Background: an optimization exercise with open tools, aiming at small area, a short achievable clock period and few clock cycles per item. Do not read the settings as production practice.
RTL that was checked went through simulation tests only; none was proved equivalent to the original.
Some runs may be left out. An edit can pass the tests and still lose a function that they never use.
The RTL of run 10 was laid out without a check of its function.

==> flow/design.v, too long to show whole: its modules and the start of the top module <==
// module part4_mac: 1433 lines
module part4_mac(clk, reset, a, b, f, valid_in, valid_out);
  // ...
==> flow/flow/run.sh <==
#!/bin/bash
# The standard layout, with two changes:
#  - one extra step between synthesis and floorplan: flow/bubble.py removes
#    the inverters that Yosys's full-adder extraction leaves around full
#    adders (a full adder is self-dual, so it can work on complemented inputs
#    and give complemented outputs instead). Registers and the logic
#    function are unchanged.
#  - the I/O ports are buffered with buf_2 cells instead of the default
#    delay-buffer cells.
set -uo pipefail
R=$PWD/orfs/results/sky130hd/part4_mac/base
P='BUFFER_PORTS_ARGS=-buffer_cell sky130_fd_sc_hd__buf_2'
bash standard.sh "$P" synth > synth.log 2>&1 || exit 1
cp "$R/1_2_yosys.v" 1_2_yosys_standard.v
python3 flow/bubble.py 1_2_yosys_standard.v "$R/1_2_yosys.v" > bubble.log 2>&1 || exit 1
touch "$R/1_2_yosys.v"
bash standard.sh "$P" finish > standard.log 2>&1
==> flow/flow/bubble.py <==
#!/usr/bin/env python3
"""Remove inverters around full-adder cells in a flat Yosys netlist.

A full adder is self-dual: FA(~a, ~b, ~c) = (~sum, ~cout). Yosys's full-adder
extraction often builds adders whose inputs and outputs all go through
inverters. This pass removes every inverter that does not drive a port,
chooses for each full adder whether it works on true or complemented
signals so that as few signals as possible are needed in both polarities,
and puts back one inverter per signal that is still needed inverted.
The logic function of every register input and output port is unchanged.

usage: bubble.py netlist.v [out.v]
"""
import re
import sys
from collections import defaultdict

OUT_PINS = {'X', 'Y', 'Q', 'Q_N', 'SUM', 'COUT', 'HI', 'LO'}
src = open(sys.argv[1]).read()
dst = sys.argv[2] if len(sys.argv) > 2 else sys.argv[1]

m = re.search(r'^\s*module\s+(\S+)\s*\((.*?)\);', src, re.S | re.M)
top = m.group(1)
# port bit names
ports = set()
for d, rng, names in re.findall(r'^\s*(input|output|inout)\s*(\[\d+:\d+\])?\s*([^;]+);', src, re.M):
    for n in names.split(','):
        n = n.strip()
        if rng:
            hi, lo = map(int, rng[1:-1].split(':'))
            for i in range(min(hi, lo), max(hi, lo) + 1):
                ports.add(f'{n}[{i}]')
        else:
            ports.add(n)

inst_re = re.compile(r'^\s*(sky130_fd_sc_hd__\w+)\s+(\S+)\s*\((.*?)\);\s*$', re.S | re.M)
pin_re = re.compile(r'\.(\w+)\((.*?)\)\s*(?:,|$)', re.S)


raw = {}


def norm(net):
    r = net.strip()
    net = r
    if net.startswith('\\'):
        net = net[1:].strip()
    raw.setdefault(net, r + (' ' if r.startswith('\\') else ''))
    return net


def vname(net):
    """net name as written in Verilog"""
    if net in raw:
        return raw[net]
    if re.fullmatch(r'[A-Za-z_][A-Za-z0-9_$]*(\[\d+\])?', net):
        return net
    if re.fullmatch(r'.*\[\d+\]', net):
        b, i = re.fullmatch(r'(.*)(\[\d+\])', net).groups()
        if re.fullmatch(r'[A-Za-z_][A-Za-z0-9_$]*', b):
            return net
        return '\\' + b + ' ' + i
    return '\\' + net + ' '


insts = []
for mm in inst_re.finditer(src):
    typ, name, body = mm.groups()
    pins = [(p, norm(n)) for p, n in pin_re.findall(body)]
    insts.append({'type': typ, 'name': name, 'pins': pins, 'span': mm.span()})

driver = {}
for k, it in enumerate(insts):
    for p, n in it['pins']:
        if p in OUT_PINS:
            driver[n] = (k, p)


def is_inv(it):
    return re.match(r'sky130_fd_sc_hd__(clk)?inv_\d+$', it['type']) is not None


def is_fa(it):
    return re.match(r'sky130_fd_sc_hd__fa_\d+$', it['type']) is not None


def pin(it, p):
    for q, n in it['pins']:
        if q == p:
            return n
    return None


removable = set()
for k, it in enumerate(insts):
    if is_inv(it) and pin(it, 'Y') not in ports and pin(it, 'A') is not None:
        removable.add(k)

memo = {}


def base(net):
    """(base net, polarity) of a net, looking through removable inverters"""
    if net in memo:
        return memo[net]
    d = driver.get(net)
    if d is not None and d[0] in removable:
        b, p = base(pin(insts[d[0]], 'A'))
        r = (b, p ^ 1)
    else:
        r = (net, 0)
    memo[net] = r
    return r


fas = [k for k, it in enumerate(insts) if is_fa(it)]
flippable = set()
for k in fas:
    outs = [pin(insts[k], 'SUM'), pin(insts[k], 'COUT')]
    if not any(o in ports for o in outs if o):
        flippable.add(k)

flip = defaultdict(int)
phys = defaultdict(int)
cnt = defaultdict(lambda: [0, 0])
demands = []          # (inst, pin, base, pol)
by_inst = defaultdict(list)
for k, it in enumerate(insts):
    if k in removable:
        continue
    for p, n in it['pins']:
        if p in OUT_PINS or n == '' or "'" in n:
            continue
        b, pol = base(n)
        demands.append([k, p, b, pol])
        by_inst[k].append(len(demands) - 1)
        cnt[b][pol] += 1


def needs(b):
    return 1 if cnt[b][phys[b] ^ 1] > 0 else 0


before = sum(needs(b) for b in list(cnt))
changed = True
passes = 0
while changed and passes < 50:
    changed = False
    passes += 1
    for k in fas:
        if k not in flippable:
            continue
        it = insts[k]
        outs = [o for o in (pin(it, 'SUM'), pin(it, 'COUT')) if o]
        aff = set(demands[i][2] for i in by_inst[k]) | set(outs)
        old = sum(needs(b) for b in aff)
        for i in by_inst[k]:
            d = demands[i]
            cnt[d[2]][d[3]] -= 1
            d[3] ^= 1
            cnt[d[2]][d[3]] += 1
        for o in outs:
            phys[o] ^= 1
        new = sum(needs(b) for b in aff)
        if new < old:
            flip[k] ^= 1
            changed = True
        else:   # undo
            for i in by_inst[k]:
                d = demands[i]
                cnt[d[2]][d[3]] -= 1
                d[3] ^= 1
                cnt[d[2]][d[3]] += 1
            for o in outs:
                phys[o] ^= 1
after = sum(needs(b) for b in list(cnt))

# rebuild
invnet = {}
newinst = []
newwires = []
conn = {}
for k, p, b, pol in demands:
    if pol == phys[b]:
        conn[(k, p)] = b
    else:
        if b not in invnet:
            j = len(invnet)
            invnet[b] = f'bbl_n{j}'
            newwires.append(f'bbl_n{j}')
            newinst.append(f'  sky130_fd_sc_hd__inv_1 bbl_i{j} (\n    .A({vname(b)}),\n    .Y(bbl_n{j})\n  );\n')
        conn[(k, p)] = invnet[b]

out = []
pos = 0
for k, it in enumerate(insts):
    s, e = it['span']
    out.append(src[pos:s])
    pos = e
    if k in removable:
        continue
    lines = [f'  {it["type"]} {it["name"]} (']
    pl = []
    for p, n in it['pins']:
        n2 = conn.get((k, p), n)
        pl.append(f'    .{p}({vname(n2) if n2 else ""})')
    lines.append(',\n'.join(pl))
    lines.append('  );')
    out.append('\n'.join(lines))
rest = src[pos:]
i = rest.rfind('endmodule')
out.append(rest[:i] + ''.join(newinst) + rest[i:])
text = ''.join(out)
# declare the new wires after the module header
hdr_end = m.end()
decl = ''.join(f'  wire {w};\n' for w in newwires)
text = text[:hdr_end] + '\n' + decl + text[hdr_end:]
open(dst, 'w').write(text)
print(f'bubble: {len(removable)} inverters removed, {len(invnet)} added '
      f'({before} -> {after} by count), {sum(flip.values())} of {len(fas)} full adders flipped',
      file=sys.stderr)
==> flow/standard.sh <==
#!/bin/bash
# synth_recipe.tcl (not shown) runs the flow's synth.tcl, then flattens the netlist and writes it again
# the make line also repeats each setting of config.mk as NAME=value (left out here)
make -C /OpenROAD-flow-scripts/flow DESIGN_CONFIG=/design/flow/config.mk WORK_HOME=/design/flow/orfs CLKGATE_MAP_FILE= SYNTH_SCRIPT=/design/flow/synth_recipe.tcl "${@:-finish}"
==> flow/config.mk <==
export PLATFORM = sky130hd
export DESIGN_NAME = part4_mac
export DESIGN_NICKNAME = part4_mac
export VERILOG_FILES = /design/flow/design.v
export SDC_FILE = /design/flow/constraint.sdc
export NUM_CORES = 4
export LEC_CHECK = 0
export CAP_MARGIN = 20
export CORE_MARGIN = 2
export CORE_UTILIZATION = 65
export CTS_BUF_LIST = sky130_fd_sc_hd__clkbuf_4 sky130_fd_sc_hd__clkbuf_8
export GPL_ROUTABILITY_DRIVEN = 0
export PLACE_DENSITY = 0.75
export SETUP_SLACK_MARGIN = 3.2
export SLEW_MARGIN = 20
export TNS_END_PERCENT = 10
==> flow/constraint.sdc <==
create_clock -name core_clock -period 6.0 [get_ports {clk}]
set_input_delay 1.2000 -clock core_clock [delete_from_list [all_inputs] [get_ports {clk}]]
set_output_delay 1.2000 -clock core_clock [all_outputs]
set_load 0.01 [all_outputs]
==> run_1/clock_map.png <==
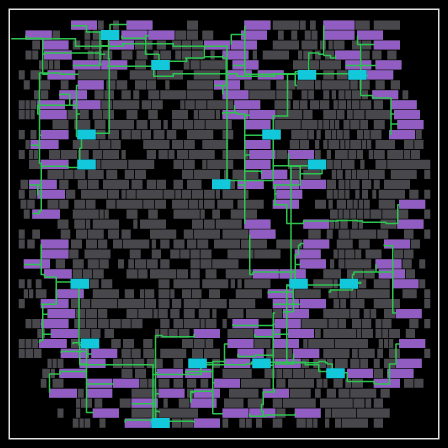
[clock wires] green | length: 1470 um
[cells driving clock nets] cyan | count: 17
[flip-flops] purple | count: 126
routed clock nets: 18
flops lie: spread over the die

==> run_1/met1.png <==
Scale bar: 20 um. Supply wires on this layer in grey.
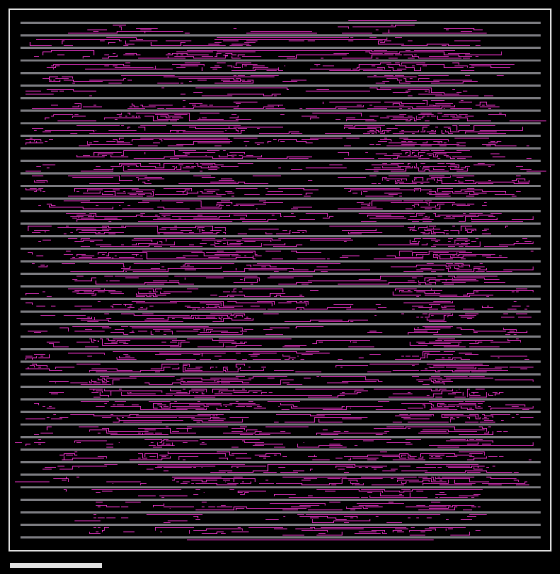
wire length on this layer: 8200 um
main direction: horizontal
nets with wire on the layer: 893
longest straight run: 53.4 um
share of all routed wire: 42%

==> run_1/final_congestion.png <==
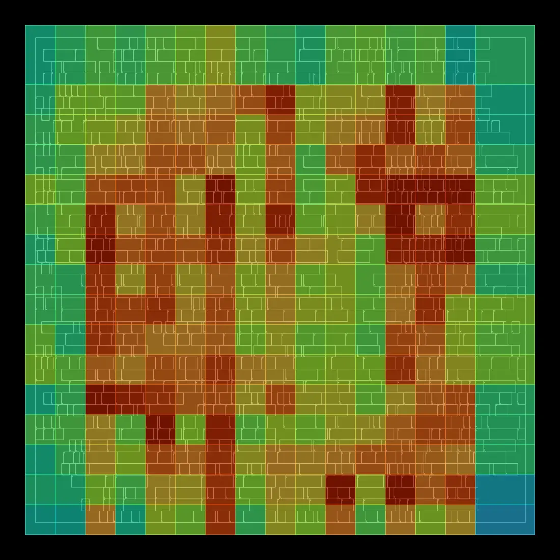
busiest layer in global routing: met2
drt wl/cell: 19.3 um
met2 track demand over resource: 46.0%
GRT Util Overall: 29.9%

==> notes.md, run 1 <==
* Skew-Pair Late Insertion Delay at 0.45 ns
* Detailed Place HPWL at 13800 um
* Hold Path Cell Cnt at 0
* Die Y at around 120 um
* Ratio of cells with drive above 1 in the final layout at 19.5%
* Net count after synthesis at 960
* Final total negative setup slack at 0 ns
* Number of DRC markers in iteration 0 at 733
* Series of cell instances along the critical path: buf_6 > a21o_1 > fa_2 > ha_2 > fa_2 > a21oi_4 > nor3b_4 > o211ai_1 > buf_4 > o211ai_1 > nor3_2 > xor2_1 > buf_4 > xnor2_1
* Area occupied by multi-input gates at 5630 um^2
* Most used cells in the layout excluding fill and tap cells: sky130_fd_sc_hd__dfxtp_1, sky130_fd_sc_hd__a22oi_1, sky130_fd_sc_hd__fa_1
* Count of endpoints failing hold in the final timing report at 0
* Die Footprint at 13700 um^2
* Crit share post-route at 54.6%
* Vias per Instance at between 6 and 7
* Fillers at approximately 870
* Final critical delay including setup and external delays at 3.28 ns
* Global route overflow at 0
* Arr. time, crit path at 3.64 ns
* Max reg flops at 28
* Syn. warnings at 1
* Die X at 117 um
* Pin slew with the least headroom to its limit at 0.874 ns
* Post-Syn Area at approximately 8300 um^2
* Number of pins with negative max-slew slack in the final report at 0
* Post-synthesis area per instance at 10.4 um^2
* Delay-heaviest family, CP: adder cells
* # IOs at 60
* Kind of capture point of the worst setup path: register
* Worst hold slack after final layout at 0.337 ns
* Level count of the clock H-tree at 4
* Fmax achieved at a little over 0.3 GHz
* Placeable Area at 12600 um^2
* Run status: complete, no violations
* Start-to-end type of the worst setup path: reg2reg
* Post-layout net count at 999
* Number of I/O port buffers at 59
* Worst path depth at 14
* Worst setup skew after layout at 0.00983 ns
* Antenna Cells at 0
* Clock root buffer: sky130_fd_sc_hd__clkbuf_8
* Worst hold-check path type: reg2reg
* Register Area at ~2600 um^2
* Clock-pin slew on the worst setup and hold paths at 0.07 ns
* Crit path max fanout at 10
* Setup-violating endpoint count in the final report at 0
* Effective utilization at floorplan at between 60 and 70%
* Number of violations of the max-capacitance limit at 0
* Number of buffer and inverter stages on the critical path at 3
* Worst path slowest cell: sky130_fd_sc_hd__fa_2
* Largest net degree at the start of global routing at 22
* Number of antenna violations at the first check in global routing at 0
* Required @ worst endpoint at 6.36 ns
* Unrepaired setup endpoints after global routing: true
* Number of instances in the synthesized netlist at 801
* R2R Setup Slk at 2.72 ns
* CTS sink count at 126
* Number of buffers on the longest clock path at 2
* Worst Setup Start Kind: register
* Global-route wire length before repair at 30700 um
* Remaining design rule violation count at 0
* Worst Reg2Reg Path Length in Cells at 14
* Number of iterations in the first detailed-routing pass at 6
* TritonCTS clock tree: done
* Growth of design area from synthesis to finish at 12.8%
* Vias after detailed routing at about 6200
* Cell Rows at 41
* Via count of the first global-routing pass at 6108
* Count of nets left with antenna violations after detail routing at 0
* Max-slew headroom at 41.6%
* Clock buffer count from CTS at 17
* Most common library cell in the layout ignoring fill and taps: sky130_fd_sc_hd__dfxtp_1
* Slowest stage delay, CP at 0.41 ns
* Overall routed net length at 19800 um
Testbench counts for the RTL of run 1, summed over its fixed seeds: cycles 4,824, items 4,800.
==> run 1: worst reg2reg max path, delay by kind of cell, from the launching register on <==
kind | cells | cell delay, ns
flops | 1 | 0.38
simple gates | 2 | 0.31
xor+xnor | 2 | 0.33
compound gates | 4 | 0.73
buf+inv | 3 | 0.50
fa+ha+maj | 3 | 0.96
==> run 1: timing repair <==
action                                 CTS  global route
setup buffers                            4             6
gates cloned                             1             0
hold buffers                             0             0
resized for setup                       42            14
pin swaps                                9            12
setup endpoints to repair               71            38
endpoints found under the hold margin    0             0
==> run 1: through the flow <==
stage               cell area, um^2  setup slack, ns  instances  util [%]
global route                   9370             2.67       1022      74.5
global placement               8720             2.49        982      69.4
finish                         9370             2.72       1022      74.5
CTS                            9260             2.87       1016      73.7
floorplan                      8520             2.94        801         -
detailed placement             8720             2.42        982      69.4
==> run 1: layer usage <==
| metal | part of all wire, % | track usage (%) | up-vias | routed length, um |
|---|---|---|---|---|
| li1 | - | - | 2798 | - |
| met1 | 42 | 41.3 | 3002 | 8200 |
| met2 | 47 | 46.0 | 387 | 9270 |
| met3 | 9.5 | 7.47 | 54 | 1880 |
| met4 | 2.1 | 11.1 | 0 | 409 |
| met5 | 0 | 0 | - | 0 |
==> run 1: final cells by class <==
class / count / share of cell area (%)
clock inverters: 7 / 0.962
multi-input cells: 584 / 60.1
flip-flops and latches: 126 / 27.3
well taps: 172 / 2.30
repair buffers: 73 / 4.76
inverters: 38 / 1.52
clock buffers: 22 / 3.03
==> run_1/gate_families.png <==
Scale bar: 20 um.
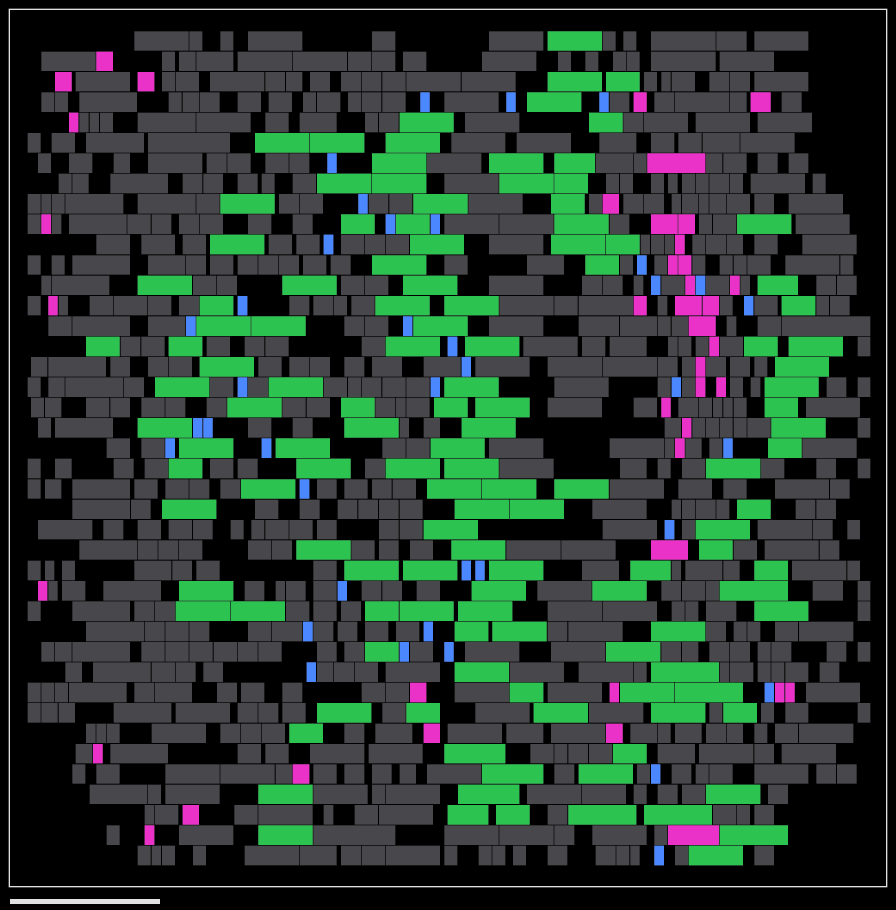

## Run 2: what changed since run 1
--- a/flow/config.mk
+++ b/flow/config.mk
@@ -11,6 +11,6 @@
 export CTS_BUF_LIST = sky130_fd_sc_hd__clkbuf_4 sky130_fd_sc_hd__clkbuf_8
 export GPL_ROUTABILITY_DRIVEN = 0
-export PLACE_DENSITY = 0.75
-export SETUP_SLACK_MARGIN = 3.2
+export PLACE_DENSITY = 0.85
+export SETUP_SLACK_MARGIN = 3.1
 export SLEW_MARGIN = 20
 export TNS_END_PERCENT = 10
==> run_2/gate_families.png <==
Scale bar: 20 um.
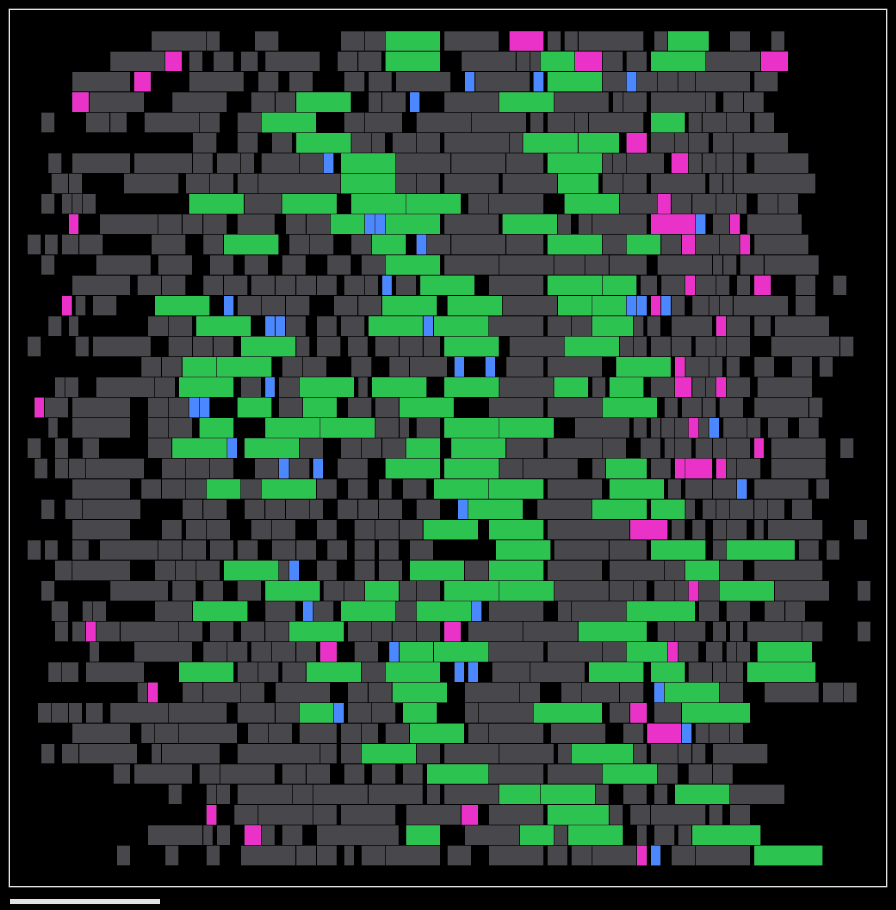
[adder and majority cells] green | cells: 128
[NOR gates] magenta | cells: 41 | where: spread over the die
[inverters] blue | cells: 38

==> run_2/final_ir_drop.png <==
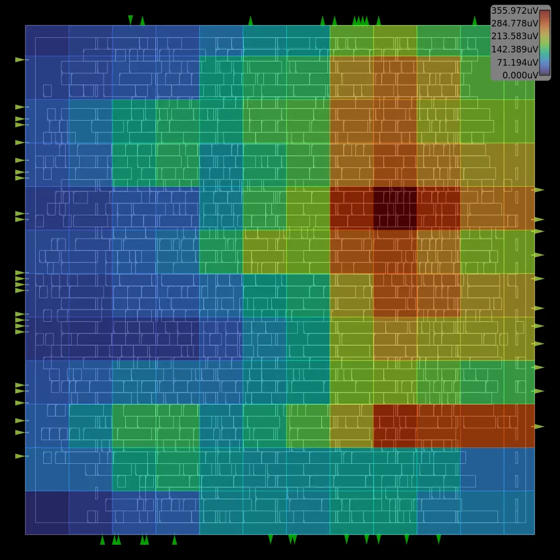

==> run_2/final_congestion.png <==
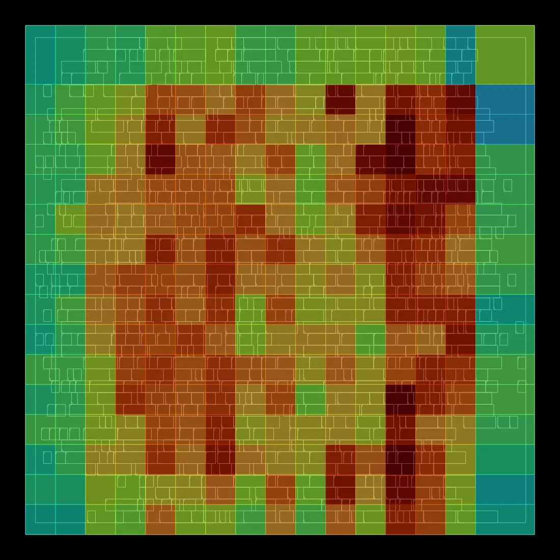
GRT Util Overall: 33.0%
met2 track demand over resource: 53.2%
met3 track demand over resource in global routing: 6.59%
share of the core filled with cells in the final layout: 75.8%
met1 Track Usage GR: 44.0%

==> run_2/met1.png <==
Scale bar: 20 um. Supply wires on this layer in grey.
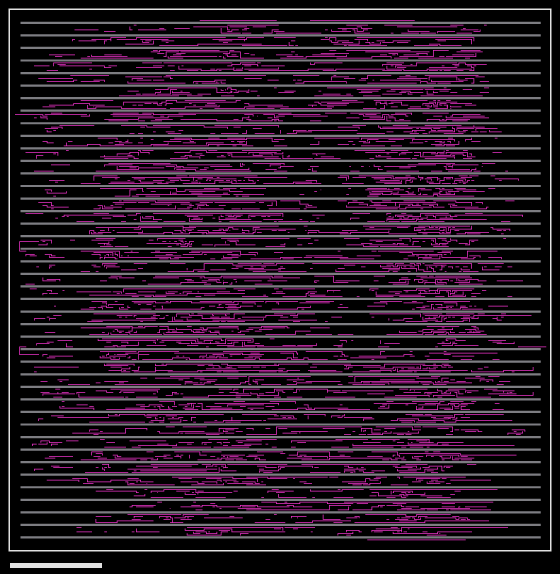
longest straight run: 35.0 um
nets with wire on the layer: 915
main direction: horizontal
vias after detailed routing: 6638
overall routed net length: 22000 um

==> run 2 against run 1 <==
Design area rose by 1.7%. Core utilization grew 1.3 points. Synthesized area unchanged. Sequential share of layout area down 0.44 points. Critical path type unchanged. Register-to-register slack got worse by 0.11 ns. Die area did not move. Non-clock buffer count up 2. Wire length rose by 11%. Hold slack better by 0.0068 ns.
==> notes.md, run 2 <==
* Run status: complete, no violations
* Most used cells in the layout excluding fill and tap cells: sky130_fd_sc_hd__dfxtp_1, sky130_fd_sc_hd__a22oi_1, sky130_fd_sc_hd__fa_1
* Worst Reg2Reg Path Length in Cells at 12 (-2)
* Effective utilization at floorplan at 66.1% (unchanged)
* Crit share post-route at 56.5% (+1.9 points)
* Register Area at 2560 um^2 (about the same)
* Worst setup skew after layout at 0.0170 ns (+0.00719 ns)
* Number of iterations in the first detailed-routing pass at 6 (unchanged)
* Worst hold slack after final layout at 0.344 ns (+0.00684 ns)
* Clock-pin slew on the worst setup and hold paths at 0.09 ns (+0.02 ns)
* Fmax achieved at 0.295 GHz (-3.3%)
* Number of violations of the max-capacitance limit at 0 (unchanged)
* Post-Syn Area at 8300 um^2 (unchanged)
* Die Footprint at 13700 um^2 (unchanged)
* Number of DRC markers in iteration 0 at 1099 (+50%)
* Remaining design rule violation count at 0 (unchanged)
* CTS sink count at 126 (unchanged)
* Final critical delay including setup and external delays at 3.39 ns (+0.111 ns)
* Ratio of cells with drive above 1 in the final layout at 20.9% (+1.4 points)
* Die Y at 117 um (unchanged)
* Setup-violating endpoint count in the final report at 0 (unchanged)
* R2R Setup Slk at 2.61 ns (-0.11 ns)
* Die X at 117 um (unchanged)
* Syn. warnings at 1 (unchanged)
* Number of antenna violations at the first check in global routing at 0 (unchanged)
* # IOs at 60 (unchanged)
* Net count after synthesis at 960 (unchanged)
* Arr. time, crit path at 3.71 ns (+0.07 ns)
* Worst Setup Start Kind: register
* Number of I/O port buffers at 59 (unchanged)
* Max-slew headroom at 38.0% (-3.7 points)
* Crit path max fanout at 10 (unchanged)
* Detailed Place HPWL at 13800 um (+0.33%)
* Number of pins with negative max-slew slack in the final report at 0 (unchanged)
* Clock buffer count from CTS at 17 (unchanged)
* Vias per Instance at 6.46 (+5.8%)
* Final total negative setup slack at 0 ns (unchanged)
* Required @ worst endpoint at 6.32 ns (-0.04 ns)
* Skew-Pair Late Insertion Delay at 0.44 ns (about the same)
* Worst hold-check path type: reg2reg
* Level count of the clock H-tree at 4 (unchanged)
* TritonCTS clock tree: done
* Most common library cell in the layout ignoring fill and taps: sky130_fd_sc_hd__dfxtp_1
* Cell Rows at 41 (unchanged)
* Global-route wire length before repair at 34400 um (+12%)
* Drt wl/cell at 21.4 um (+11%)
* Count of endpoints failing hold in the final timing report at 0 (unchanged)
* Area occupied by multi-input gates at 5650 um^2 (+0.40%)
* Hold Path Cell Cnt at 0 (unchanged)
* Antenna Cells at 0 (unchanged)
* Post-synthesis area per instance at 10.4 um^2 (unchanged)
* Unrepaired setup endpoints after global routing: true
* Busiest layer in global routing: met2
* Max reg flops at 28 (unchanged)
* Placeable Area at 12600 um^2 (unchanged)
* Pin slew with the least headroom to its limit at 0.929 ns (+0.0552 ns)
* Clock root buffer: sky130_fd_sc_hd__clkbuf_8
* Via count of the first global-routing pass at 6613 (+8.3%)
* Start-to-end type of the worst setup path: reg2reg
* Largest net degree at the start of global routing at 22 (unchanged)
* Count of nets left with antenna violations after detail routing at 0 (unchanged)
* Growth of design area from synthesis to finish at 14.7%
* Number of buffers on the longest clock path at 2 (unchanged)
* Post-layout net count at 1001 (+0.20%)
* Fillers at 758 (-13%)
* Kind of capture point of the worst setup path: register
* Number of instances in the synthesized netlist at 801 (unchanged)
* Global route overflow at 0 (unchanged)
## run 2: worst max-delay path, stage by stage, from the launching register on
cell and delay, ns:
sky130_fd_sc_hd__dfxtp_4 0.40, sky130_fd_sc_hd__clkbuf_16 0.18, sky130_fd_sc_hd__a21o_1 0.19, sky130_fd_sc_hd__fa_1 0.45, sky130_fd_sc_hd__ha_1 0.44, sky130_fd_sc_hd__nand2_1 0.17
sky130_fd_sc_hd__nor3_2 0.32, sky130_fd_sc_hd__nand2_1 0.09, sky130_fd_sc_hd__o211ai_1 0.39, sky130_fd_sc_hd__nor3_2 0.10, sky130_fd_sc_hd__xor2_1 0.16, sky130_fd_sc_hd__buf_4 0.17
sky130_fd_sc_hd__o21ba_2 0.19
## run 2: what timing repair did
| action | CTS | global route |
|---|---|---|
| resized for setup | 50 | 13 |
| hold buffers | 0 | 0 |
| pin swaps | 13 | 2 |
| setup endpoints to repair | 67 | 34 |
| endpoints found under the hold margin | 0 | 0 |
| setup buffers | 12 | 1 |
| cloned | 0 | 2 |
## run 2: cell type report
class                           count  share of cell area (%)
Clock buffer                       20                    2.82
Inverter                           38                    1.50
Tap cell                          172                    2.26
Sequential cell                   126                    26.9
Timing Repair Buffer               75                    5.03
Multi-Input combinational cell    584                    59.3
Clock inverter                     12                    2.17
## run 2: layer usage
layer  wire length, um  vias to the layer above
met1              8610                     3183
li1                  -                     2809
met3              2220                      104
met2             10300                      542
met4               824                        0
met5                 0                        -
## run 2: per-stage QoR
step           instances  instance area, um^2  util [%]  setup WS (ns)
3_5_place_dp         980                 8700      69.2           2.26
6_report            1027                 9530      75.8           2.61
4_1_cts             1024                 9430      75.0           2.86
5_1_grt             1027                 9530      75.8           2.59
2_1_floorplan        801                 8490         -           2.94
3_3_place_gp         980                 8700      69.2           2.36
==> run_2/registers.png <==
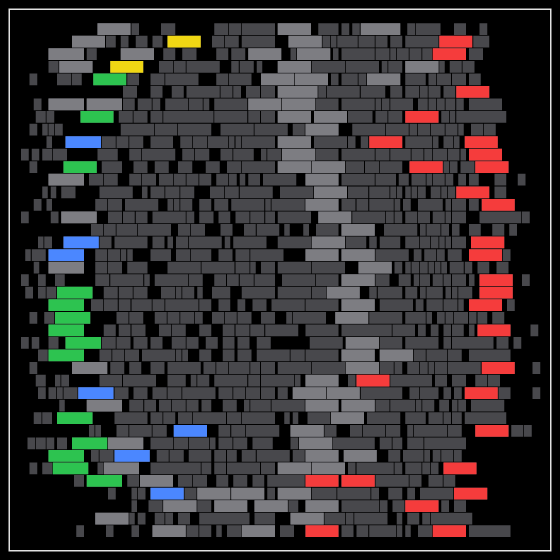

## Run 3: what changed since run 2
--- a/flow/config.mk
+++ b/flow/config.mk
@@ -8,8 +8,8 @@
 export CAP_MARGIN = 20
 export CORE_MARGIN = 2
-export CORE_UTILIZATION = 65
+export CORE_UTILIZATION = 70
 export CTS_BUF_LIST = sky130_fd_sc_hd__clkbuf_4 sky130_fd_sc_hd__clkbuf_8
 export GPL_ROUTABILITY_DRIVEN = 0
-export PLACE_DENSITY = 0.85
+export PLACE_DENSITY = 0.75
 export SETUP_SLACK_MARGIN = 3.1
 export SLEW_MARGIN = 20
==> run_3/registers.png <==
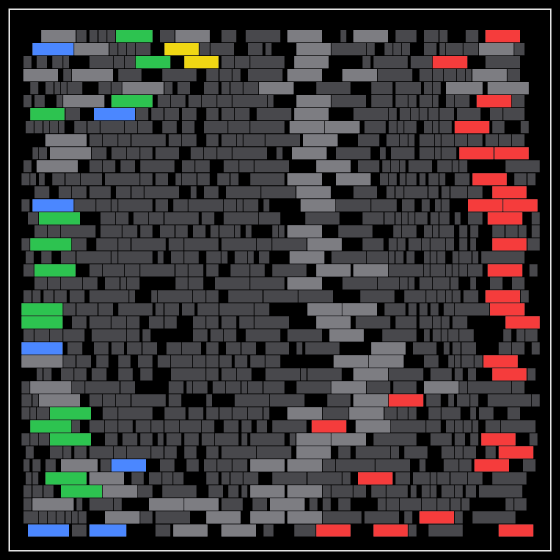
[sgn] yellow | sequential cells: 2
[a_r] green | sequential cells: 14
[raw] red | sequential cells: 28
[one_r] blue | sequential cells: 7
Register Area: 2630 um^2
share of the core filled with cells in the final layout: 81.6%

==> run_3/final_ir_drop.png <==
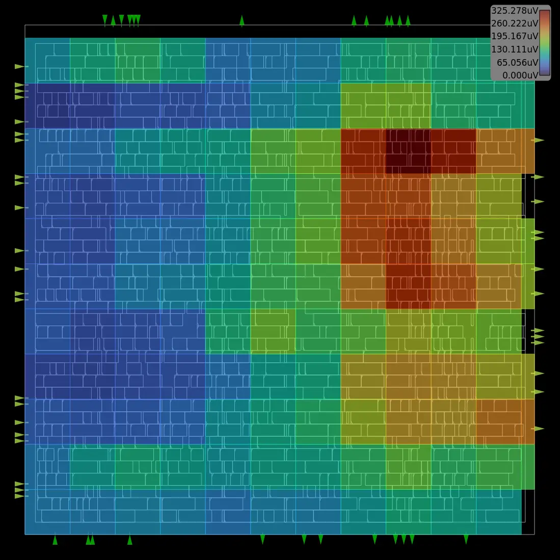

==> run 3 against run 2 <==
Still clean. Worst setup slack improved by 0.16 ns. Maximum frequency increased by 4.9%. Critical path depth unchanged. Count of clock-buffer cells in the layout is 5 higher. Critical endpoint unchanged.
==> notes.md, run 3 <==
* Max reg flops at 28 (unchanged)
* Clock-pin slew on the worst setup and hold paths at 0.07 ns (-0.02 ns)
* Worst Setup Start Kind: register
* Syn. warnings at 1 (unchanged)
* Fillers at 703 (-7.3%)
* Post-layout net count at 1011 (+1.0%)
* Final total negative setup slack at 0 ns (unchanged)
* Number of antenna violations at the first check in global routing at 0 (unchanged)
* Worst setup skew after layout at 0.0132 ns (-0.00387 ns)
* Number of pins with negative max-slew slack in the final report at 0 (unchanged)
* Count of endpoints failing hold in the final timing report at 0 (unchanged)
* Global route overflow at 0 (unchanged)
* Start-to-end type of the worst setup path: reg2reg
* TritonCTS clock tree: done
* Worst Reg2Reg Path Length in Cells at 12 (unchanged)
* Clock buffer count from CTS at 17 (unchanged)
* Pin slew with the least headroom to its limit at 0.873 ns (-0.0563 ns)
* Hold Path Cell Cnt at 0 (unchanged)
* Net count after synthesis at 960 (unchanged)
* Most common library cell in the layout ignoring fill and taps: sky130_fd_sc_hd__dfxtp_1
* Clock root buffer: sky130_fd_sc_hd__clkbuf_8
* Count of nets left with antenna violations after detail routing at 0 (unchanged)
* Kind of capture point of the worst setup path: register
* Die Y at 113 um (-3.5%)
* Die Footprint at 12700 um^2 (-6.9%)
* Fmax achieved at 0.310 GHz (+4.9%)
* Number of DRC markers in iteration 0 at 586 (-47%)
* Final critical delay including setup and external delays at 3.23 ns (-0.158 ns)
* Skew-Pair Late Insertion Delay at 0.44 ns (about the same)
* Max-slew headroom at 41.7% (+3.8 points)
* Cell mode on critical path: sky130_fd_sc_hd__o211ai_1
* Post-synthesis area per instance at 10.4 um^2 (unchanged)
* Run status: complete, no violations
* Cell Rows at 39 (-4.9%)
* Worst hold-check path type: reg2reg
* Via count of the first global-routing pass at 6169 (-6.7%)
* Vias after detailed routing at 6241 (-6.0%)
* Drt wl/cell at 19.3 um (-9.8%)
* Placeable Area at 11500 um^2 (-8.4%)
* Crit path max fanout at 14 (+4)
* Setup-violating endpoint count in the final report at 0 (unchanged)
* Arr. time, crit path at 3.56 ns (-0.15 ns)
* Detailed Place HPWL at 13600 um (-1.7%)
* CTS sink count at 126 (unchanged)
* Antenna Cells at 0 (unchanged)
* Unrepaired setup endpoints after global routing: true
* Number of violations of the max-capacitance limit at 0 (unchanged)
* Number of buffers on the longest clock path at 2 (unchanged)
* Level count of the clock H-tree at 4 (unchanged)
* R2R Setup Slk at 2.77 ns (+0.16 ns)
* Die X at 113 um (-3.5%)
* Number of I/O port buffers at 59 (unchanged)
* Effective utilization at floorplan at 72.1% (+6.0 points)
* Slowest stage delay, CP at 0.56 ns (+0.11 ns)
* Ratio of cells with drive above 1 in the final layout at 20.5% (-0.45 points)
* Most used cells in the layout excluding fill and tap cells: sky130_fd_sc_hd__dfxtp_1, sky130_fd_sc_hd__a22oi_1, sky130_fd_sc_hd__fa_1
* Global-route wire length before repair at 31100 um (-9.6%)
* Post-Syn Area at 8300 um^2 (unchanged)
* Worst path slowest cell: sky130_fd_sc_hd__fa_1
* Largest net degree at the start of global routing at 28 (+27%)
* Number of instances in the synthesized netlist at 801 (unchanged)
* Crit share post-route at 53.8% (-2.6 points)
* Vias per Instance at 6.20 (-4.1%)
* Number of iterations in the first detailed-routing pass at 19 (+13)
* Required @ worst endpoint at 6.33 ns (about the same)
* Growth of design area from synthesis to finish at 13.2%
* # IOs at 60 (unchanged)
* Series of cell instances along the critical path: buf_12 > a21o_1 > fa_1 > ha_4 > and2_1 > a221o_1 > o211ai_1 > o211ai_1 > nor3_1 > xor2_1 > buf_4 > o21ba_2
* Overall routed net length at 19400 um (-12%)
* Remaining design rule violation count at 0 (unchanged)
==> run_3/clock_map.png <==
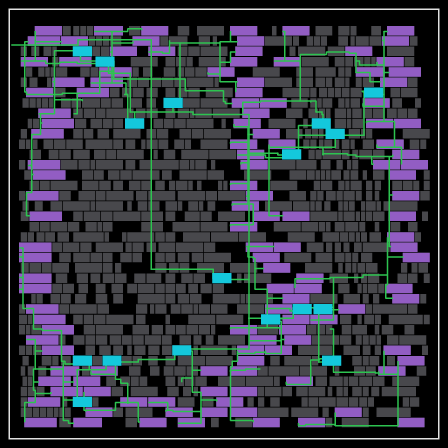
[clock wires] green | length: 1630 um
[flip-flops] purple | count: 126
[cells driving clock nets] cyan | count: 17
routed clock nets: 18

==> run_3/final_congestion.png <==
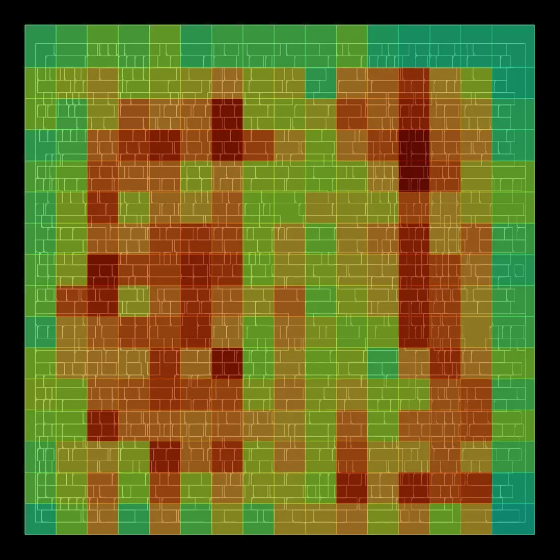
met2 track demand over resource: 48.7%
GRT Util Overall: 31.4%
met3 track demand over resource in global routing: 7.55%

run 3: metrics by stage:
stage	worst slack [ns]	cells	instance area, um^2	utilization (%)	hold slack, ns
6_report	2.77	1007	9400	81.6	0.336
5_1_grt	2.67	1007	9400	81.6	0.356
4_1_cts	2.84	986	9130	79.2	0.339
3_5_place_dp	2.55	952	8670	75.3	0.315
3_3_place_gp	2.64	952	8670	75.3	0.311
2_1_floorplan	2.94	801	8490	-	0.310
run 3: layer usage:
layer / routed length [um] / vias up / track usage [%]
met4: 559 / 0 / 10.7
li1: - / 2825 / -
met2: 8900 / 359 / 48.7
met3: 1920 / 62 / 7.55
met5: 0 / - / 0
met1: 8030 / 2995 / 44.0
run 3: area by class of cell:
class / count / area [um^2] / share of cell area [%]
sequential: 126 / 2630 / 28.0
timing repair buffer: 85 / 533 / 5.67
inverter: 38 / 143 / 1.52
multi-input combinational: 584 / 5560 / 59.2
clock inverter: 6 / 35.0 / 0.373
tap: 143 / 179 / 1.90
clock buffer: 25 / 319 / 3.40
run 3: worst max-delay path, delay by kind of cell, from the launching register on:
kind	cells	cell delay [ns]
DFF	1	0.35
AOI/OAI and AO/OA	5	1.22
and+or+nand+nor	2	0.33
buffers and inverters	2	0.31
adders and majority gates	2	0.78
xor gates and xnor gates	1	0.11
run 3: repair_timing:
action / in CTS / in global routing
gates cloned: 0 / 1
setup buffers: 3 / 20
hold buffers: 0 / 0
setup endpoints to repair: 37 / 34
pin swaps: 8 / 1
gates resized for setup: 36 / 38
==> run_3/met1.png <==
Scale bar: 20 um. Supply wires on this layer in grey.
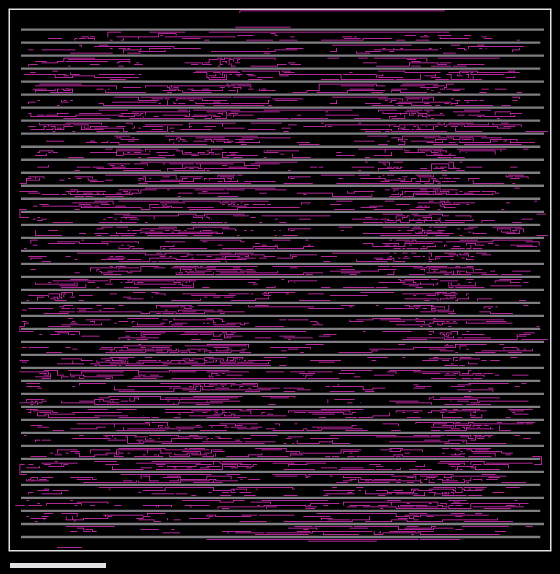

## Run 4: what changed since run 3
--- a/flow/config.mk
+++ b/flow/config.mk
@@ -8,5 +8,5 @@
 export CAP_MARGIN = 20
 export CORE_MARGIN = 2
-export CORE_UTILIZATION = 70
+export CORE_UTILIZATION = 60
 export CTS_BUF_LIST = sky130_fd_sc_hd__clkbuf_4 sky130_fd_sc_hd__clkbuf_8
 export GPL_ROUTABILITY_DRIVEN = 0
==> run_4/met1.png <==
Scale bar: 20 um. Supply wires on this layer in grey.
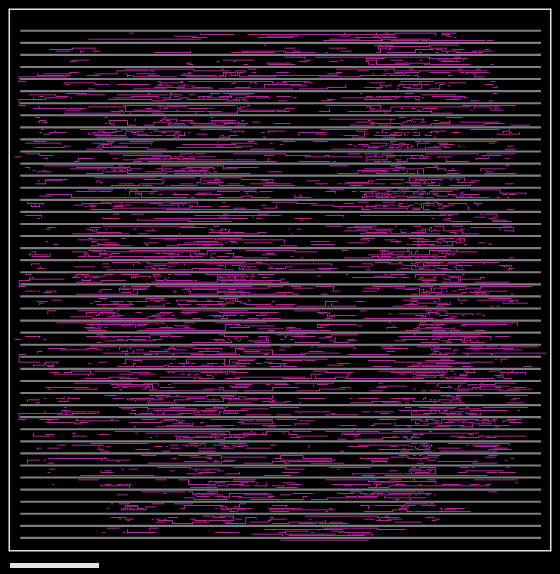
nets with wire on the layer: 900
share of all routed wire: 42%
main direction: horizontal
longest straight run: 29.0 um
overall routed net length: 20000 um
vias after detailed routing: 6225
met1 Track Usage GR: 37.5%

==> run_4/final_ir_drop.png <==
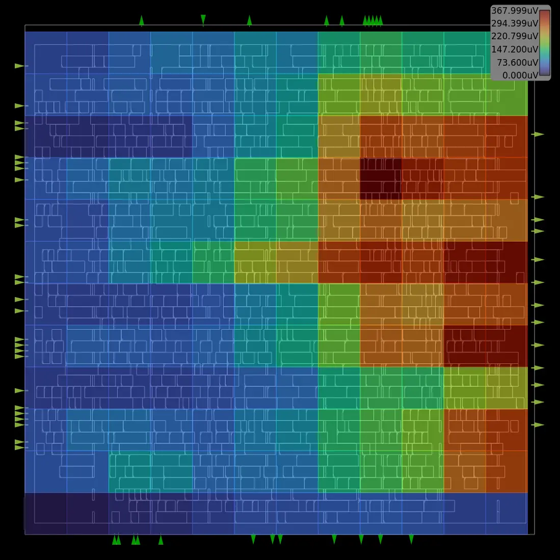

==> run 4 against run 3 <==
Still clean. Worst setup slack worse by 0.0069 ns. Global-route usage down 3.2 points. Synthesized cell count unchanged. Wire length up 2.7%. Critical path depth down 1.
==> notes.md, run 4 <==
* Antenna Cells at 0 (unchanged)
* # IOs at 60 (unchanged)
* Pin slew with the least headroom to its limit at 0.888 ns (+0.0152 ns)
* Detail Route met3 WL at 1700 um (-11%)
* Max reg flops at 28 (unchanged)
* Number of buffers on the longest clock path at 2 (unchanged)
* Vias per Instance at 6.02 (-2.9%)
* Highest metal layer with signal wires: met4
* CTS sink count at 126 (unchanged)
* Cell Count Post-Placement at 985 (+3.5%)
* R2R Setup Slk at 2.76 ns (about the same)
* Detailed Place HPWL at 13900 um (+2.3%)
* Number of antenna violations at the first check in global routing at 0 (unchanged)
* Most common library cell in the layout ignoring fill and taps: sky130_fd_sc_hd__dfxtp_1
* Clock-pin slew on the worst setup and hold paths at 0.08 ns (about the same)
* Via count of the first global-routing pass at 6213 (+0.71%)
* Worst hold-check path type: reg2reg
* Non-filler cells in the finished layout at 1034 (+2.7%)
* Cell Rows at 42 (+7.7%)
* Number of DRC markers in iteration 0 at 803 (+37%)
* Required @ worst endpoint at 6.34 ns (about the same)
* Die X at 122 um (+7.7%)
* Hold Path Cell Cnt at 0 (unchanged)
* Run status: complete, no violations
* Fillers at 988 (+41%)
* Fmax achieved at 0.309 GHz (-0.21%)
* Remaining design rule violation count at 0 (unchanged)
* Number of instances in the synthesized netlist at 801 (unchanged)
* Final critical delay including setup and external delays at 3.24 ns (+0.00686 ns)
* Post-Syn Area at 8300 um^2 (unchanged)
* Syn. warnings at 1 (unchanged)
* Global route overflow at 0 (unchanged)
* Count of nets left with antenna violations after detail routing at 0 (unchanged)
* Clock root buffer: sky130_fd_sc_hd__clkbuf_8
* Kind of capture point of the worst setup path: register
* Post-Layout Inst Area at 9560 um^2 (+1.7%)
* Effective utilization at floorplan at 62.0% (-10 points)
* Skew-Pair Late Insertion Delay at 0.46 ns (+0.02 ns)
* Met2 wirelength from detailed routing at 9240 um (+3.7%)
* Level count of the clock H-tree at 4 (unchanged)
* Number of violations of the max-capacitance limit at 0 (unchanged)
* Worst setup skew after layout at 0.0113 ns (-0.00187 ns)
* Start-to-end type of the worst setup path: reg2reg
* Unrepaired setup endpoints after global routing: true
* Worst Reg2Reg Path Length in Cells at 11 (-1)
* Placement Setup Slack at 2.39 ns (-0.163 ns)
* Crit path max fanout at 7 (-7)
* Die Y at 122 um (+7.7%)
* Total cell area at the placement stage at 8710 um^2 (+0.48%)
* Final total negative setup slack at 0 ns (unchanged)
* Global-route wire length before repair at 32000 um (+2.8%)
* Ratio of cells with drive above 1 in the final layout at 21.4% (+0.96 points)
* Post-layout net count at 1004 (-0.69%)
* Die Footprint at 14800 um^2 (+16%)
* Net count after synthesis at 960 (unchanged)
* Number of pins with negative max-slew slack in the final report at 0 (unchanged)
* Setup-violating endpoint count in the final report at 0 (unchanged)
* Placeable Area at 13400 um^2 (+16%)
* Share of the core filled with cells in the final layout at 71.3% (-10 points)
* Count of endpoints failing hold in the final timing report at 0 (unchanged)
* Worst Setup Start Kind: register
* Number of iterations in the first detailed-routing pass at 8 (-11)
* Clock buffer count from CTS at 17 (unchanged)
* TritonCTS clock tree: done
* Met1 Routed Length at 8380 um (+4.3%)
* Setup slack after layout at 2.76 ns (-0.00686 ns)
* Max-slew headroom at 40.7% (-1.0 points)
* Post-synthesis area per instance at 10.4 um^2 (unchanged)
* Most used cells in the layout excluding fill and tap cells: sky130_fd_sc_hd__dfxtp_1, sky130_fd_sc_hd__a22oi_1, sky130_fd_sc_hd__fa_1
* Growth of design area from synthesis to finish at 15.1%
* Number of I/O port buffers at 59 (unchanged)
* Largest net degree at the start of global routing at 17 (-39%)
* Crit share post-route at 54.0% (+0.11 points)
* Arr. time, crit path at 3.58 ns (+0.02 ns)
==> run_4/final_congestion.png <==
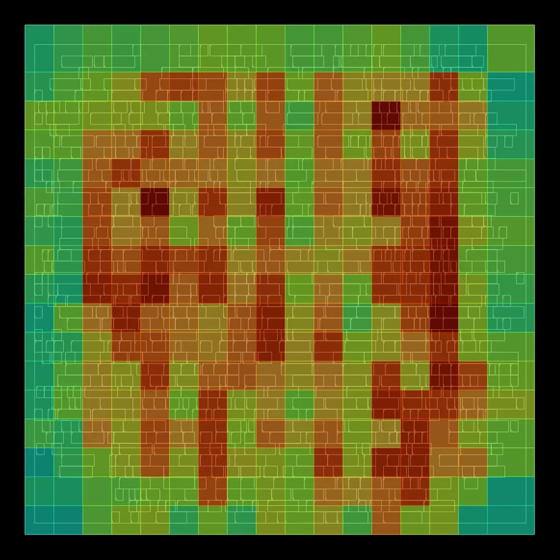
met3 track demand over resource in global routing: 7.07%
met2 track demand over resource: 44.5%
drt wl/cell: 19.3 um
GRT Util Overall: 28.2%

==> run_4/gate_families.png <==
Scale bar: 20 um.
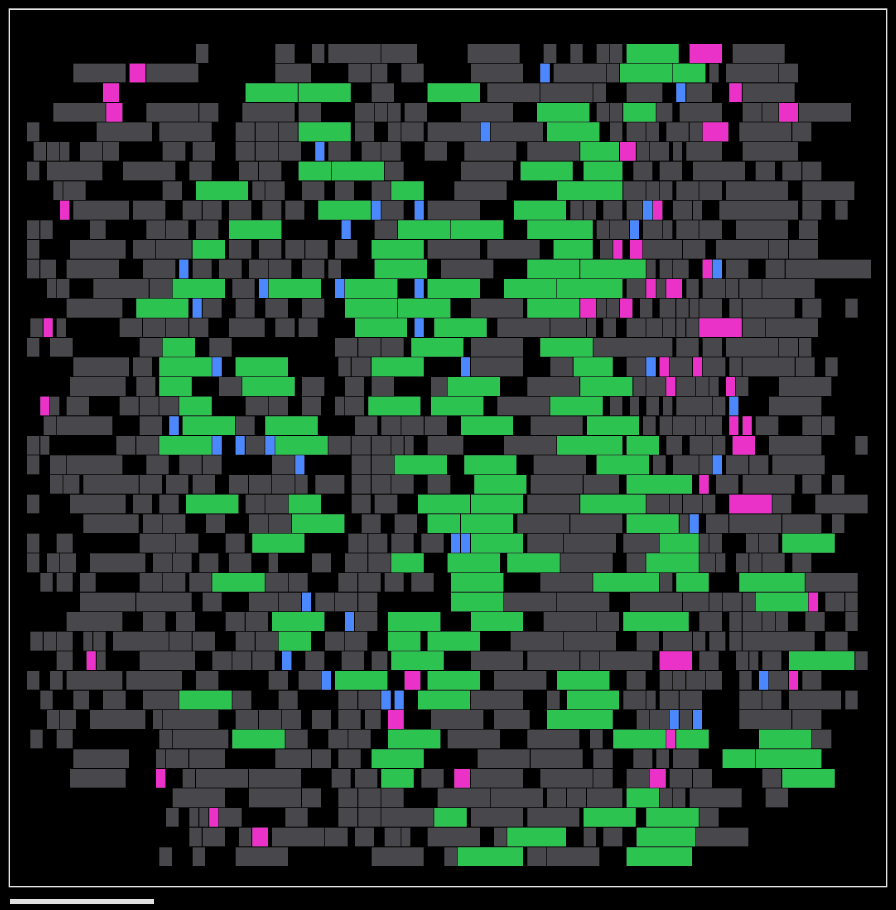
[inverters] blue | cells: 38
[adder and majority cells] green | cells: 128
[NOR gates] magenta | cells: 41 | where: spread over the die

-- run 4: cell type report --
| type | instances | area (um^2) | share of cell area [%] |
|---|---|---|---|
| flip-flops and latches | 126 | 2560 | 26.8 |
| repair buffers | 78 | 507 | 5.30 |
| multi-input cells | 584 | 5720 | 59.9 |
| inverters | 38 | 143 | 1.49 |
| clock buffers | 18 | 248 | 2.59 |
| clock inverters | 14 | 159 | 1.66 |
| well taps | 176 | 220 | 2.30 |
-- run 4: critical path, stage by stage, from the launching register on --
cell                       delay [ns]
sky130_fd_sc_hd__dfxtp_4         0.38
sky130_fd_sc_hd__buf_8           0.14
sky130_fd_sc_hd__a21o_1          0.18
sky130_fd_sc_hd__fa_1            0.55
sky130_fd_sc_hd__ha_4            0.23
sky130_fd_sc_hd__and2_4          0.14
sky130_fd_sc_hd__a221o_1         0.33
sky130_fd_sc_hd__o211ai_1        0.34
sky130_fd_sc_hd__o211ai_1        0.21
sky130_fd_sc_hd__nor3_2          0.22
sky130_fd_sc_hd__xor2_2          0.27
sky130_fd_sc_hd__xnor2_1         0.13
-- run 4: repair_timing --
action / CTS / global route
pin swaps: 16 / 10
setup endpoints to repair: 53 / 34
gates resized for setup: 52 / 21
hold buffers: 0 / 0
cloned: 2 / 0
setup buffers: 11 / 4
-- run 4: per-stage QoR --
stage,hold slack [ns]
6_report,0.347
5_1_grt,0.347
4_1_cts,0.340
3_5_place_dp,0.321
3_3_place_gp,0.319
2_1_floorplan,0.310
-- run 4: metal layers --
metal	vias up	global-route usage, %
met5	-	0
met4	0	11.0
met3	67	7.07
met2	352	44.5
met1	2995	37.5
li1	2811	-
==> run_4/registers.png <==
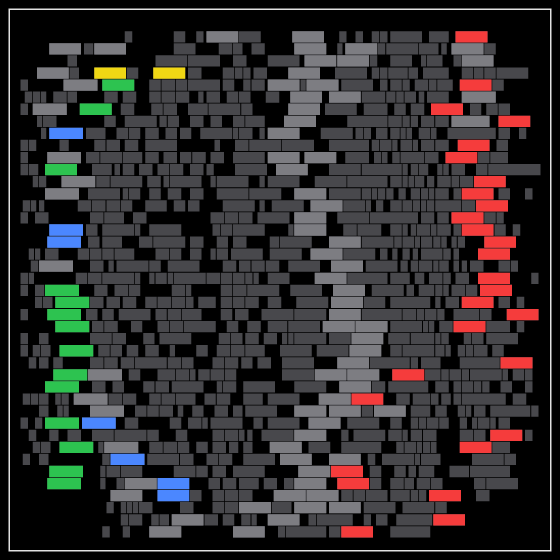

## Run 5: what changed since run 4
--- a/flow/config.mk
+++ b/flow/config.mk
@@ -8,5 +8,5 @@
 export CAP_MARGIN = 20
 export CORE_MARGIN = 2
-export CORE_UTILIZATION = 60
+export CORE_UTILIZATION = 65
 export CTS_BUF_LIST = sky130_fd_sc_hd__clkbuf_4 sky130_fd_sc_hd__clkbuf_8
 export GPL_ROUTABILITY_DRIVEN = 0
@@ -14,3 +14,3 @@
 export SETUP_SLACK_MARGIN = 3.1
 export SLEW_MARGIN = 20
-export TNS_END_PERCENT = 10
+export TNS_END_PERCENT = 3
==> run_5/registers.png <==
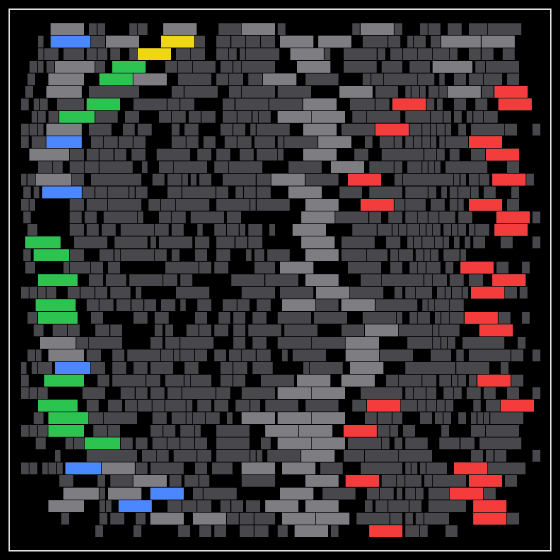
[raw] red | sequential cells: 28
[sgn] yellow | sequential cells: 2
[a_r] green | sequential cells: 14
[one_r] blue | sequential cells: 7

==> run_5/final_congestion.png <==
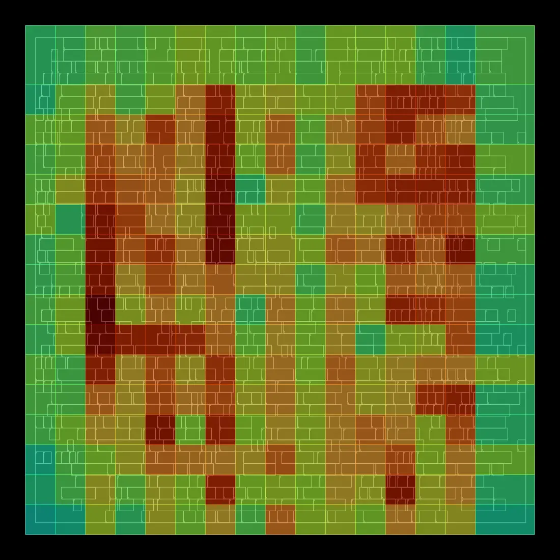
share of the core filled with cells in the final layout: 75.0%
met3 track demand over resource in global routing: 8.24%
GRT Util Overall: 31.2%

==> run 5 against run 4 <==
Still clean. Hold slack worse by 0.017 ns. Clock skew about the same. Cell count down 1.4%. Maximum frequency up 1.4%. Synthesized area unchanged. Wire length up 0.52%. Count of clock-buffer cells in the layout unchanged. Synthesized cell count unchanged. Sequential cell count unchanged. Critical path type unchanged.
==> notes.md, run 5 <==
* Worst hold-check path type: reg2reg
* Non-filler cells in the finished layout at 1020 (-1.4%)
* Final total negative setup slack at 0 ns (unchanged)
* Number of pins with negative max-slew slack in the final report at 0 (unchanged)
* R2R Setup Slk at 2.81 ns (+0.04 ns)
* # IOs at 60 (unchanged)
* Growth of design area from synthesis to finish at 13.5%
* Arr. time, crit path at 3.56 ns (-0.02 ns)
* Via count of the first global-routing pass at 6233 (+0.32%)
* TritonCTS clock tree: done
* Post-layout net count at 995 (-0.90%)
* Run status: complete, no violations
* Ratio of cells with drive above 1 in the final layout at 19.5% (-2.0 points)
* Vias per Instance at 5.99 (-0.45%)
* CTS sink count at 126 (unchanged)
* Antenna Cells at 0 (unchanged)
* Clock-pin slew on the worst setup and hold paths at 0.08 ns (about the same)
* Unrepaired setup endpoints after global routing: true
* Level count of the clock H-tree at 4 (unchanged)
* Clock root buffer: sky130_fd_sc_hd__clkbuf_8
* Most used cells in the layout excluding fill and tap cells: sky130_fd_sc_hd__dfxtp_1, sky130_fd_sc_hd__a22oi_1, sky130_fd_sc_hd__fa_1
* Number of instances in the synthesized netlist at 801 (unchanged)
* Global-route wire length before repair at 32100 um (+0.26%)
* Post-synthesis area per instance at 10.4 um^2 (unchanged)
* Die Footprint at 13700 um^2 (-7.4%)
* Cell Rows at 41 (-2.4%)
* Remaining design rule violation count at 0 (unchanged)
* Post-Syn Area at 8300 um^2 (unchanged)
* Required @ worst endpoint at 6.37 ns (+0.03 ns)
* Crit share post-route at 53.2% (-0.73 points)
* Count of endpoints failing hold in the final timing report at 0 (unchanged)
* Kind of capture point of the worst setup path: register
* Number of antenna violations at the first check in global routing at 0 (unchanged)
* Skew-Pair Late Insertion Delay at 0.46 ns (about the same)
* Largest net degree at the start of global routing at 17 (unchanged)
* Setup-violating endpoint count in the final report at 0 (unchanged)
* Number of DRC markers in iteration 0 at 710 (-12%)
* Effective utilization at floorplan at 66.1% (+4.1 points)
* Worst Reg2Reg Path Length in Cells at 13 (+2)
* Worst Setup Start Kind: register
* Clock buffer count from CTS at 17 (unchanged)
* Max reg flops at 28 (unchanged)
* Worst setup skew after layout at 0.0116 ns (+0.000352 ns)
* Hold Path Cell Cnt at 0 (unchanged)
* Detailed Place HPWL at 13800 um (-0.77%)
* Pin slew with the least headroom to its limit at 0.882 ns (-0.00591 ns)
* Fmax achieved at 0.313 GHz (+1.4%)
* Number of buffers on the longest clock path at 2 (unchanged)
* Global route overflow at 0 (unchanged)
* Start-to-end type of the worst setup path: reg2reg
* Drt wl/cell at 19.7 um (+1.9%)
* Placeable Area at 12600 um^2 (-6.2%)
* Count of nets left with antenna violations after detail routing at 0 (unchanged)
* Net count after synthesis at 960 (unchanged)
* Die X at 117 um (-3.8%)
* Crit path max fanout at 13 (+6)
* Cell Count Post-Placement at 979 (-0.61%)
* Number of I/O port buffers at 59 (unchanged)
* Number of violations of the max-capacitance limit at 0 (unchanged)
* Syn. warnings at 1 (unchanged)
* Max-slew headroom at 41.1% (+0.39 points)
* Die Y at 117 um (-3.8%)
* Worst hold slack after final layout at 0.329 ns (-0.0172 ns)
* Number of iterations in the first detailed-routing pass at 5 (-3)
* Final critical delay including setup and external delays at 3.19 ns (-0.0440 ns)
* Most common library cell in the layout ignoring fill and taps: sky130_fd_sc_hd__dfxtp_1
==> run_5/clock_map.png <==
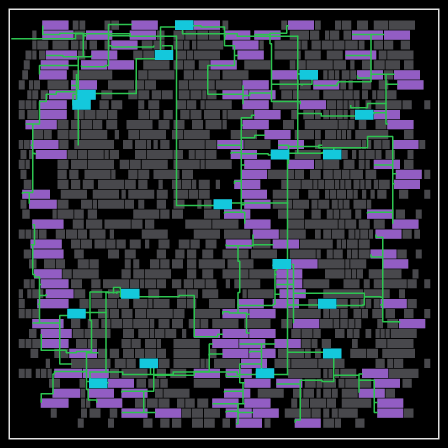
[flip-flops] purple | count: 126
[cells driving clock nets] cyan | count: 17
[clock wires] green | length: 1580 um
flops lie: spread over the die
routed clock nets: 18

==> run_5/met1.png <==
Scale bar: 20 um. Supply wires on this layer in grey.
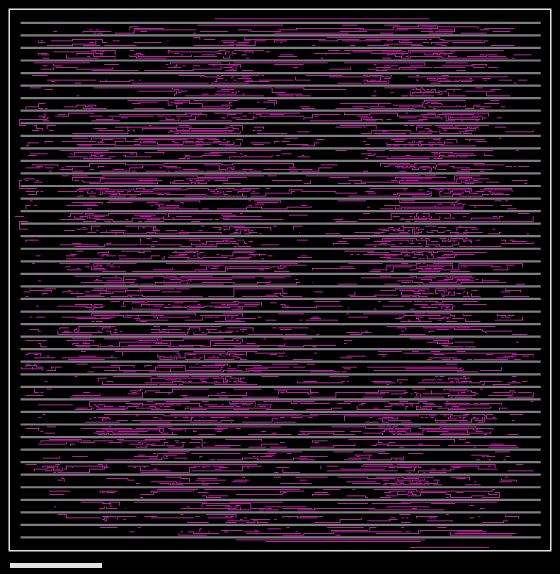
nets with wire on the layer: 895
share of all routed wire: 44%
wire length on this layer: 8730 um
vias after detailed routing: 6113
overall routed net length: 20100 um
met1 Track Usage GR: 43.2%

run 5: critical path, cell delays in order, from the launching register on:
cell and delay, ns:
sky130_fd_sc_hd__dfxtp_4 0.36, sky130_fd_sc_hd__buf_4 0.13, sky130_fd_sc_hd__buf_6 0.14, sky130_fd_sc_hd__a21o_1 0.19, sky130_fd_sc_hd__fa_1 0.49, sky130_fd_sc_hd__ha_2 0.31
sky130_fd_sc_hd__a21oi_1 0.21, sky130_fd_sc_hd__o21ai_0 0.16, sky130_fd_sc_hd__a32oi_1 0.31, sky130_fd_sc_hd__a21oi_1 0.14, sky130_fd_sc_hd__nor3_2 0.20, sky130_fd_sc_hd__xor2_1 0.17
sky130_fd_sc_hd__buf_4 0.15, sky130_fd_sc_hd__xnor2_1 0.14
run 5: final cells by class:
cell class	count	area [um^2]
timing repair buffer	69	403
clock buffer	18	248
multi-input combinational	584	5620
clock inverter	13	213
inverter	38	143
tap	172	215
fill	862	3140
sequential	126	2590
run 5: per-layer routing:
layer  up-vias  GRT usage [%]  share of wire [%]
li1       2796              -                  -
met1      2941           43.2                 44
met2       322           48.2                 46
met3        54           8.24                7.7
met4         0           10.3                2.5
met5         -              0                  0
run 5: timing repair:
item                                    in CTS  in global routing
pin swaps                                   11                  6
gates resized for setup                     57                  9
buffers inserted                             9                  1
hold buffers                                 0                  0
endpoints found under the setup margin      68                 29
run 5: per-stage QoR:
step	worst slack, ns	area, um^2
after floorplan	2.94	8440
after global placement	2.40	8680
after detailed placement	2.30	8680
after CTS	2.91	9380
after global routing	2.65	9430
final	2.81	9430
==> run_5/final_ir_drop.png <==
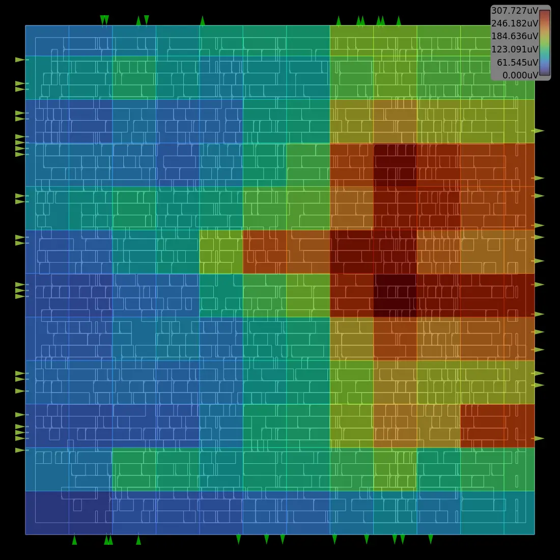

## Run 6: what changed since run 5
--- a/flow/config.mk
+++ b/flow/config.mk
@@ -14,3 +14,3 @@
 export SETUP_SLACK_MARGIN = 3.1
 export SLEW_MARGIN = 20
-export TNS_END_PERCENT = 3
+export TNS_END_PERCENT = 10
==> run_6/final_ir_drop.png <==
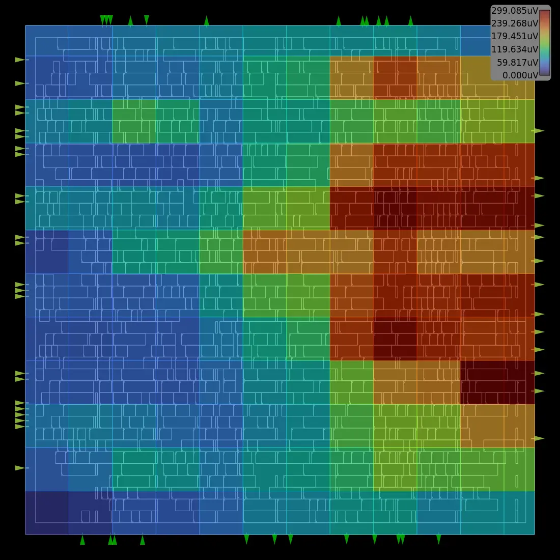

==> run_6/gate_families.png <==
Scale bar: 20 um.
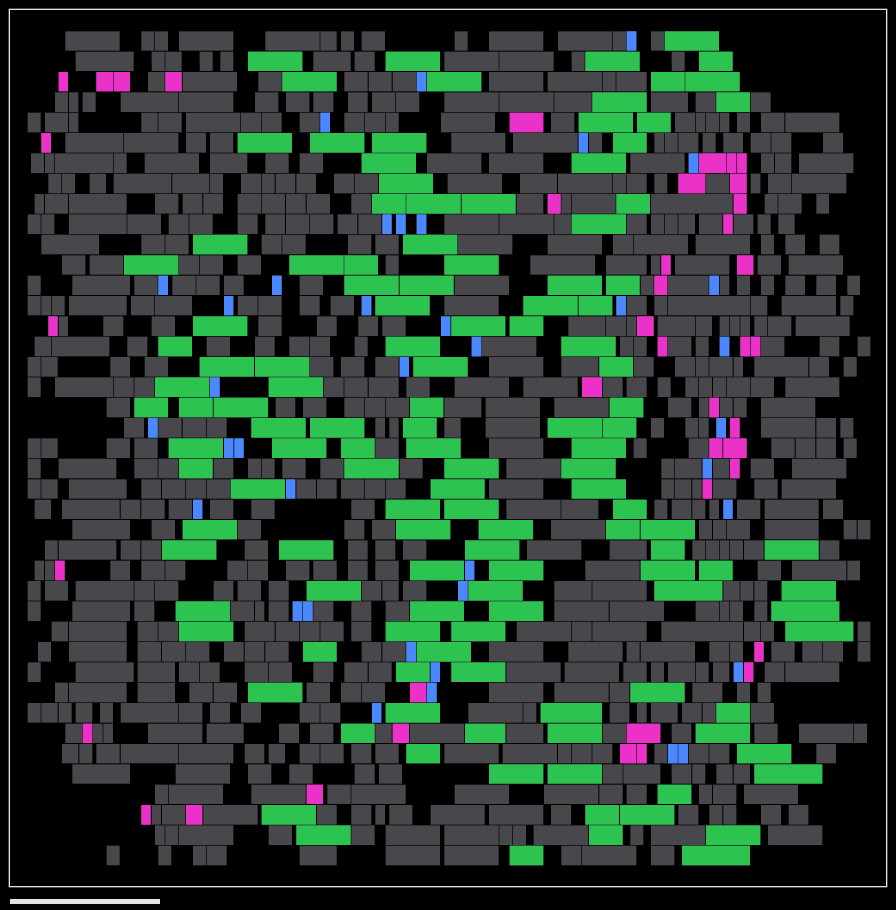
[adder and majority cells] green | cells: 128
[inverters] blue | cells: 38
[NOR gates] magenta | cells: 41 | where: spread over the die

==> run_6/final_congestion.png <==
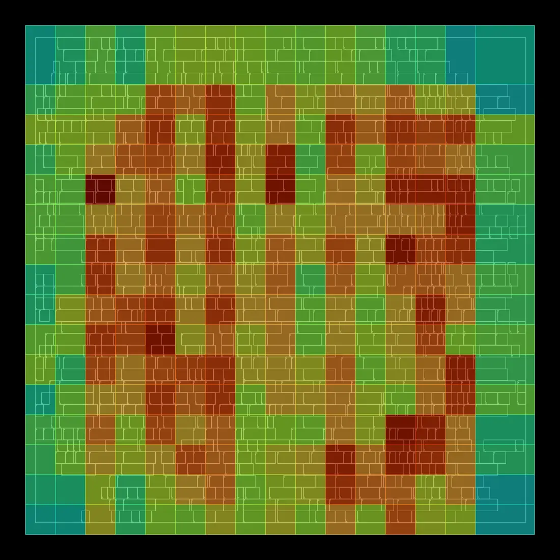
share of the core filled with cells in the final layout: 74.3%
GRT Util Overall: 30.6%
met2 track demand over resource: 48.7%
met1 Track Usage GR: 41.5%
drt wl/cell: 19.3 um

==> run_6/clock_map.png <==
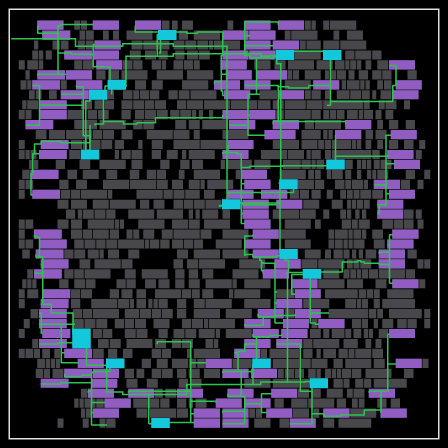
[clock wires] green | length: 1570 um
[cells driving clock nets] cyan | count: 17
[flip-flops] purple | count: 126
flops lie: spread over the die

==> run 6 against run 5 <==
Clock skew up 0.00075 ns. Global-route usage down 0.60 points. Wire length down 1.7%. Still clean. Critical endpoint is now keep$_DFF_P_. Sequential share of layout area about the same. Via count up 0.11%. First-iteration DRC count up 7.5%.
==> notes.md, run 6 <==
* Net count after synthesis at 960 (unchanged)
* Run status: complete, no violations
* Final total negative setup slack at 0 ns (unchanged)
* Worst setup skew after layout at 0.0124 ns (+0.000754 ns)
* Kind of capture point of the worst setup path: register
* Arr. time, crit path at 3.58 ns (+0.02 ns)
* Setup slack after layout at 2.81 ns (-0.000130 ns)
* TritonCTS clock tree: done
* Number of iterations in the first detailed-routing pass at 5 (unchanged)
* Remaining design rule violation count at 0 (unchanged)
* Worst path slowest cell: sky130_fd_sc_hd__fa_2
* Clock-pin slew on the worst setup and hold paths at 0.07 ns (about the same)
* Number of DRC markers in iteration 0 at 763 (+7.5%)
* Worst Reg2Reg Path Length in Cells at 12 (-1)
* Syn. warnings at 1 (unchanged)
* Max-slew headroom at 40.0% (-1.1 points)
* Setup-violating endpoint count in the final report at 0 (unchanged)
* Crit path max fanout at 14 (+1)
* Vias per Instance at 5.98 (-0.28%)
* Cell Rows at 41 (unchanged)
* Hold Path Cell Cnt at 0 (unchanged)
* Post-synthesis area per instance at 10.4 um^2 (unchanged)
* Skew-Pair Late Insertion Delay at 0.45 ns (about the same)
* Via count of the first global-routing pass at 6126 (-1.7%)
* Largest net degree at the start of global routing at 17 (unchanged)
* Placeable Area at 12600 um^2 (unchanged)
* Overall routed net length at 19700 um (-1.7%)
* Ratio of cells with drive above 1 in the final layout at 18.7% (-0.80 points)
* Global route overflow at 0 (unchanged)
* Worst path depth at 12 (-1)
* Antenna Cells at 0 (unchanged)
* Clock buffer count from CTS at 17 (unchanged)
* Global-route wire length before repair at 31500 um (-1.7%)
* Post-Syn Area at 8300 um^2 (unchanged)
* Required @ worst endpoint at 6.39 ns (+0.02 ns)
* R2R Setup Slk at 2.81 ns (about the same)
* Cell mode on critical path: sky130_fd_sc_hd__o211ai_1
* Unrepaired setup endpoints after global routing: true
* Effective utilization at floorplan at 66.1% (unchanged)
* Number of pins with negative max-slew slack in the final report at 0 (unchanged)
* Number of instances in the synthesized netlist at 801 (unchanged)
* Crit share post-route at 53.2% (about the same)
* Slowest stage delay, CP at 0.41 ns (-0.08 ns)
* Fmax achieved at 0.313 GHz (about the same)
* Growth of design area from synthesis to finish at 12.5%
* # IOs at 60 (unchanged)
* Post-layout net count at 998 (+0.30%)
* Pin slew with the least headroom to its limit at 0.899 ns (+0.0161 ns)
* Start-to-end type of the worst setup path: reg2reg
* Placement Setup Slack at 2.18 ns (-0.115 ns)
* Series of cell instances along the critical path: buf_8 > a21o_1 > fa_1 > ha_2 > fa_2 > a21oi_2 > nor3b_2 > o211ai_1 > o211ai_1 > nor3_2 > xor2_2 > o21ba_2
* Detailed Place HPWL at 13800 um (-0.19%)
* Die X at 117 um (unchanged)
* Worst hold-check path type: reg2reg
* Vias after detailed routing at 6120 (+0.11%)
* Post-Layout Inst Area at 9340 um^2 (-0.93%)
* Delay-heaviest family, CP: compound AO/OA/AOI/OAI gates
* Most used cells in the layout excluding fill and tap cells: sky130_fd_sc_hd__dfxtp_1, sky130_fd_sc_hd__a22oi_1, sky130_fd_sc_hd__fa_1
* Die Y at 117 um (unchanged)
* CTS sink count at 126 (unchanged)
* Max reg flops at 28 (unchanged)
* Die Footprint at 13700 um^2 (unchanged)
* Count of nets left with antenna violations after detail routing at 0 (unchanged)
* Count of endpoints failing hold in the final timing report at 0 (unchanged)
* Number of I/O port buffers at 59 (unchanged)
* Level count of the clock H-tree at 4 (unchanged)
* Final critical delay including setup and external delays at 3.19 ns (+0.000130 ns)
* Number of buffer and inverter stages on the critical path at 1 (-2)
* Number of antenna violations at the first check in global routing at 0 (unchanged)
* Most common library cell in the layout ignoring fill and taps: sky130_fd_sc_hd__dfxtp_1
* Worst Setup Start Kind: register
run 6: metrics by stage:
step	instances	hold slack [ns]
floorplan	801	0.310
CTS	1024	0.370
detailed placement	979	0.357
global placement	979	0.358
global route	1024	0.381
finish	1024	0.376
run 6: layer usage:
| layer | vias to the layer above | routed length (um) | track usage [%] |
|---|---|---|---|
| met5 | - | 0 | 0 |
| met4 | 0 | 461 | 10.1 |
| met2 | 318 | 9240 | 48.7 |
| li1 | 2809 | - | - |
| met1 | 2942 | 8590 | 41.5 |
| met3 | 51 | 1420 | 7.21 |
run 6: worst reg2reg max path: stages, from the launching register on:
cell                       delay, ns
sky130_fd_sc_hd__dfxtp_4        0.38
sky130_fd_sc_hd__buf_8          0.16
sky130_fd_sc_hd__a21o_1         0.19
sky130_fd_sc_hd__fa_1           0.37
sky130_fd_sc_hd__ha_2           0.21
sky130_fd_sc_hd__fa_2           0.41
sky130_fd_sc_hd__a21oi_2        0.19
sky130_fd_sc_hd__nor3b_2        0.08
sky130_fd_sc_hd__o211ai_1       0.31
sky130_fd_sc_hd__o211ai_1       0.19
sky130_fd_sc_hd__nor3_2         0.22
sky130_fd_sc_hd__xor2_2         0.27
sky130_fd_sc_hd__o21ba_2        0.16
run 6: cell type report:
| cell class | count | area, um^2 |
|---|---|---|
| flip-flops and latches | 126 | 2560 |
| fillers | 889 | 3230 |
| multi-input cells | 584 | 5550 |
| clock inverters | 12 | 160 |
| well taps | 172 | 215 |
| inverters | 38 | 143 |
| clock buffers | 20 | 275 |
| repair buffers | 72 | 429 |
run 6: timing repair:
action / CTS / global route
setup endpoints to repair: 68 / 32
buffers inserted: 13 / 0
pin swaps: 11 / 0
hold buffers: 0 / 0
resized for setup: 37 / 2
==> run_6/met1.png <==
Scale bar: 20 um. Supply wires on this layer in grey.
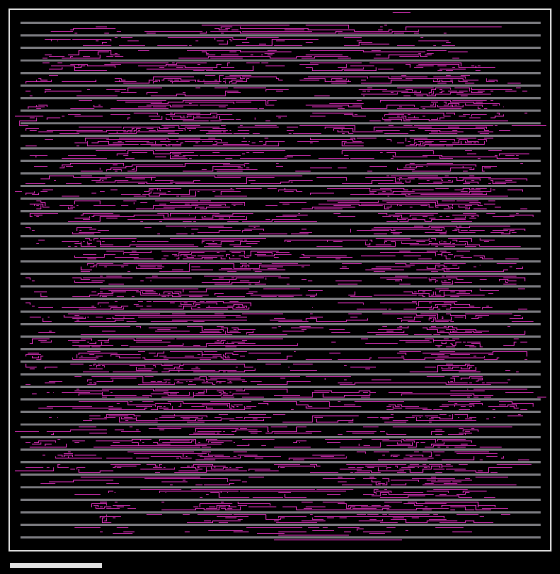

## Run 7: what changed since run 6
--- a/flow/config.mk
+++ b/flow/config.mk
@@ -11,5 +11,5 @@
 export CTS_BUF_LIST = sky130_fd_sc_hd__clkbuf_4 sky130_fd_sc_hd__clkbuf_8
 export GPL_ROUTABILITY_DRIVEN = 0
-export PLACE_DENSITY = 0.75
+export PLACE_DENSITY = 0.7
 export SETUP_SLACK_MARGIN = 3.1
 export SLEW_MARGIN = 20
==> run_7/met1.png <==
Scale bar: 20 um. Supply wires on this layer in grey.
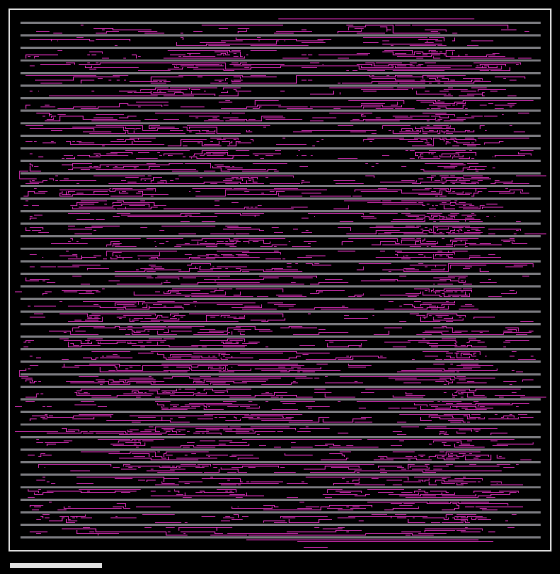
nets with wire on the layer: 900
share of all routed wire: 44%
longest straight run: 50.1 um
main direction: horizontal

==> run_7/gate_families.png <==
Scale bar: 20 um.
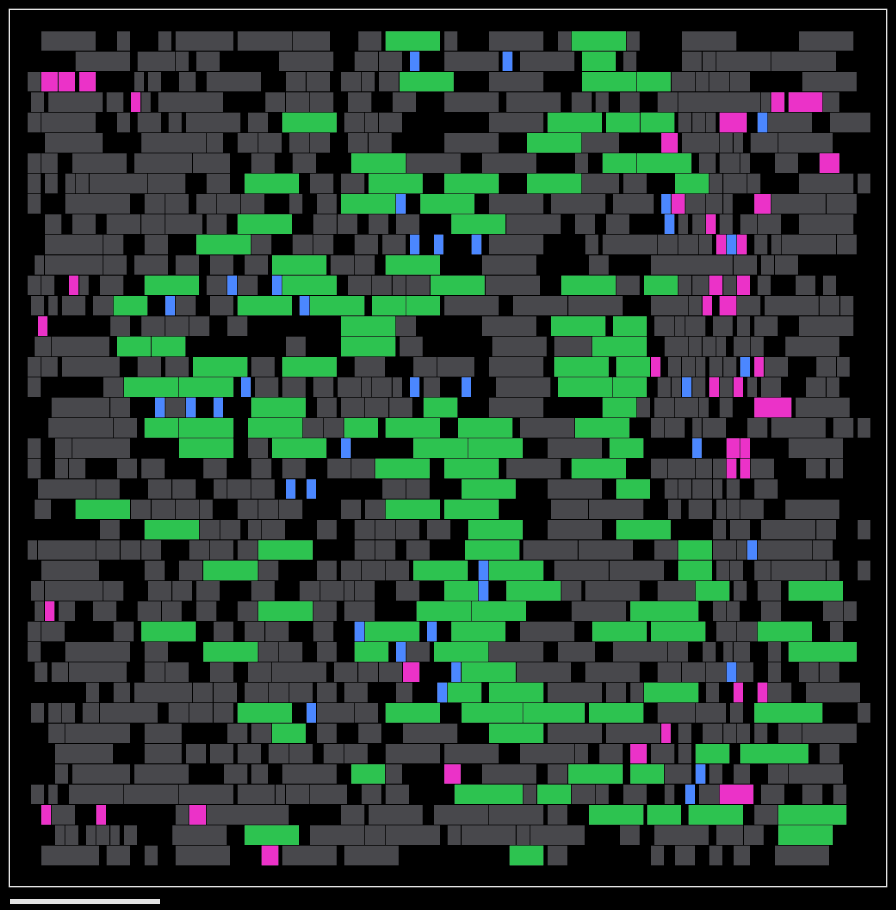
[adder and majority cells] green | cells: 128
[inverters] blue | cells: 38
[NOR gates] magenta | cells: 41 | where: spread over the die
most common library cell in the layout ignoring fill and taps: sky130_fd_sc_hd__dfxtp_1
non-filler cells in the finished layout: 1020
multi-input logic portion of the cell area: 59.7%

==> run 7 against run 6 <==
Synthesized area stayed put. First-iteration DRC count rose by 21%. Core utilization is 0.14 points lower. Synthesized cell count is the same. Die area is the same. Largest cell class unchanged. Via count up 0.49%. Design area shrank 0.19%. Global-route usage fell by 0.34 points. Still clean on timing, DRC and antenna. Register-to-register slack lost 0.02 ns.
==> notes.md, run 7 <==
* TritonCTS clock tree: done
* Skew-Pair Late Insertion Delay at 0.43 ns (-0.02 ns)
* Level count of the clock H-tree at 4 (unchanged)
* Ratio of cells with drive above 1 in the final layout at 18.2% (-0.50 points)
* Slowest stage delay, CP at 0.53 ns (+0.12 ns)
* Die Footprint at 13700 um^2 (unchanged)
* Worst Reg2Reg Path Length in Cells at 11 (-1)
* Clock root buffer: sky130_fd_sc_hd__clkbuf_8
* Most used cells in the layout excluding fill and tap cells: sky130_fd_sc_hd__dfxtp_1, sky130_fd_sc_hd__a22oi_1, sky130_fd_sc_hd__fa_1
* Via count of the first global-routing pass at 6184 (+0.95%)
* Net count after synthesis at 960 (unchanged)
* Post-Syn Area at 8300 um^2 (unchanged)
* Global route overflow at 0 (unchanged)
* Unrepaired setup endpoints after global routing: true
* Final total negative setup slack at 0 ns (unchanged)
* Count of nets left with antenna violations after detail routing at 0 (unchanged)
* Number of instances in the synthesized netlist at 801 (unchanged)
* Post-synthesis area per instance at 10.4 um^2 (unchanged)
* Total cell area at the placement stage at 8700 um^2
* Number of iterations in the first detailed-routing pass at 7 (+2)
* Hold Path Cell Cnt at 0 (unchanged)
* Syn. warnings at 1 (unchanged)
* Clock buffer count from CTS at 17 (unchanged)
* Post-layout net count at 994 (-0.40%)
* Fmax achieved at 0.311 GHz (-0.53%)
* Die Y at 117 um (unchanged)
* Worst Setup Start Kind: register
* Worst hold-check path type: reg2reg
* Max reg flops at 28 (unchanged)
* Run status: complete, no violations
* Vias after detailed routing at 6150 (+0.49%)
* Vias per Instance at 6.03 (+0.88%)
* Count of hold buffers inserted by post-cts repair at 0 (unchanged)
* Number of violations of the max-capacitance limit at 0
* Worst setup skew after layout at 0.00684 ns (-0.00555 ns)
* Largest net degree at the start of global routing at 29 (+12)
* GRT Util Overall at 30.2% (-0.34 points)
* Effective utilization at floorplan at 66.1% (unchanged)
* Crit share post-route at 53.5% (+0.28 points)
* Cell mode on critical path: sky130_fd_sc_hd__o211ai_1
* Detailed Place HPWL at 13900 um (+0.80%)
* Count of endpoints failing hold in the final timing report at 0 (unchanged)
* Remaining design rule violation count at 0 (unchanged)
* Required @ worst endpoint at 6.38 ns (about the same)
* Kind of capture point of the worst setup path: register
* Placeable Area at 12600 um^2 (unchanged)
* Number of I/O port buffers at 59 (unchanged)
* Antenna Cells at 0 (unchanged)
* Global-route wire length before repair at 31300 um (-0.75%)
* Post-Layout Inst Area at 9320 um^2 (-0.19%)
* Number of pins with negative max-slew slack in the final report at 0 (unchanged)
* Crit path max fanout at 14 (unchanged)
* R2R Setup Slk at 2.79 ns (-0.02 ns)
* Number of buffers on the longest clock path at 2
* Pin slew with the least headroom to its limit at 0.899 ns (+0.000936 ns)
* Max-slew headroom at 40.0% (-0.062 points)
* Overall routed net length at 19400 um (-1.7%)
* # IOs at 60 (unchanged)
* Cell Rows at 41 (unchanged)
* Worst path slowest cell: sky130_fd_sc_hd__fa_1
* Clock-pin slew on the worst setup and hold paths at 0.07 ns (about the same)
* Setup-violating endpoint count in the final report at 0 (unchanged)
* Series of cell instances along the critical path: buf_12 > a21o_1 > fa_1 > ha_4 > and2_1 > a221o_1 > o211ai_1 > o211ai_1 > nor3_2 > xor2_2 > o21ba_2
* Die X at 117 um (unchanged)
* Number of antenna violations at the first check in global routing at 0 (unchanged)
* Start-to-end type of the worst setup path: reg2reg
* Final critical delay including setup and external delays at 3.21 ns (+0.0170 ns)
* CTS sink count at 126 (unchanged)
* Arr. time, crit path at 3.59 ns (about the same)
* Growth of design area from synthesis to finish at 12.3%
* Number of DRC markers in iteration 0 at 927 (+21%)
==> run_7/final_congestion.png <==
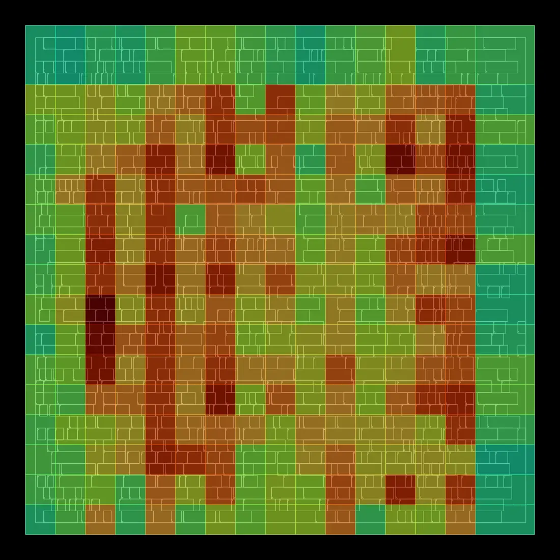
share of the core filled with cells in the final layout: 74.2%
met1 Track Usage GR: 42.7%
drt wl/cell: 19.0 um
met3 track demand over resource in global routing: 6.80%

==> run_7/final_ir_drop.png <==
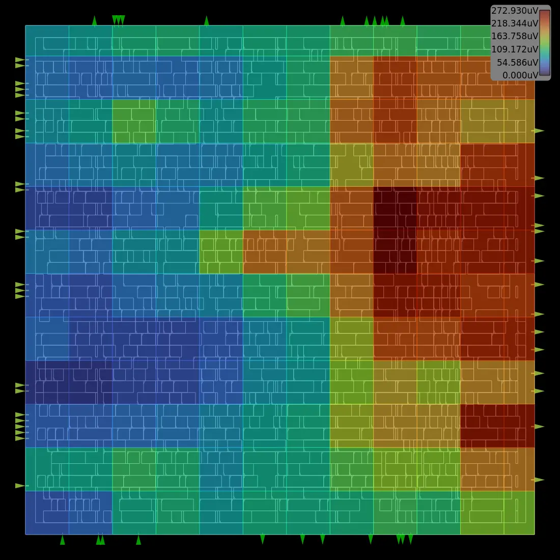

[run 7: what timing repair did]
action                                  CTS  global route
pin swaps                                15             4
gates resized for setup                  44             3
buffers inserted                          6             2
endpoints found under the setup margin   67            34
cloned                                    0             0
[run 7: final cells by class]
class,instances,area (um^2)
tap,172,215
clock buffer,21,283
timing repair buffer,68,387
sequential,126,2570
fill,913,3250
multi-input combinational,584,5570
inverter,38,143
clock inverter,11,154
[run 7: critical path: cells and delay by family, from the launching register on]
family                   cells  cell delay (ns)
AO/OA/AOI/OAI                5             1.27
adder cells (fa/ha/maj)      2             0.75
flip-flops                   1             0.36
AND/OR/NAND/NOR              2             0.35
XOR/XNOR                     1             0.26
buffers and inverters        1             0.15
[run 7: stage by stage]
step	std cells	worst slack [ns]	hold slack, ns
3_5_place_dp	980	2.26	0.313
5_1_grt	1020	2.71	0.352
6_report	1020	2.79	0.334
4_1_cts	1018	2.90	0.340
2_1_floorplan	801	2.94	0.310
3_3_place_gp	980	2.34	0.311
[run 7: routing by layer]
layer  routed length [um]  track usage [%]  part of all wire [%]
met4                  388             11.1                   2.0
met2                 8900             46.1                    46
met3                 1560             6.80                   8.0
met1                 8540             42.7                    44
met5                    0                0                     0
==> run_7/registers.png <==
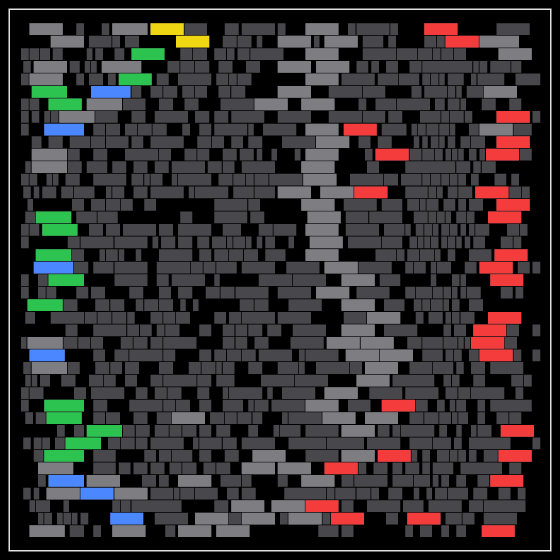

## Run 8: what changed since run 7
--- a/flow/config.mk
+++ b/flow/config.mk
@@ -6,11 +6,11 @@
 export NUM_CORES = 4
 export LEC_CHECK = 0
-export CAP_MARGIN = 20
+export CAP_MARGIN = 10
 export CORE_MARGIN = 2
 export CORE_UTILIZATION = 65
 export CTS_BUF_LIST = sky130_fd_sc_hd__clkbuf_4 sky130_fd_sc_hd__clkbuf_8
 export GPL_ROUTABILITY_DRIVEN = 0
-export PLACE_DENSITY = 0.7
+export PLACE_DENSITY = 0.75
 export SETUP_SLACK_MARGIN = 3.1
-export SLEW_MARGIN = 20
+export SLEW_MARGIN = 10
 export TNS_END_PERCENT = 10
==> run_8/registers.png <==
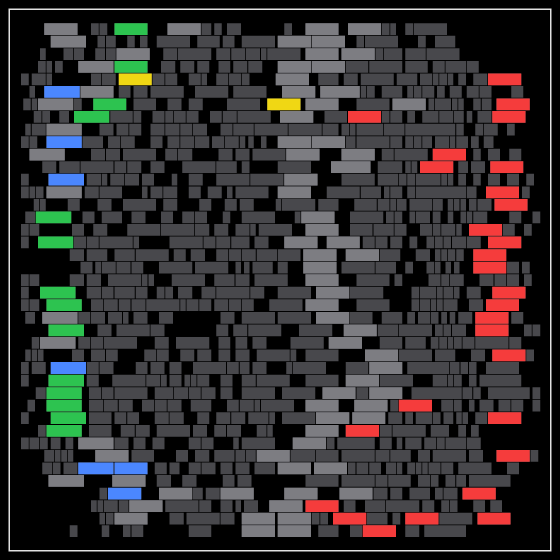
[raw] red | sequential cells: 28
[sgn] yellow | sequential cells: 2
[one_r] blue | sequential cells: 7
[a_r] green | sequential cells: 14
not coloured: 75
Register Area: 2560 um^2
share of the core filled with cells in the final layout: 74.3%
register share of the cell area: 27.4%

==> run 8 against run 7 <==
Critical path type unchanged. Maximum frequency increased by 0.53%. Count of clock-buffer cells in the layout decreased by 1. Wire length is 1.7% higher. Clock skew increased by 0.0055 ns. Critical endpoint unchanged.
==> notes.md, run 8 <==
* Vias per Instance at 5.98 (-0.88%)
* Crit share post-route at 53.2% (-0.28 points)
* Die Y at 117 um (unchanged)
* Number of antenna violations at the first check in global routing at 0 (unchanged)
* Most used cells in the layout excluding fill and tap cells: sky130_fd_sc_hd__dfxtp_1, sky130_fd_sc_hd__a22oi_1, sky130_fd_sc_hd__fa_1
* Setup-violating endpoint count in the final report at 0 (unchanged)
* Global-route wire length before repair at 31500 um (+0.75%)
* Arr. time, crit path at 3.58 ns (about the same)
* Skew-Pair Late Insertion Delay at 0.45 ns (+0.02 ns)
* Required @ worst endpoint at 6.39 ns (about the same)
* Level count of the clock H-tree at 4 (unchanged)
* Worst Setup Start Kind: register
* Cell Rows at 41 (unchanged)
* Via count of the first global-routing pass at 6126 (-0.94%)
* Detailed Place HPWL at 13800 um (-0.80%)
* Effective utilization at floorplan at 66.1% (unchanged)
* Remaining design rule violation count at 0 (unchanged)
* Number of iterations in the first detailed-routing pass at 5 (-2)
* Antenna Cells at 0 (unchanged)
* Drt wl/cell at 19.3 um (+1.3%)
* Overall routed net length at 19700 um (+1.7%)
* Count of endpoints failing hold in the final timing report at 0 (unchanged)
* Number of DRC markers in iteration 0 at 763 (-18%)
* Unrepaired setup endpoints after global routing: true
* Cell Count Post-Placement at 979 (-0.10%)
* Area occupied by multi-input gates at 5550 um^2 (-0.22%)
* Pin slew with the least headroom to its limit at 0.899 ns (-0.000936 ns)
* Max reg flops at 28 (unchanged)
* Net count after synthesis at 960 (unchanged)
* Hold Path Cell Cnt at 0 (unchanged)
* Number of instances in the synthesized netlist at 801 (unchanged)
* Largest net degree at the start of global routing at 17 (-41%)
* Die X at 117 um (unchanged)
* CTS sink count at 126 (unchanged)
* R2R Setup Slk at 2.81 ns (+0.02 ns)
* Vias after detailed routing at 6120 (-0.49%)
* Number of I/O port buffers at 59 (unchanged)
* Number of violations of the max-capacitance limit at 0 (unchanged)
* Clock buffer count from CTS at 17 (unchanged)
* Growth of design area from synthesis to finish at 12.5%
* Max-slew headroom at 40.0% (+0.062 points)
* Number of buffers on the longest clock path at 2 (unchanged)
* Final critical delay including setup and external delays at 3.19 ns (-0.0170 ns)
* Crit path max fanout at 14 (unchanged)
* Post-Syn Area at 8300 um^2 (unchanged)
* Clock-pin slew on the worst setup and hold paths at 0.07 ns (about the same)
* Die Footprint at 13700 um^2 (unchanged)
* Ratio of cells with drive above 1 in the final layout at 18.7% (+0.50 points)
* Most common library cell in the layout ignoring fill and taps: sky130_fd_sc_hd__dfxtp_1
* Number of pins with negative max-slew slack in the final report at 0 (unchanged)
* Worst setup skew after layout at 0.0124 ns (+0.00555 ns)
* Non-filler cells in the finished layout at 1024 (+0.39%)
* Final total negative setup slack at 0 ns (unchanged)
* Run status: complete, no violations
* Start-to-end type of the worst setup path: reg2reg
* Fmax achieved at 0.313 GHz (+0.53%)
* Worst hold-check path type: reg2reg
* TritonCTS clock tree: done
* Global route overflow at 0 (unchanged)
-- run 8: layout make-up --
type,count,share of cell area (%)
Clock buffer,20,2.95
Clock inverter,12,1.71
Inverter,38,1.53
Multi-Input combinational cell,584,59.5
Sequential cell,126,27.4
Tap cell,172,2.30
Timing Repair Buffer,72,4.60
-- run 8: metrics by stage --
stage	util (%)	setup WS, ns	instance area, um^2
4_1_cts	74.2	2.87	9330
3_3_place_gp	69.2	2.28	8690
5_1_grt	74.3	2.72	9340
6_report	74.3	2.81	9340
3_5_place_dp	69.2	2.18	8690
2_1_floorplan	-	2.94	8490
-- run 8: worst max-delay path: stages (launching register included) --
cell and delay, ns:
sky130_fd_sc_hd__dfxtp_4 0.38, sky130_fd_sc_hd__buf_8 0.16, sky130_fd_sc_hd__a21o_1 0.18, sky130_fd_sc_hd__fa_1 0.37, sky130_fd_sc_hd__ha_2 0.21, sky130_fd_sc_hd__fa_2 0.41, sky130_fd_sc_hd__a21oi_2 0.18, sky130_fd_sc_hd__nor3b_2 0.08
sky130_fd_sc_hd__o211ai_1 0.31, sky130_fd_sc_hd__o211ai_1 0.19, sky130_fd_sc_hd__nor3_2 0.22, sky130_fd_sc_hd__xor2_2 0.27, sky130_fd_sc_hd__o21ba_2 0.16
-- run 8: timing repair --
item,in CTS,in global routing
pin swaps,11,0
setup endpoints to repair,68,32
buffers inserted,13,0
resized for setup,37,2
hold buffers,0,0
-- run 8: metal layers --
metal | global-route usage, % | routed length [um] | share of wire (%) | up-vias
met3 | 7.21 | 1420 | 7.2 | 51
li1 | - | - | - | 2809
met1 | 41.5 | 8590 | 44 | 2942
met4 | 10.1 | 461 | 2.3 | 0
met2 | 48.7 | 9240 | 47 | 318
met5 | 0 | 0 | 0 | -
## Run 9: what changed since run 8
--- a/flow/config.mk
+++ b/flow/config.mk
@@ -6,5 +6,5 @@
 export NUM_CORES = 4
 export LEC_CHECK = 0
-export CAP_MARGIN = 10
+export CAP_MARGIN = 0
 export CORE_MARGIN = 2
 export CORE_UTILIZATION = 65
@@ -13,4 +13,4 @@
 export PLACE_DENSITY = 0.75
 export SETUP_SLACK_MARGIN = 3.1
-export SLEW_MARGIN = 10
+export SLEW_MARGIN = 0
 export TNS_END_PERCENT = 10
==> run 9 against run 8 <==
Largest cell class unchanged. Critical path depth is the same. Worst setup slack stayed put. Die area is the same. Sequential cell count did not move. Non-clock buffer count unchanged. Clock skew stayed put.
==> notes.md, run 9 <==
* Share of the core filled with cells in the final layout at 74.3% (unchanged)
* Die X at 117 um (unchanged)
* Global route overflow at 0 (unchanged)
* Number of I/O port buffers at 59 (unchanged)
* Antenna Cells at 0 (unchanged)
* Crit share post-route at 53.2% (unchanged)
* Clock-pin slew on the worst setup and hold paths at 0.07 ns (about the same)
* Required @ worst endpoint at 6.39 ns (about the same)
* Count of hold buffers inserted by post-cts repair at 0 (unchanged)
* Fmax achieved at 0.313 GHz (unchanged)
* Final total negative setup slack at 0 ns (unchanged)
* Run status: complete, no violations
* Vias per Instance at 5.98 (unchanged)
* Worst hold-check path type: reg2reg
* Die Y at 117 um (unchanged)
* Crit path max fanout at 14 (unchanged)
* Net count after synthesis at 960 (unchanged)
* Clock root buffer: sky130_fd_sc_hd__clkbuf_8
* Vias after detailed routing at 6120 (unchanged)
* Global-route wire length before repair at 31500 um (unchanged)
* Level count of the clock H-tree at 4 (unchanged)
* Post-Layout Inst Area at 9340 um^2 (unchanged)
* Setup-violating endpoint count in the final report at 0 (unchanged)
* Hold Path Cell Cnt at 0 (unchanged)
* Start-to-end type of the worst setup path: reg2reg
* CTS sink count at 126 (unchanged)
* Total cell area at the placement stage at 8690 um^2 (unchanged)
* Die Footprint at 13700 um^2 (unchanged)
* Post-Syn Area at 8300 um^2 (unchanged)
* Register Area at 2560 um^2 (unchanged)
* Kind of capture point of the worst setup path: register
* Number of pins with negative max-slew slack in the final report at 0 (unchanged)
* Worst setup skew after layout at 0.0124 ns (unchanged)
* R2R Setup Slk at 2.81 ns (about the same)
* Max reg flops at 28 (unchanged)
* TritonCTS clock tree: done
* Most used cells in the layout excluding fill and tap cells: sky130_fd_sc_hd__dfxtp_1, sky130_fd_sc_hd__a22oi_1, sky130_fd_sc_hd__fa_1
* Count of endpoints failing hold in the final timing report at 0 (unchanged)
* Most common library cell in the layout ignoring fill and taps: sky130_fd_sc_hd__dfxtp_1
* Overall routed net length at 19700 um (unchanged)
* Skew-Pair Late Insertion Delay at 0.45 ns (about the same)
* Largest net degree at the start of global routing at 17 (unchanged)
* Drt wl/cell at 19.3 um (unchanged)
* Remaining design rule violation count at 0 (unchanged)
* Area occupied by multi-input gates at 5550 um^2 (unchanged)
* Number of iterations in the first detailed-routing pass at 5 (unchanged)
* Max-slew headroom at 40.0% (unchanged)
* Number of buffers on the longest clock path at 2 (unchanged)
* Number of instances in the synthesized netlist at 801 (unchanged)
* Number of antenna violations at the first check in global routing at 0 (unchanged)
* Worst Setup Start Kind: register
* Clock buffer count from CTS at 17 (unchanged)
* Final critical delay including setup and external delays at 3.19 ns (unchanged)
* Growth of design area from synthesis to finish at 12.5% (unchanged)
* Cell Count Post-Placement at 979 (unchanged)
* Arr. time, crit path at 3.58 ns (about the same)
* Number of DRC markers in iteration 0 at 763 (unchanged)
* Pin slew with the least headroom to its limit at 0.899 ns (unchanged)
* Detailed Place HPWL at 13800 um (unchanged)
* Cell Rows at 41 (unchanged)
* Unrepaired setup endpoints after global routing: true
## run 9: final cells by class
type                    count  share of cell area, %
clock buffers              20                   2.95
inverters                  38                   1.53
multi-input cells         584                   59.5
clock inverters            12                   1.71
flip-flops and latches    126                   27.4
well taps                 172                   2.30
repair buffers             72                   4.60
## run 9: per-layer routing
layer	track usage (%)	wire, um	vias up	share of wire (%)
met5	0	0	-	0
met2	48.7	9240	318	47
met3	7.21	1420	51	7.2
li1	-	-	2809	-
met1	41.5	8590	2942	44
met4	10.1	461	0	2.3
## run 9: what timing repair did
action	4_1_cts	5_1_grt
pin swaps	11	0
gates resized for setup	37	2
setup endpoints to repair	68	32
setup buffers	13	0
## run 9: stage by stage
step / worst slack [ns] / hold slack, ns
final: 2.81 / 0.376
after global routing: 2.72 / 0.381
after CTS: 2.87 / 0.370
after detailed placement: 2.18 / 0.357
after global placement: 2.28 / 0.358
after floorplan: 2.94 / 0.310
## run 9: critical path, stage by stage (launching register included)
cell	delay, ns
sky130_fd_sc_hd__dfxtp_4	0.38
sky130_fd_sc_hd__buf_8	0.16
sky130_fd_sc_hd__a21o_1	0.18
sky130_fd_sc_hd__fa_1	0.37
sky130_fd_sc_hd__ha_2	0.21
sky130_fd_sc_hd__fa_2	0.41
sky130_fd_sc_hd__a21oi_2	0.18
sky130_fd_sc_hd__nor3b_2	0.08
sky130_fd_sc_hd__o211ai_1	0.31
sky130_fd_sc_hd__o211ai_1	0.19
sky130_fd_sc_hd__nor3_2	0.22
sky130_fd_sc_hd__xor2_2	0.27
sky130_fd_sc_hd__o21ba_2	0.16
## Run 10: large edit since run 9, in outline
flow/design.v: 1433 -> 1357 lines; modules unchanged: 0
  part4_mac: edited, 1433 -> 1357 lines
==> flow/flow/run.sh (replaced) <==
#!/bin/bash
# The standard layout, with one extra step between synthesis and
# floorplan: flow/bubble.py removes the inverters that Yosys's full-adder
# extraction leaves around full adders (a full adder is self-dual, so it can
# work on complemented inputs and give complemented outputs instead).
# Registers and the logic function are unchanged.
set -uo pipefail
R=$PWD/orfs/results/sky130hd/part4_mac/base
bash standard.sh synth > synth.log 2>&1 || exit 1
cp "$R/1_2_yosys.v" 1_2_yosys_standard.v
python3 flow/bubble.py 1_2_yosys_standard.v "$R/1_2_yosys.v" > bubble.log 2>&1 || exit 1
touch "$R/1_2_yosys.v"
bash standard.sh finish > standard.log 2>&1
--- a/flow/config.mk
+++ b/flow/config.mk
@@ -6,11 +6,9 @@
 export NUM_CORES = 4
 export LEC_CHECK = 0
-export CAP_MARGIN = 0
+export CAP_MARGIN = 20
 export CORE_MARGIN = 2
 export CORE_UTILIZATION = 65
 export CTS_BUF_LIST = sky130_fd_sc_hd__clkbuf_4 sky130_fd_sc_hd__clkbuf_8
-export GPL_ROUTABILITY_DRIVEN = 0
 export PLACE_DENSITY = 0.75
 export SETUP_SLACK_MARGIN = 3.1
-export SLEW_MARGIN = 0
-export TNS_END_PERCENT = 10
+export SLEW_MARGIN = 20
==> run_10/gate_families.png <==
Scale bar: 20 um.
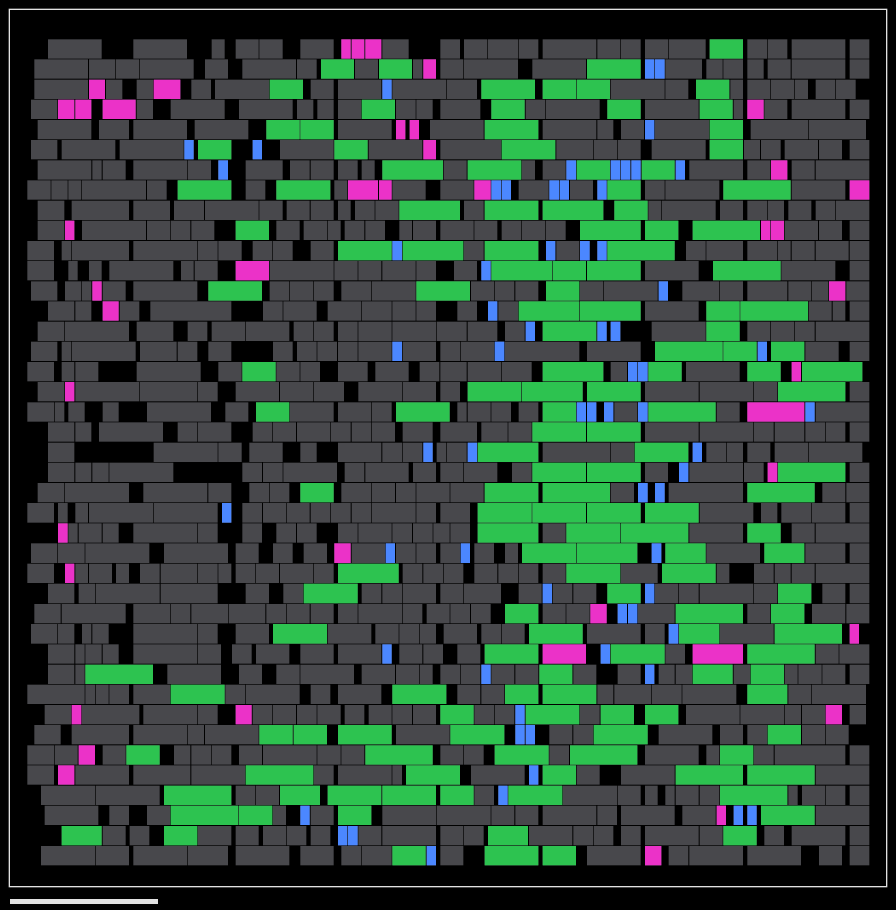
[NOR gates] magenta | cells: 43 | where: spread over the die
[inverters] blue | cells: 67
[adder and majority cells] green | cells: 156
multi-input logic portion of the cell area: 55.5%
non-filler cells in the finished layout: 1149

==> run_10/met1.png <==
Scale bar: 20 um. Supply wires on this layer in grey.
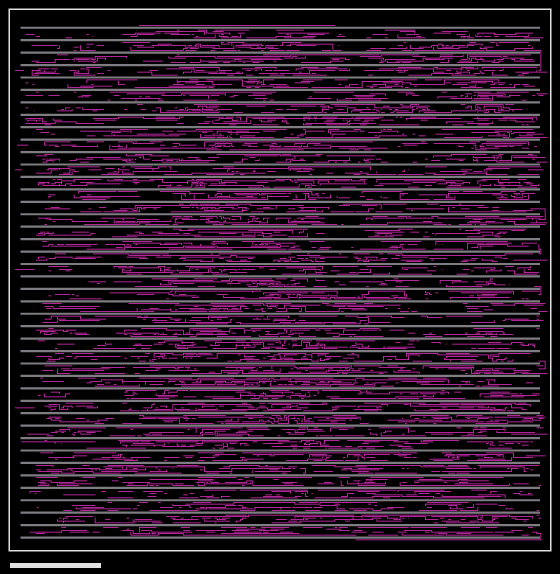
longest straight run: 42.8 um
main direction: horizontal
wire length on this layer: 10400 um
share of all routed wire: 37%
vias after detailed routing: 7338
met1 Track Usage GR: 42.0%
overall routed net length: 28300 um

==> run 10 against run 9 <==
Critical path type unchanged. First-iteration DRC count up 43%. Die area up 1.9%. Synthesized cell count rose by 2.9%. Design area increased by 23%. Still clean on timing, DRC and antenna. Core utilization grew 16 points. Worst setup slack worse by 0.11 ns. Critical endpoint is now raw[25]$_DFF_P_. Wire length up 44%. Critical path depth rose by 3.
==> notes.md, run 10 <==
* Global route overflow at 0 (unchanged)
* Number of instances in the synthesized netlist at 824 (+2.9%)
* Remaining design rule violation count at 0 (unchanged)
* Most common library cell in the layout ignoring fill and taps: sky130_fd_sc_hd__dfxtp_1
* Delay-heaviest family, CP: compound AO/OA/AOI/OAI gates
* Number of violations of the max-capacitance limit at 0
* Antenna Cells at 0 (unchanged)
* Arr. time, crit path at 3.66 ns (+0.08 ns)
* Count of hold buffers inserted by post-cts repair at 0 (unchanged)
* Level count of the clock H-tree at 4 (unchanged)
* Largest net degree at the start of global routing at 28 (+11)
* Effective utilization at floorplan at between 60% and 70%
* Syn. warnings at 1
* Fillers at 480
* Setup-violating endpoint count in the final report at 0 (unchanged)
* Ratio of cells with drive above 1 in the final layout at 36.3%
* Max-slew headroom at 53.9% (+14 points)
* TritonCTS clock tree: done
* Detailed Place HPWL at 14100 um (+2.8%)
* Global-route wire length before repair at 34300 um (+8.6%)
* Routability cong. at 0.927
* Hold Path Cell Cnt at 0 (unchanged)
* Via count of the first global-routing pass at 6606
* Number of iterations in the first detailed-routing pass at 8 (+3)
* Worst Reg2Reg Path Length in Cells at 15
* Post-synthesis area per instance at 10.3 um^2
* Max reg flops at 28 (unchanged)
* Drt wl/cell at 24.6 um (+28%)
* Series of cell instances along the critical path: buf_16 > a21o_1 > ha_1 > or2_2 > ha_4 > buf_4 > a21oi_1 > o21ai_2 > a22oi_2 > a31oi_4 > buf_6 > o21a_4 > buf_12 > nor2_4 > xnor2_1
* Vias per Instance at 6.39 (+6.9%)
* GRT Util Overall at 31.7%
* Number of pins with negative max-slew slack in the final report at 0 (unchanged)
* Required @ worst endpoint at 6.36 ns (-0.03 ns)
* Number of antenna violations at the first check in global routing at 0 (unchanged)
* Setup slack after layout at 2.70 ns (-0.106 ns)
* Post-Layout Inst Area at 11500 um^2 (+23%)
* Run status: complete, no violations
* Post-layout net count at 1151
* Net count after synthesis at 1011 (+5.3%)
* Cell Rows at 41 (unchanged)
* Number of buffers on the longest clock path at 2 (unchanged)
* Final critical delay including setup and external delays at 3.30 ns (+0.106 ns)
* Share of the core filled with cells in the final layout at 90.7% (+16 points)
* Die Y at 118 um (+0.94%)
* Kind of capture point of the worst setup path: register
* Cell Count Post-Placement at 1006 (+2.8%)
* Unrepaired setup endpoints after global routing: true
* Post-Syn Area at 8470 um^2 (+2.0%)
* Count of nets left with antenna violations after detail routing at 0
* Pin slew with the least headroom to its limit at 0.691 ns (-0.208 ns)
* Start-to-end type of the worst setup path: reg2reg
* Busiest layer in global routing: met2
* Clock-pin slew on the worst setup and hold paths at 0.07 ns (about the same)
* Crit share post-route at 55.0% (+1.8 points)
* Worst hold-check path type: reg2reg
* Worst setup skew after layout at 0.0130 ns (+0.000603 ns)
* Number of I/O port buffers at 59 (unchanged)
* Worst path slowest cell: sky130_fd_sc_hd__dfxtp_4
* Worst hold slack after final layout at 0.331 ns (-0.0447 ns)
* Die Footprint at 14000 um^2 (+1.9%)
* Worst path depth at 15 (+3)
* CTS sink count at 126 (unchanged)
* Die X at 118 um (+0.94%)
* Count of endpoints failing hold in the final timing report at 0 (unchanged)
* Total cell area at the placement stage at 9320 um^2 (+7.2%)
* Clock buffer count from CTS at 17 (unchanged)
* Worst Setup Start Kind: register
* Met3 track demand over resource in global routing at 7.07% (-0.14 points)
* Skew-Pair Late Insertion Delay at 0.45 ns (about the same)
* Growth of design area from synthesis to finish at 35.7%
* # IOs at 60
* Number of buffer and inverter stages on the critical path at 4 (+3)
* Slowest stage delay, CP at 0.41 ns (about the same)
* Met2 track demand over resource at 49.7% (+0.93 points)
* Crit path max fanout at 7 (-7)
* Most used cells in the layout excluding fill and tap cells: sky130_fd_sc_hd__dfxtp_1, sky130_fd_sc_hd__buf_4, sky130_fd_sc_hd__xor2_1
* Clock root buffer: sky130_fd_sc_hd__clkbuf_8
* Fmax achieved at 0.303 GHz (-3.2%)
* Placement Setup Slack at 2.44 ns (+0.261 ns)
* Final total negative setup slack at 0 ns (unchanged)
* R2R Setup Slk at 2.70 ns (-0.11 ns)
* Placeable Area at 12700 um^2
* Number of DRC markers in iteration 0 at 1088 (+43%)
==> run_10/clock_map.png <==
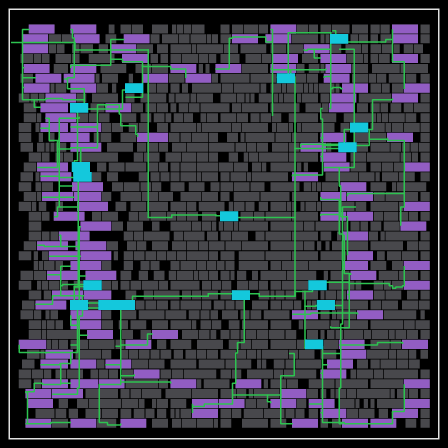
[cells driving clock nets] cyan | count: 17
[flip-flops] purple | count: 126
[clock wires] green | length: 1720 um
routed clock nets: 18

==> run_10/final_ir_drop.png <==
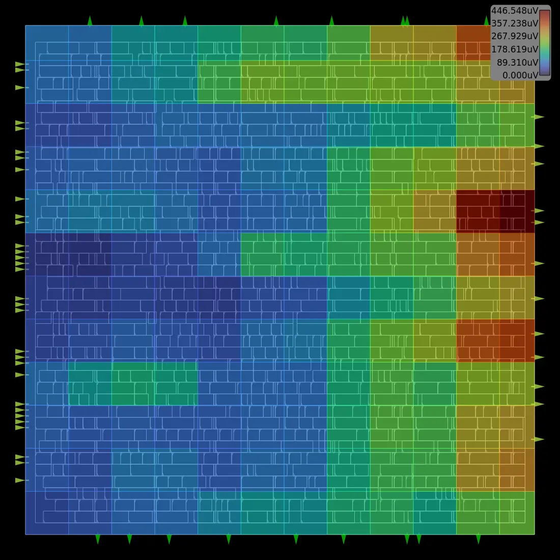

-- run 10: worst reg2reg max path: stages (launching register included) --
cell,delay (ns)
sky130_fd_sc_hd__dfxtp_4,0.41
sky130_fd_sc_hd__buf_16,0.17
sky130_fd_sc_hd__a21o_1,0.19
sky130_fd_sc_hd__ha_1,0.19
sky130_fd_sc_hd__or2_2,0.30
sky130_fd_sc_hd__ha_4,0.23
sky130_fd_sc_hd__buf_4,0.15
sky130_fd_sc_hd__a21oi_1,0.22
sky130_fd_sc_hd__o21ai_2,0.12
sky130_fd_sc_hd__a22oi_2,0.31
sky130_fd_sc_hd__a31oi_4,0.20
sky130_fd_sc_hd__buf_6,0.16
sky130_fd_sc_hd__o21a_4,0.21
sky130_fd_sc_hd__buf_12,0.13
sky130_fd_sc_hd__nor2_4,0.08
sky130_fd_sc_hd__xnor2_1,0.13
-- run 10: cell type report --
| cell class | instances | area (um^2) | area share (%) |
|---|---|---|---|
| flip-flops and latches | 126 | 2630 | 22.9 |
| multi-input cells | 580 | 6380 | 55.5 |
| well taps | 172 | 215 | 1.87 |
| clock buffers | 19 | 262 | 2.28 |
| repair buffers | 172 | 1630 | 14.2 |
| clock inverters | 13 | 116 | 1.01 |
| inverters | 67 | 251 | 2.19 |
-- run 10: metal layers --
layer | part of all wire [%] | wire (um)
met4 | 6.4 | 1820
met5 | 0 | 0
met1 | 37 | 10400
met3 | 9.7 | 2760
met2 | 47 | 13300
-- run 10: what timing repair did --
item / 4_1_cts / 5_1_grt
endpoints found under the setup margin: 75 / 55
pin swaps: 47 / 60
setup buffers: 52 / 56
resized for setup: 150 / 102
cloned: 2 / 1

static timing again, ports no longer ideal:
In the flow no input, the clock included, has a driving cell. The finished layouts below were timed again as built, in two steps. Step 1 assumes that a clkbuf_16 drives the clock port and a buf_2 every other input. Step 2 also shifts input and output timing later by t, the mid clock arrival at the registers, as if the neighbouring blocks saw the same clock. Slacks: ideal ports / drivers / drivers and shift; pairs: ideal ports / drivers.
| run | t (ns) | slack for setup (ns) | worst setup path at the end | worst register clock-pin slew, ns |
|---|---|---|---|---|
| run 1 | 0.482 | 2.722 / 2.722 / 2.722 | register to register | 0.07 / 0.07 |
| run 2 | 0.471 | 2.611 / 2.611 / 2.611 | register to register | 0.09 / 0.09 |
| run 3 | 0.472 | 2.769 / 2.769 / 2.769 | register to register | 0.08 / 0.08 |
| run 4 | 0.492 | 2.763 / 2.763 / 2.763 | register to register | 0.08 / 0.08 |
| run 5 | 0.490 | 2.806 / 2.806 / 2.806 | register to register | 0.08 / 0.08 |
| run 6 | 0.479 | 2.806 / 2.806 / 2.806 | register to register | 0.08 / 0.08 |
| run 7 | 0.468 | 2.789 / 2.789 / 2.789 | register to register | 0.08 / 0.08 |
| run 8 | 0.479 | 2.806 / 2.806 / 2.806 | register to register | 0.08 / 0.08 |
| run 9 | 0.479 | 2.806 / 2.806 / 2.806 | register to register | 0.08 / 0.08 |
| run 10 | 0.479 | 2.700 / 2.700 / 2.700 | register to register | 0.09 / 0.09 |
After both steps every run listed still meets setup and hold.
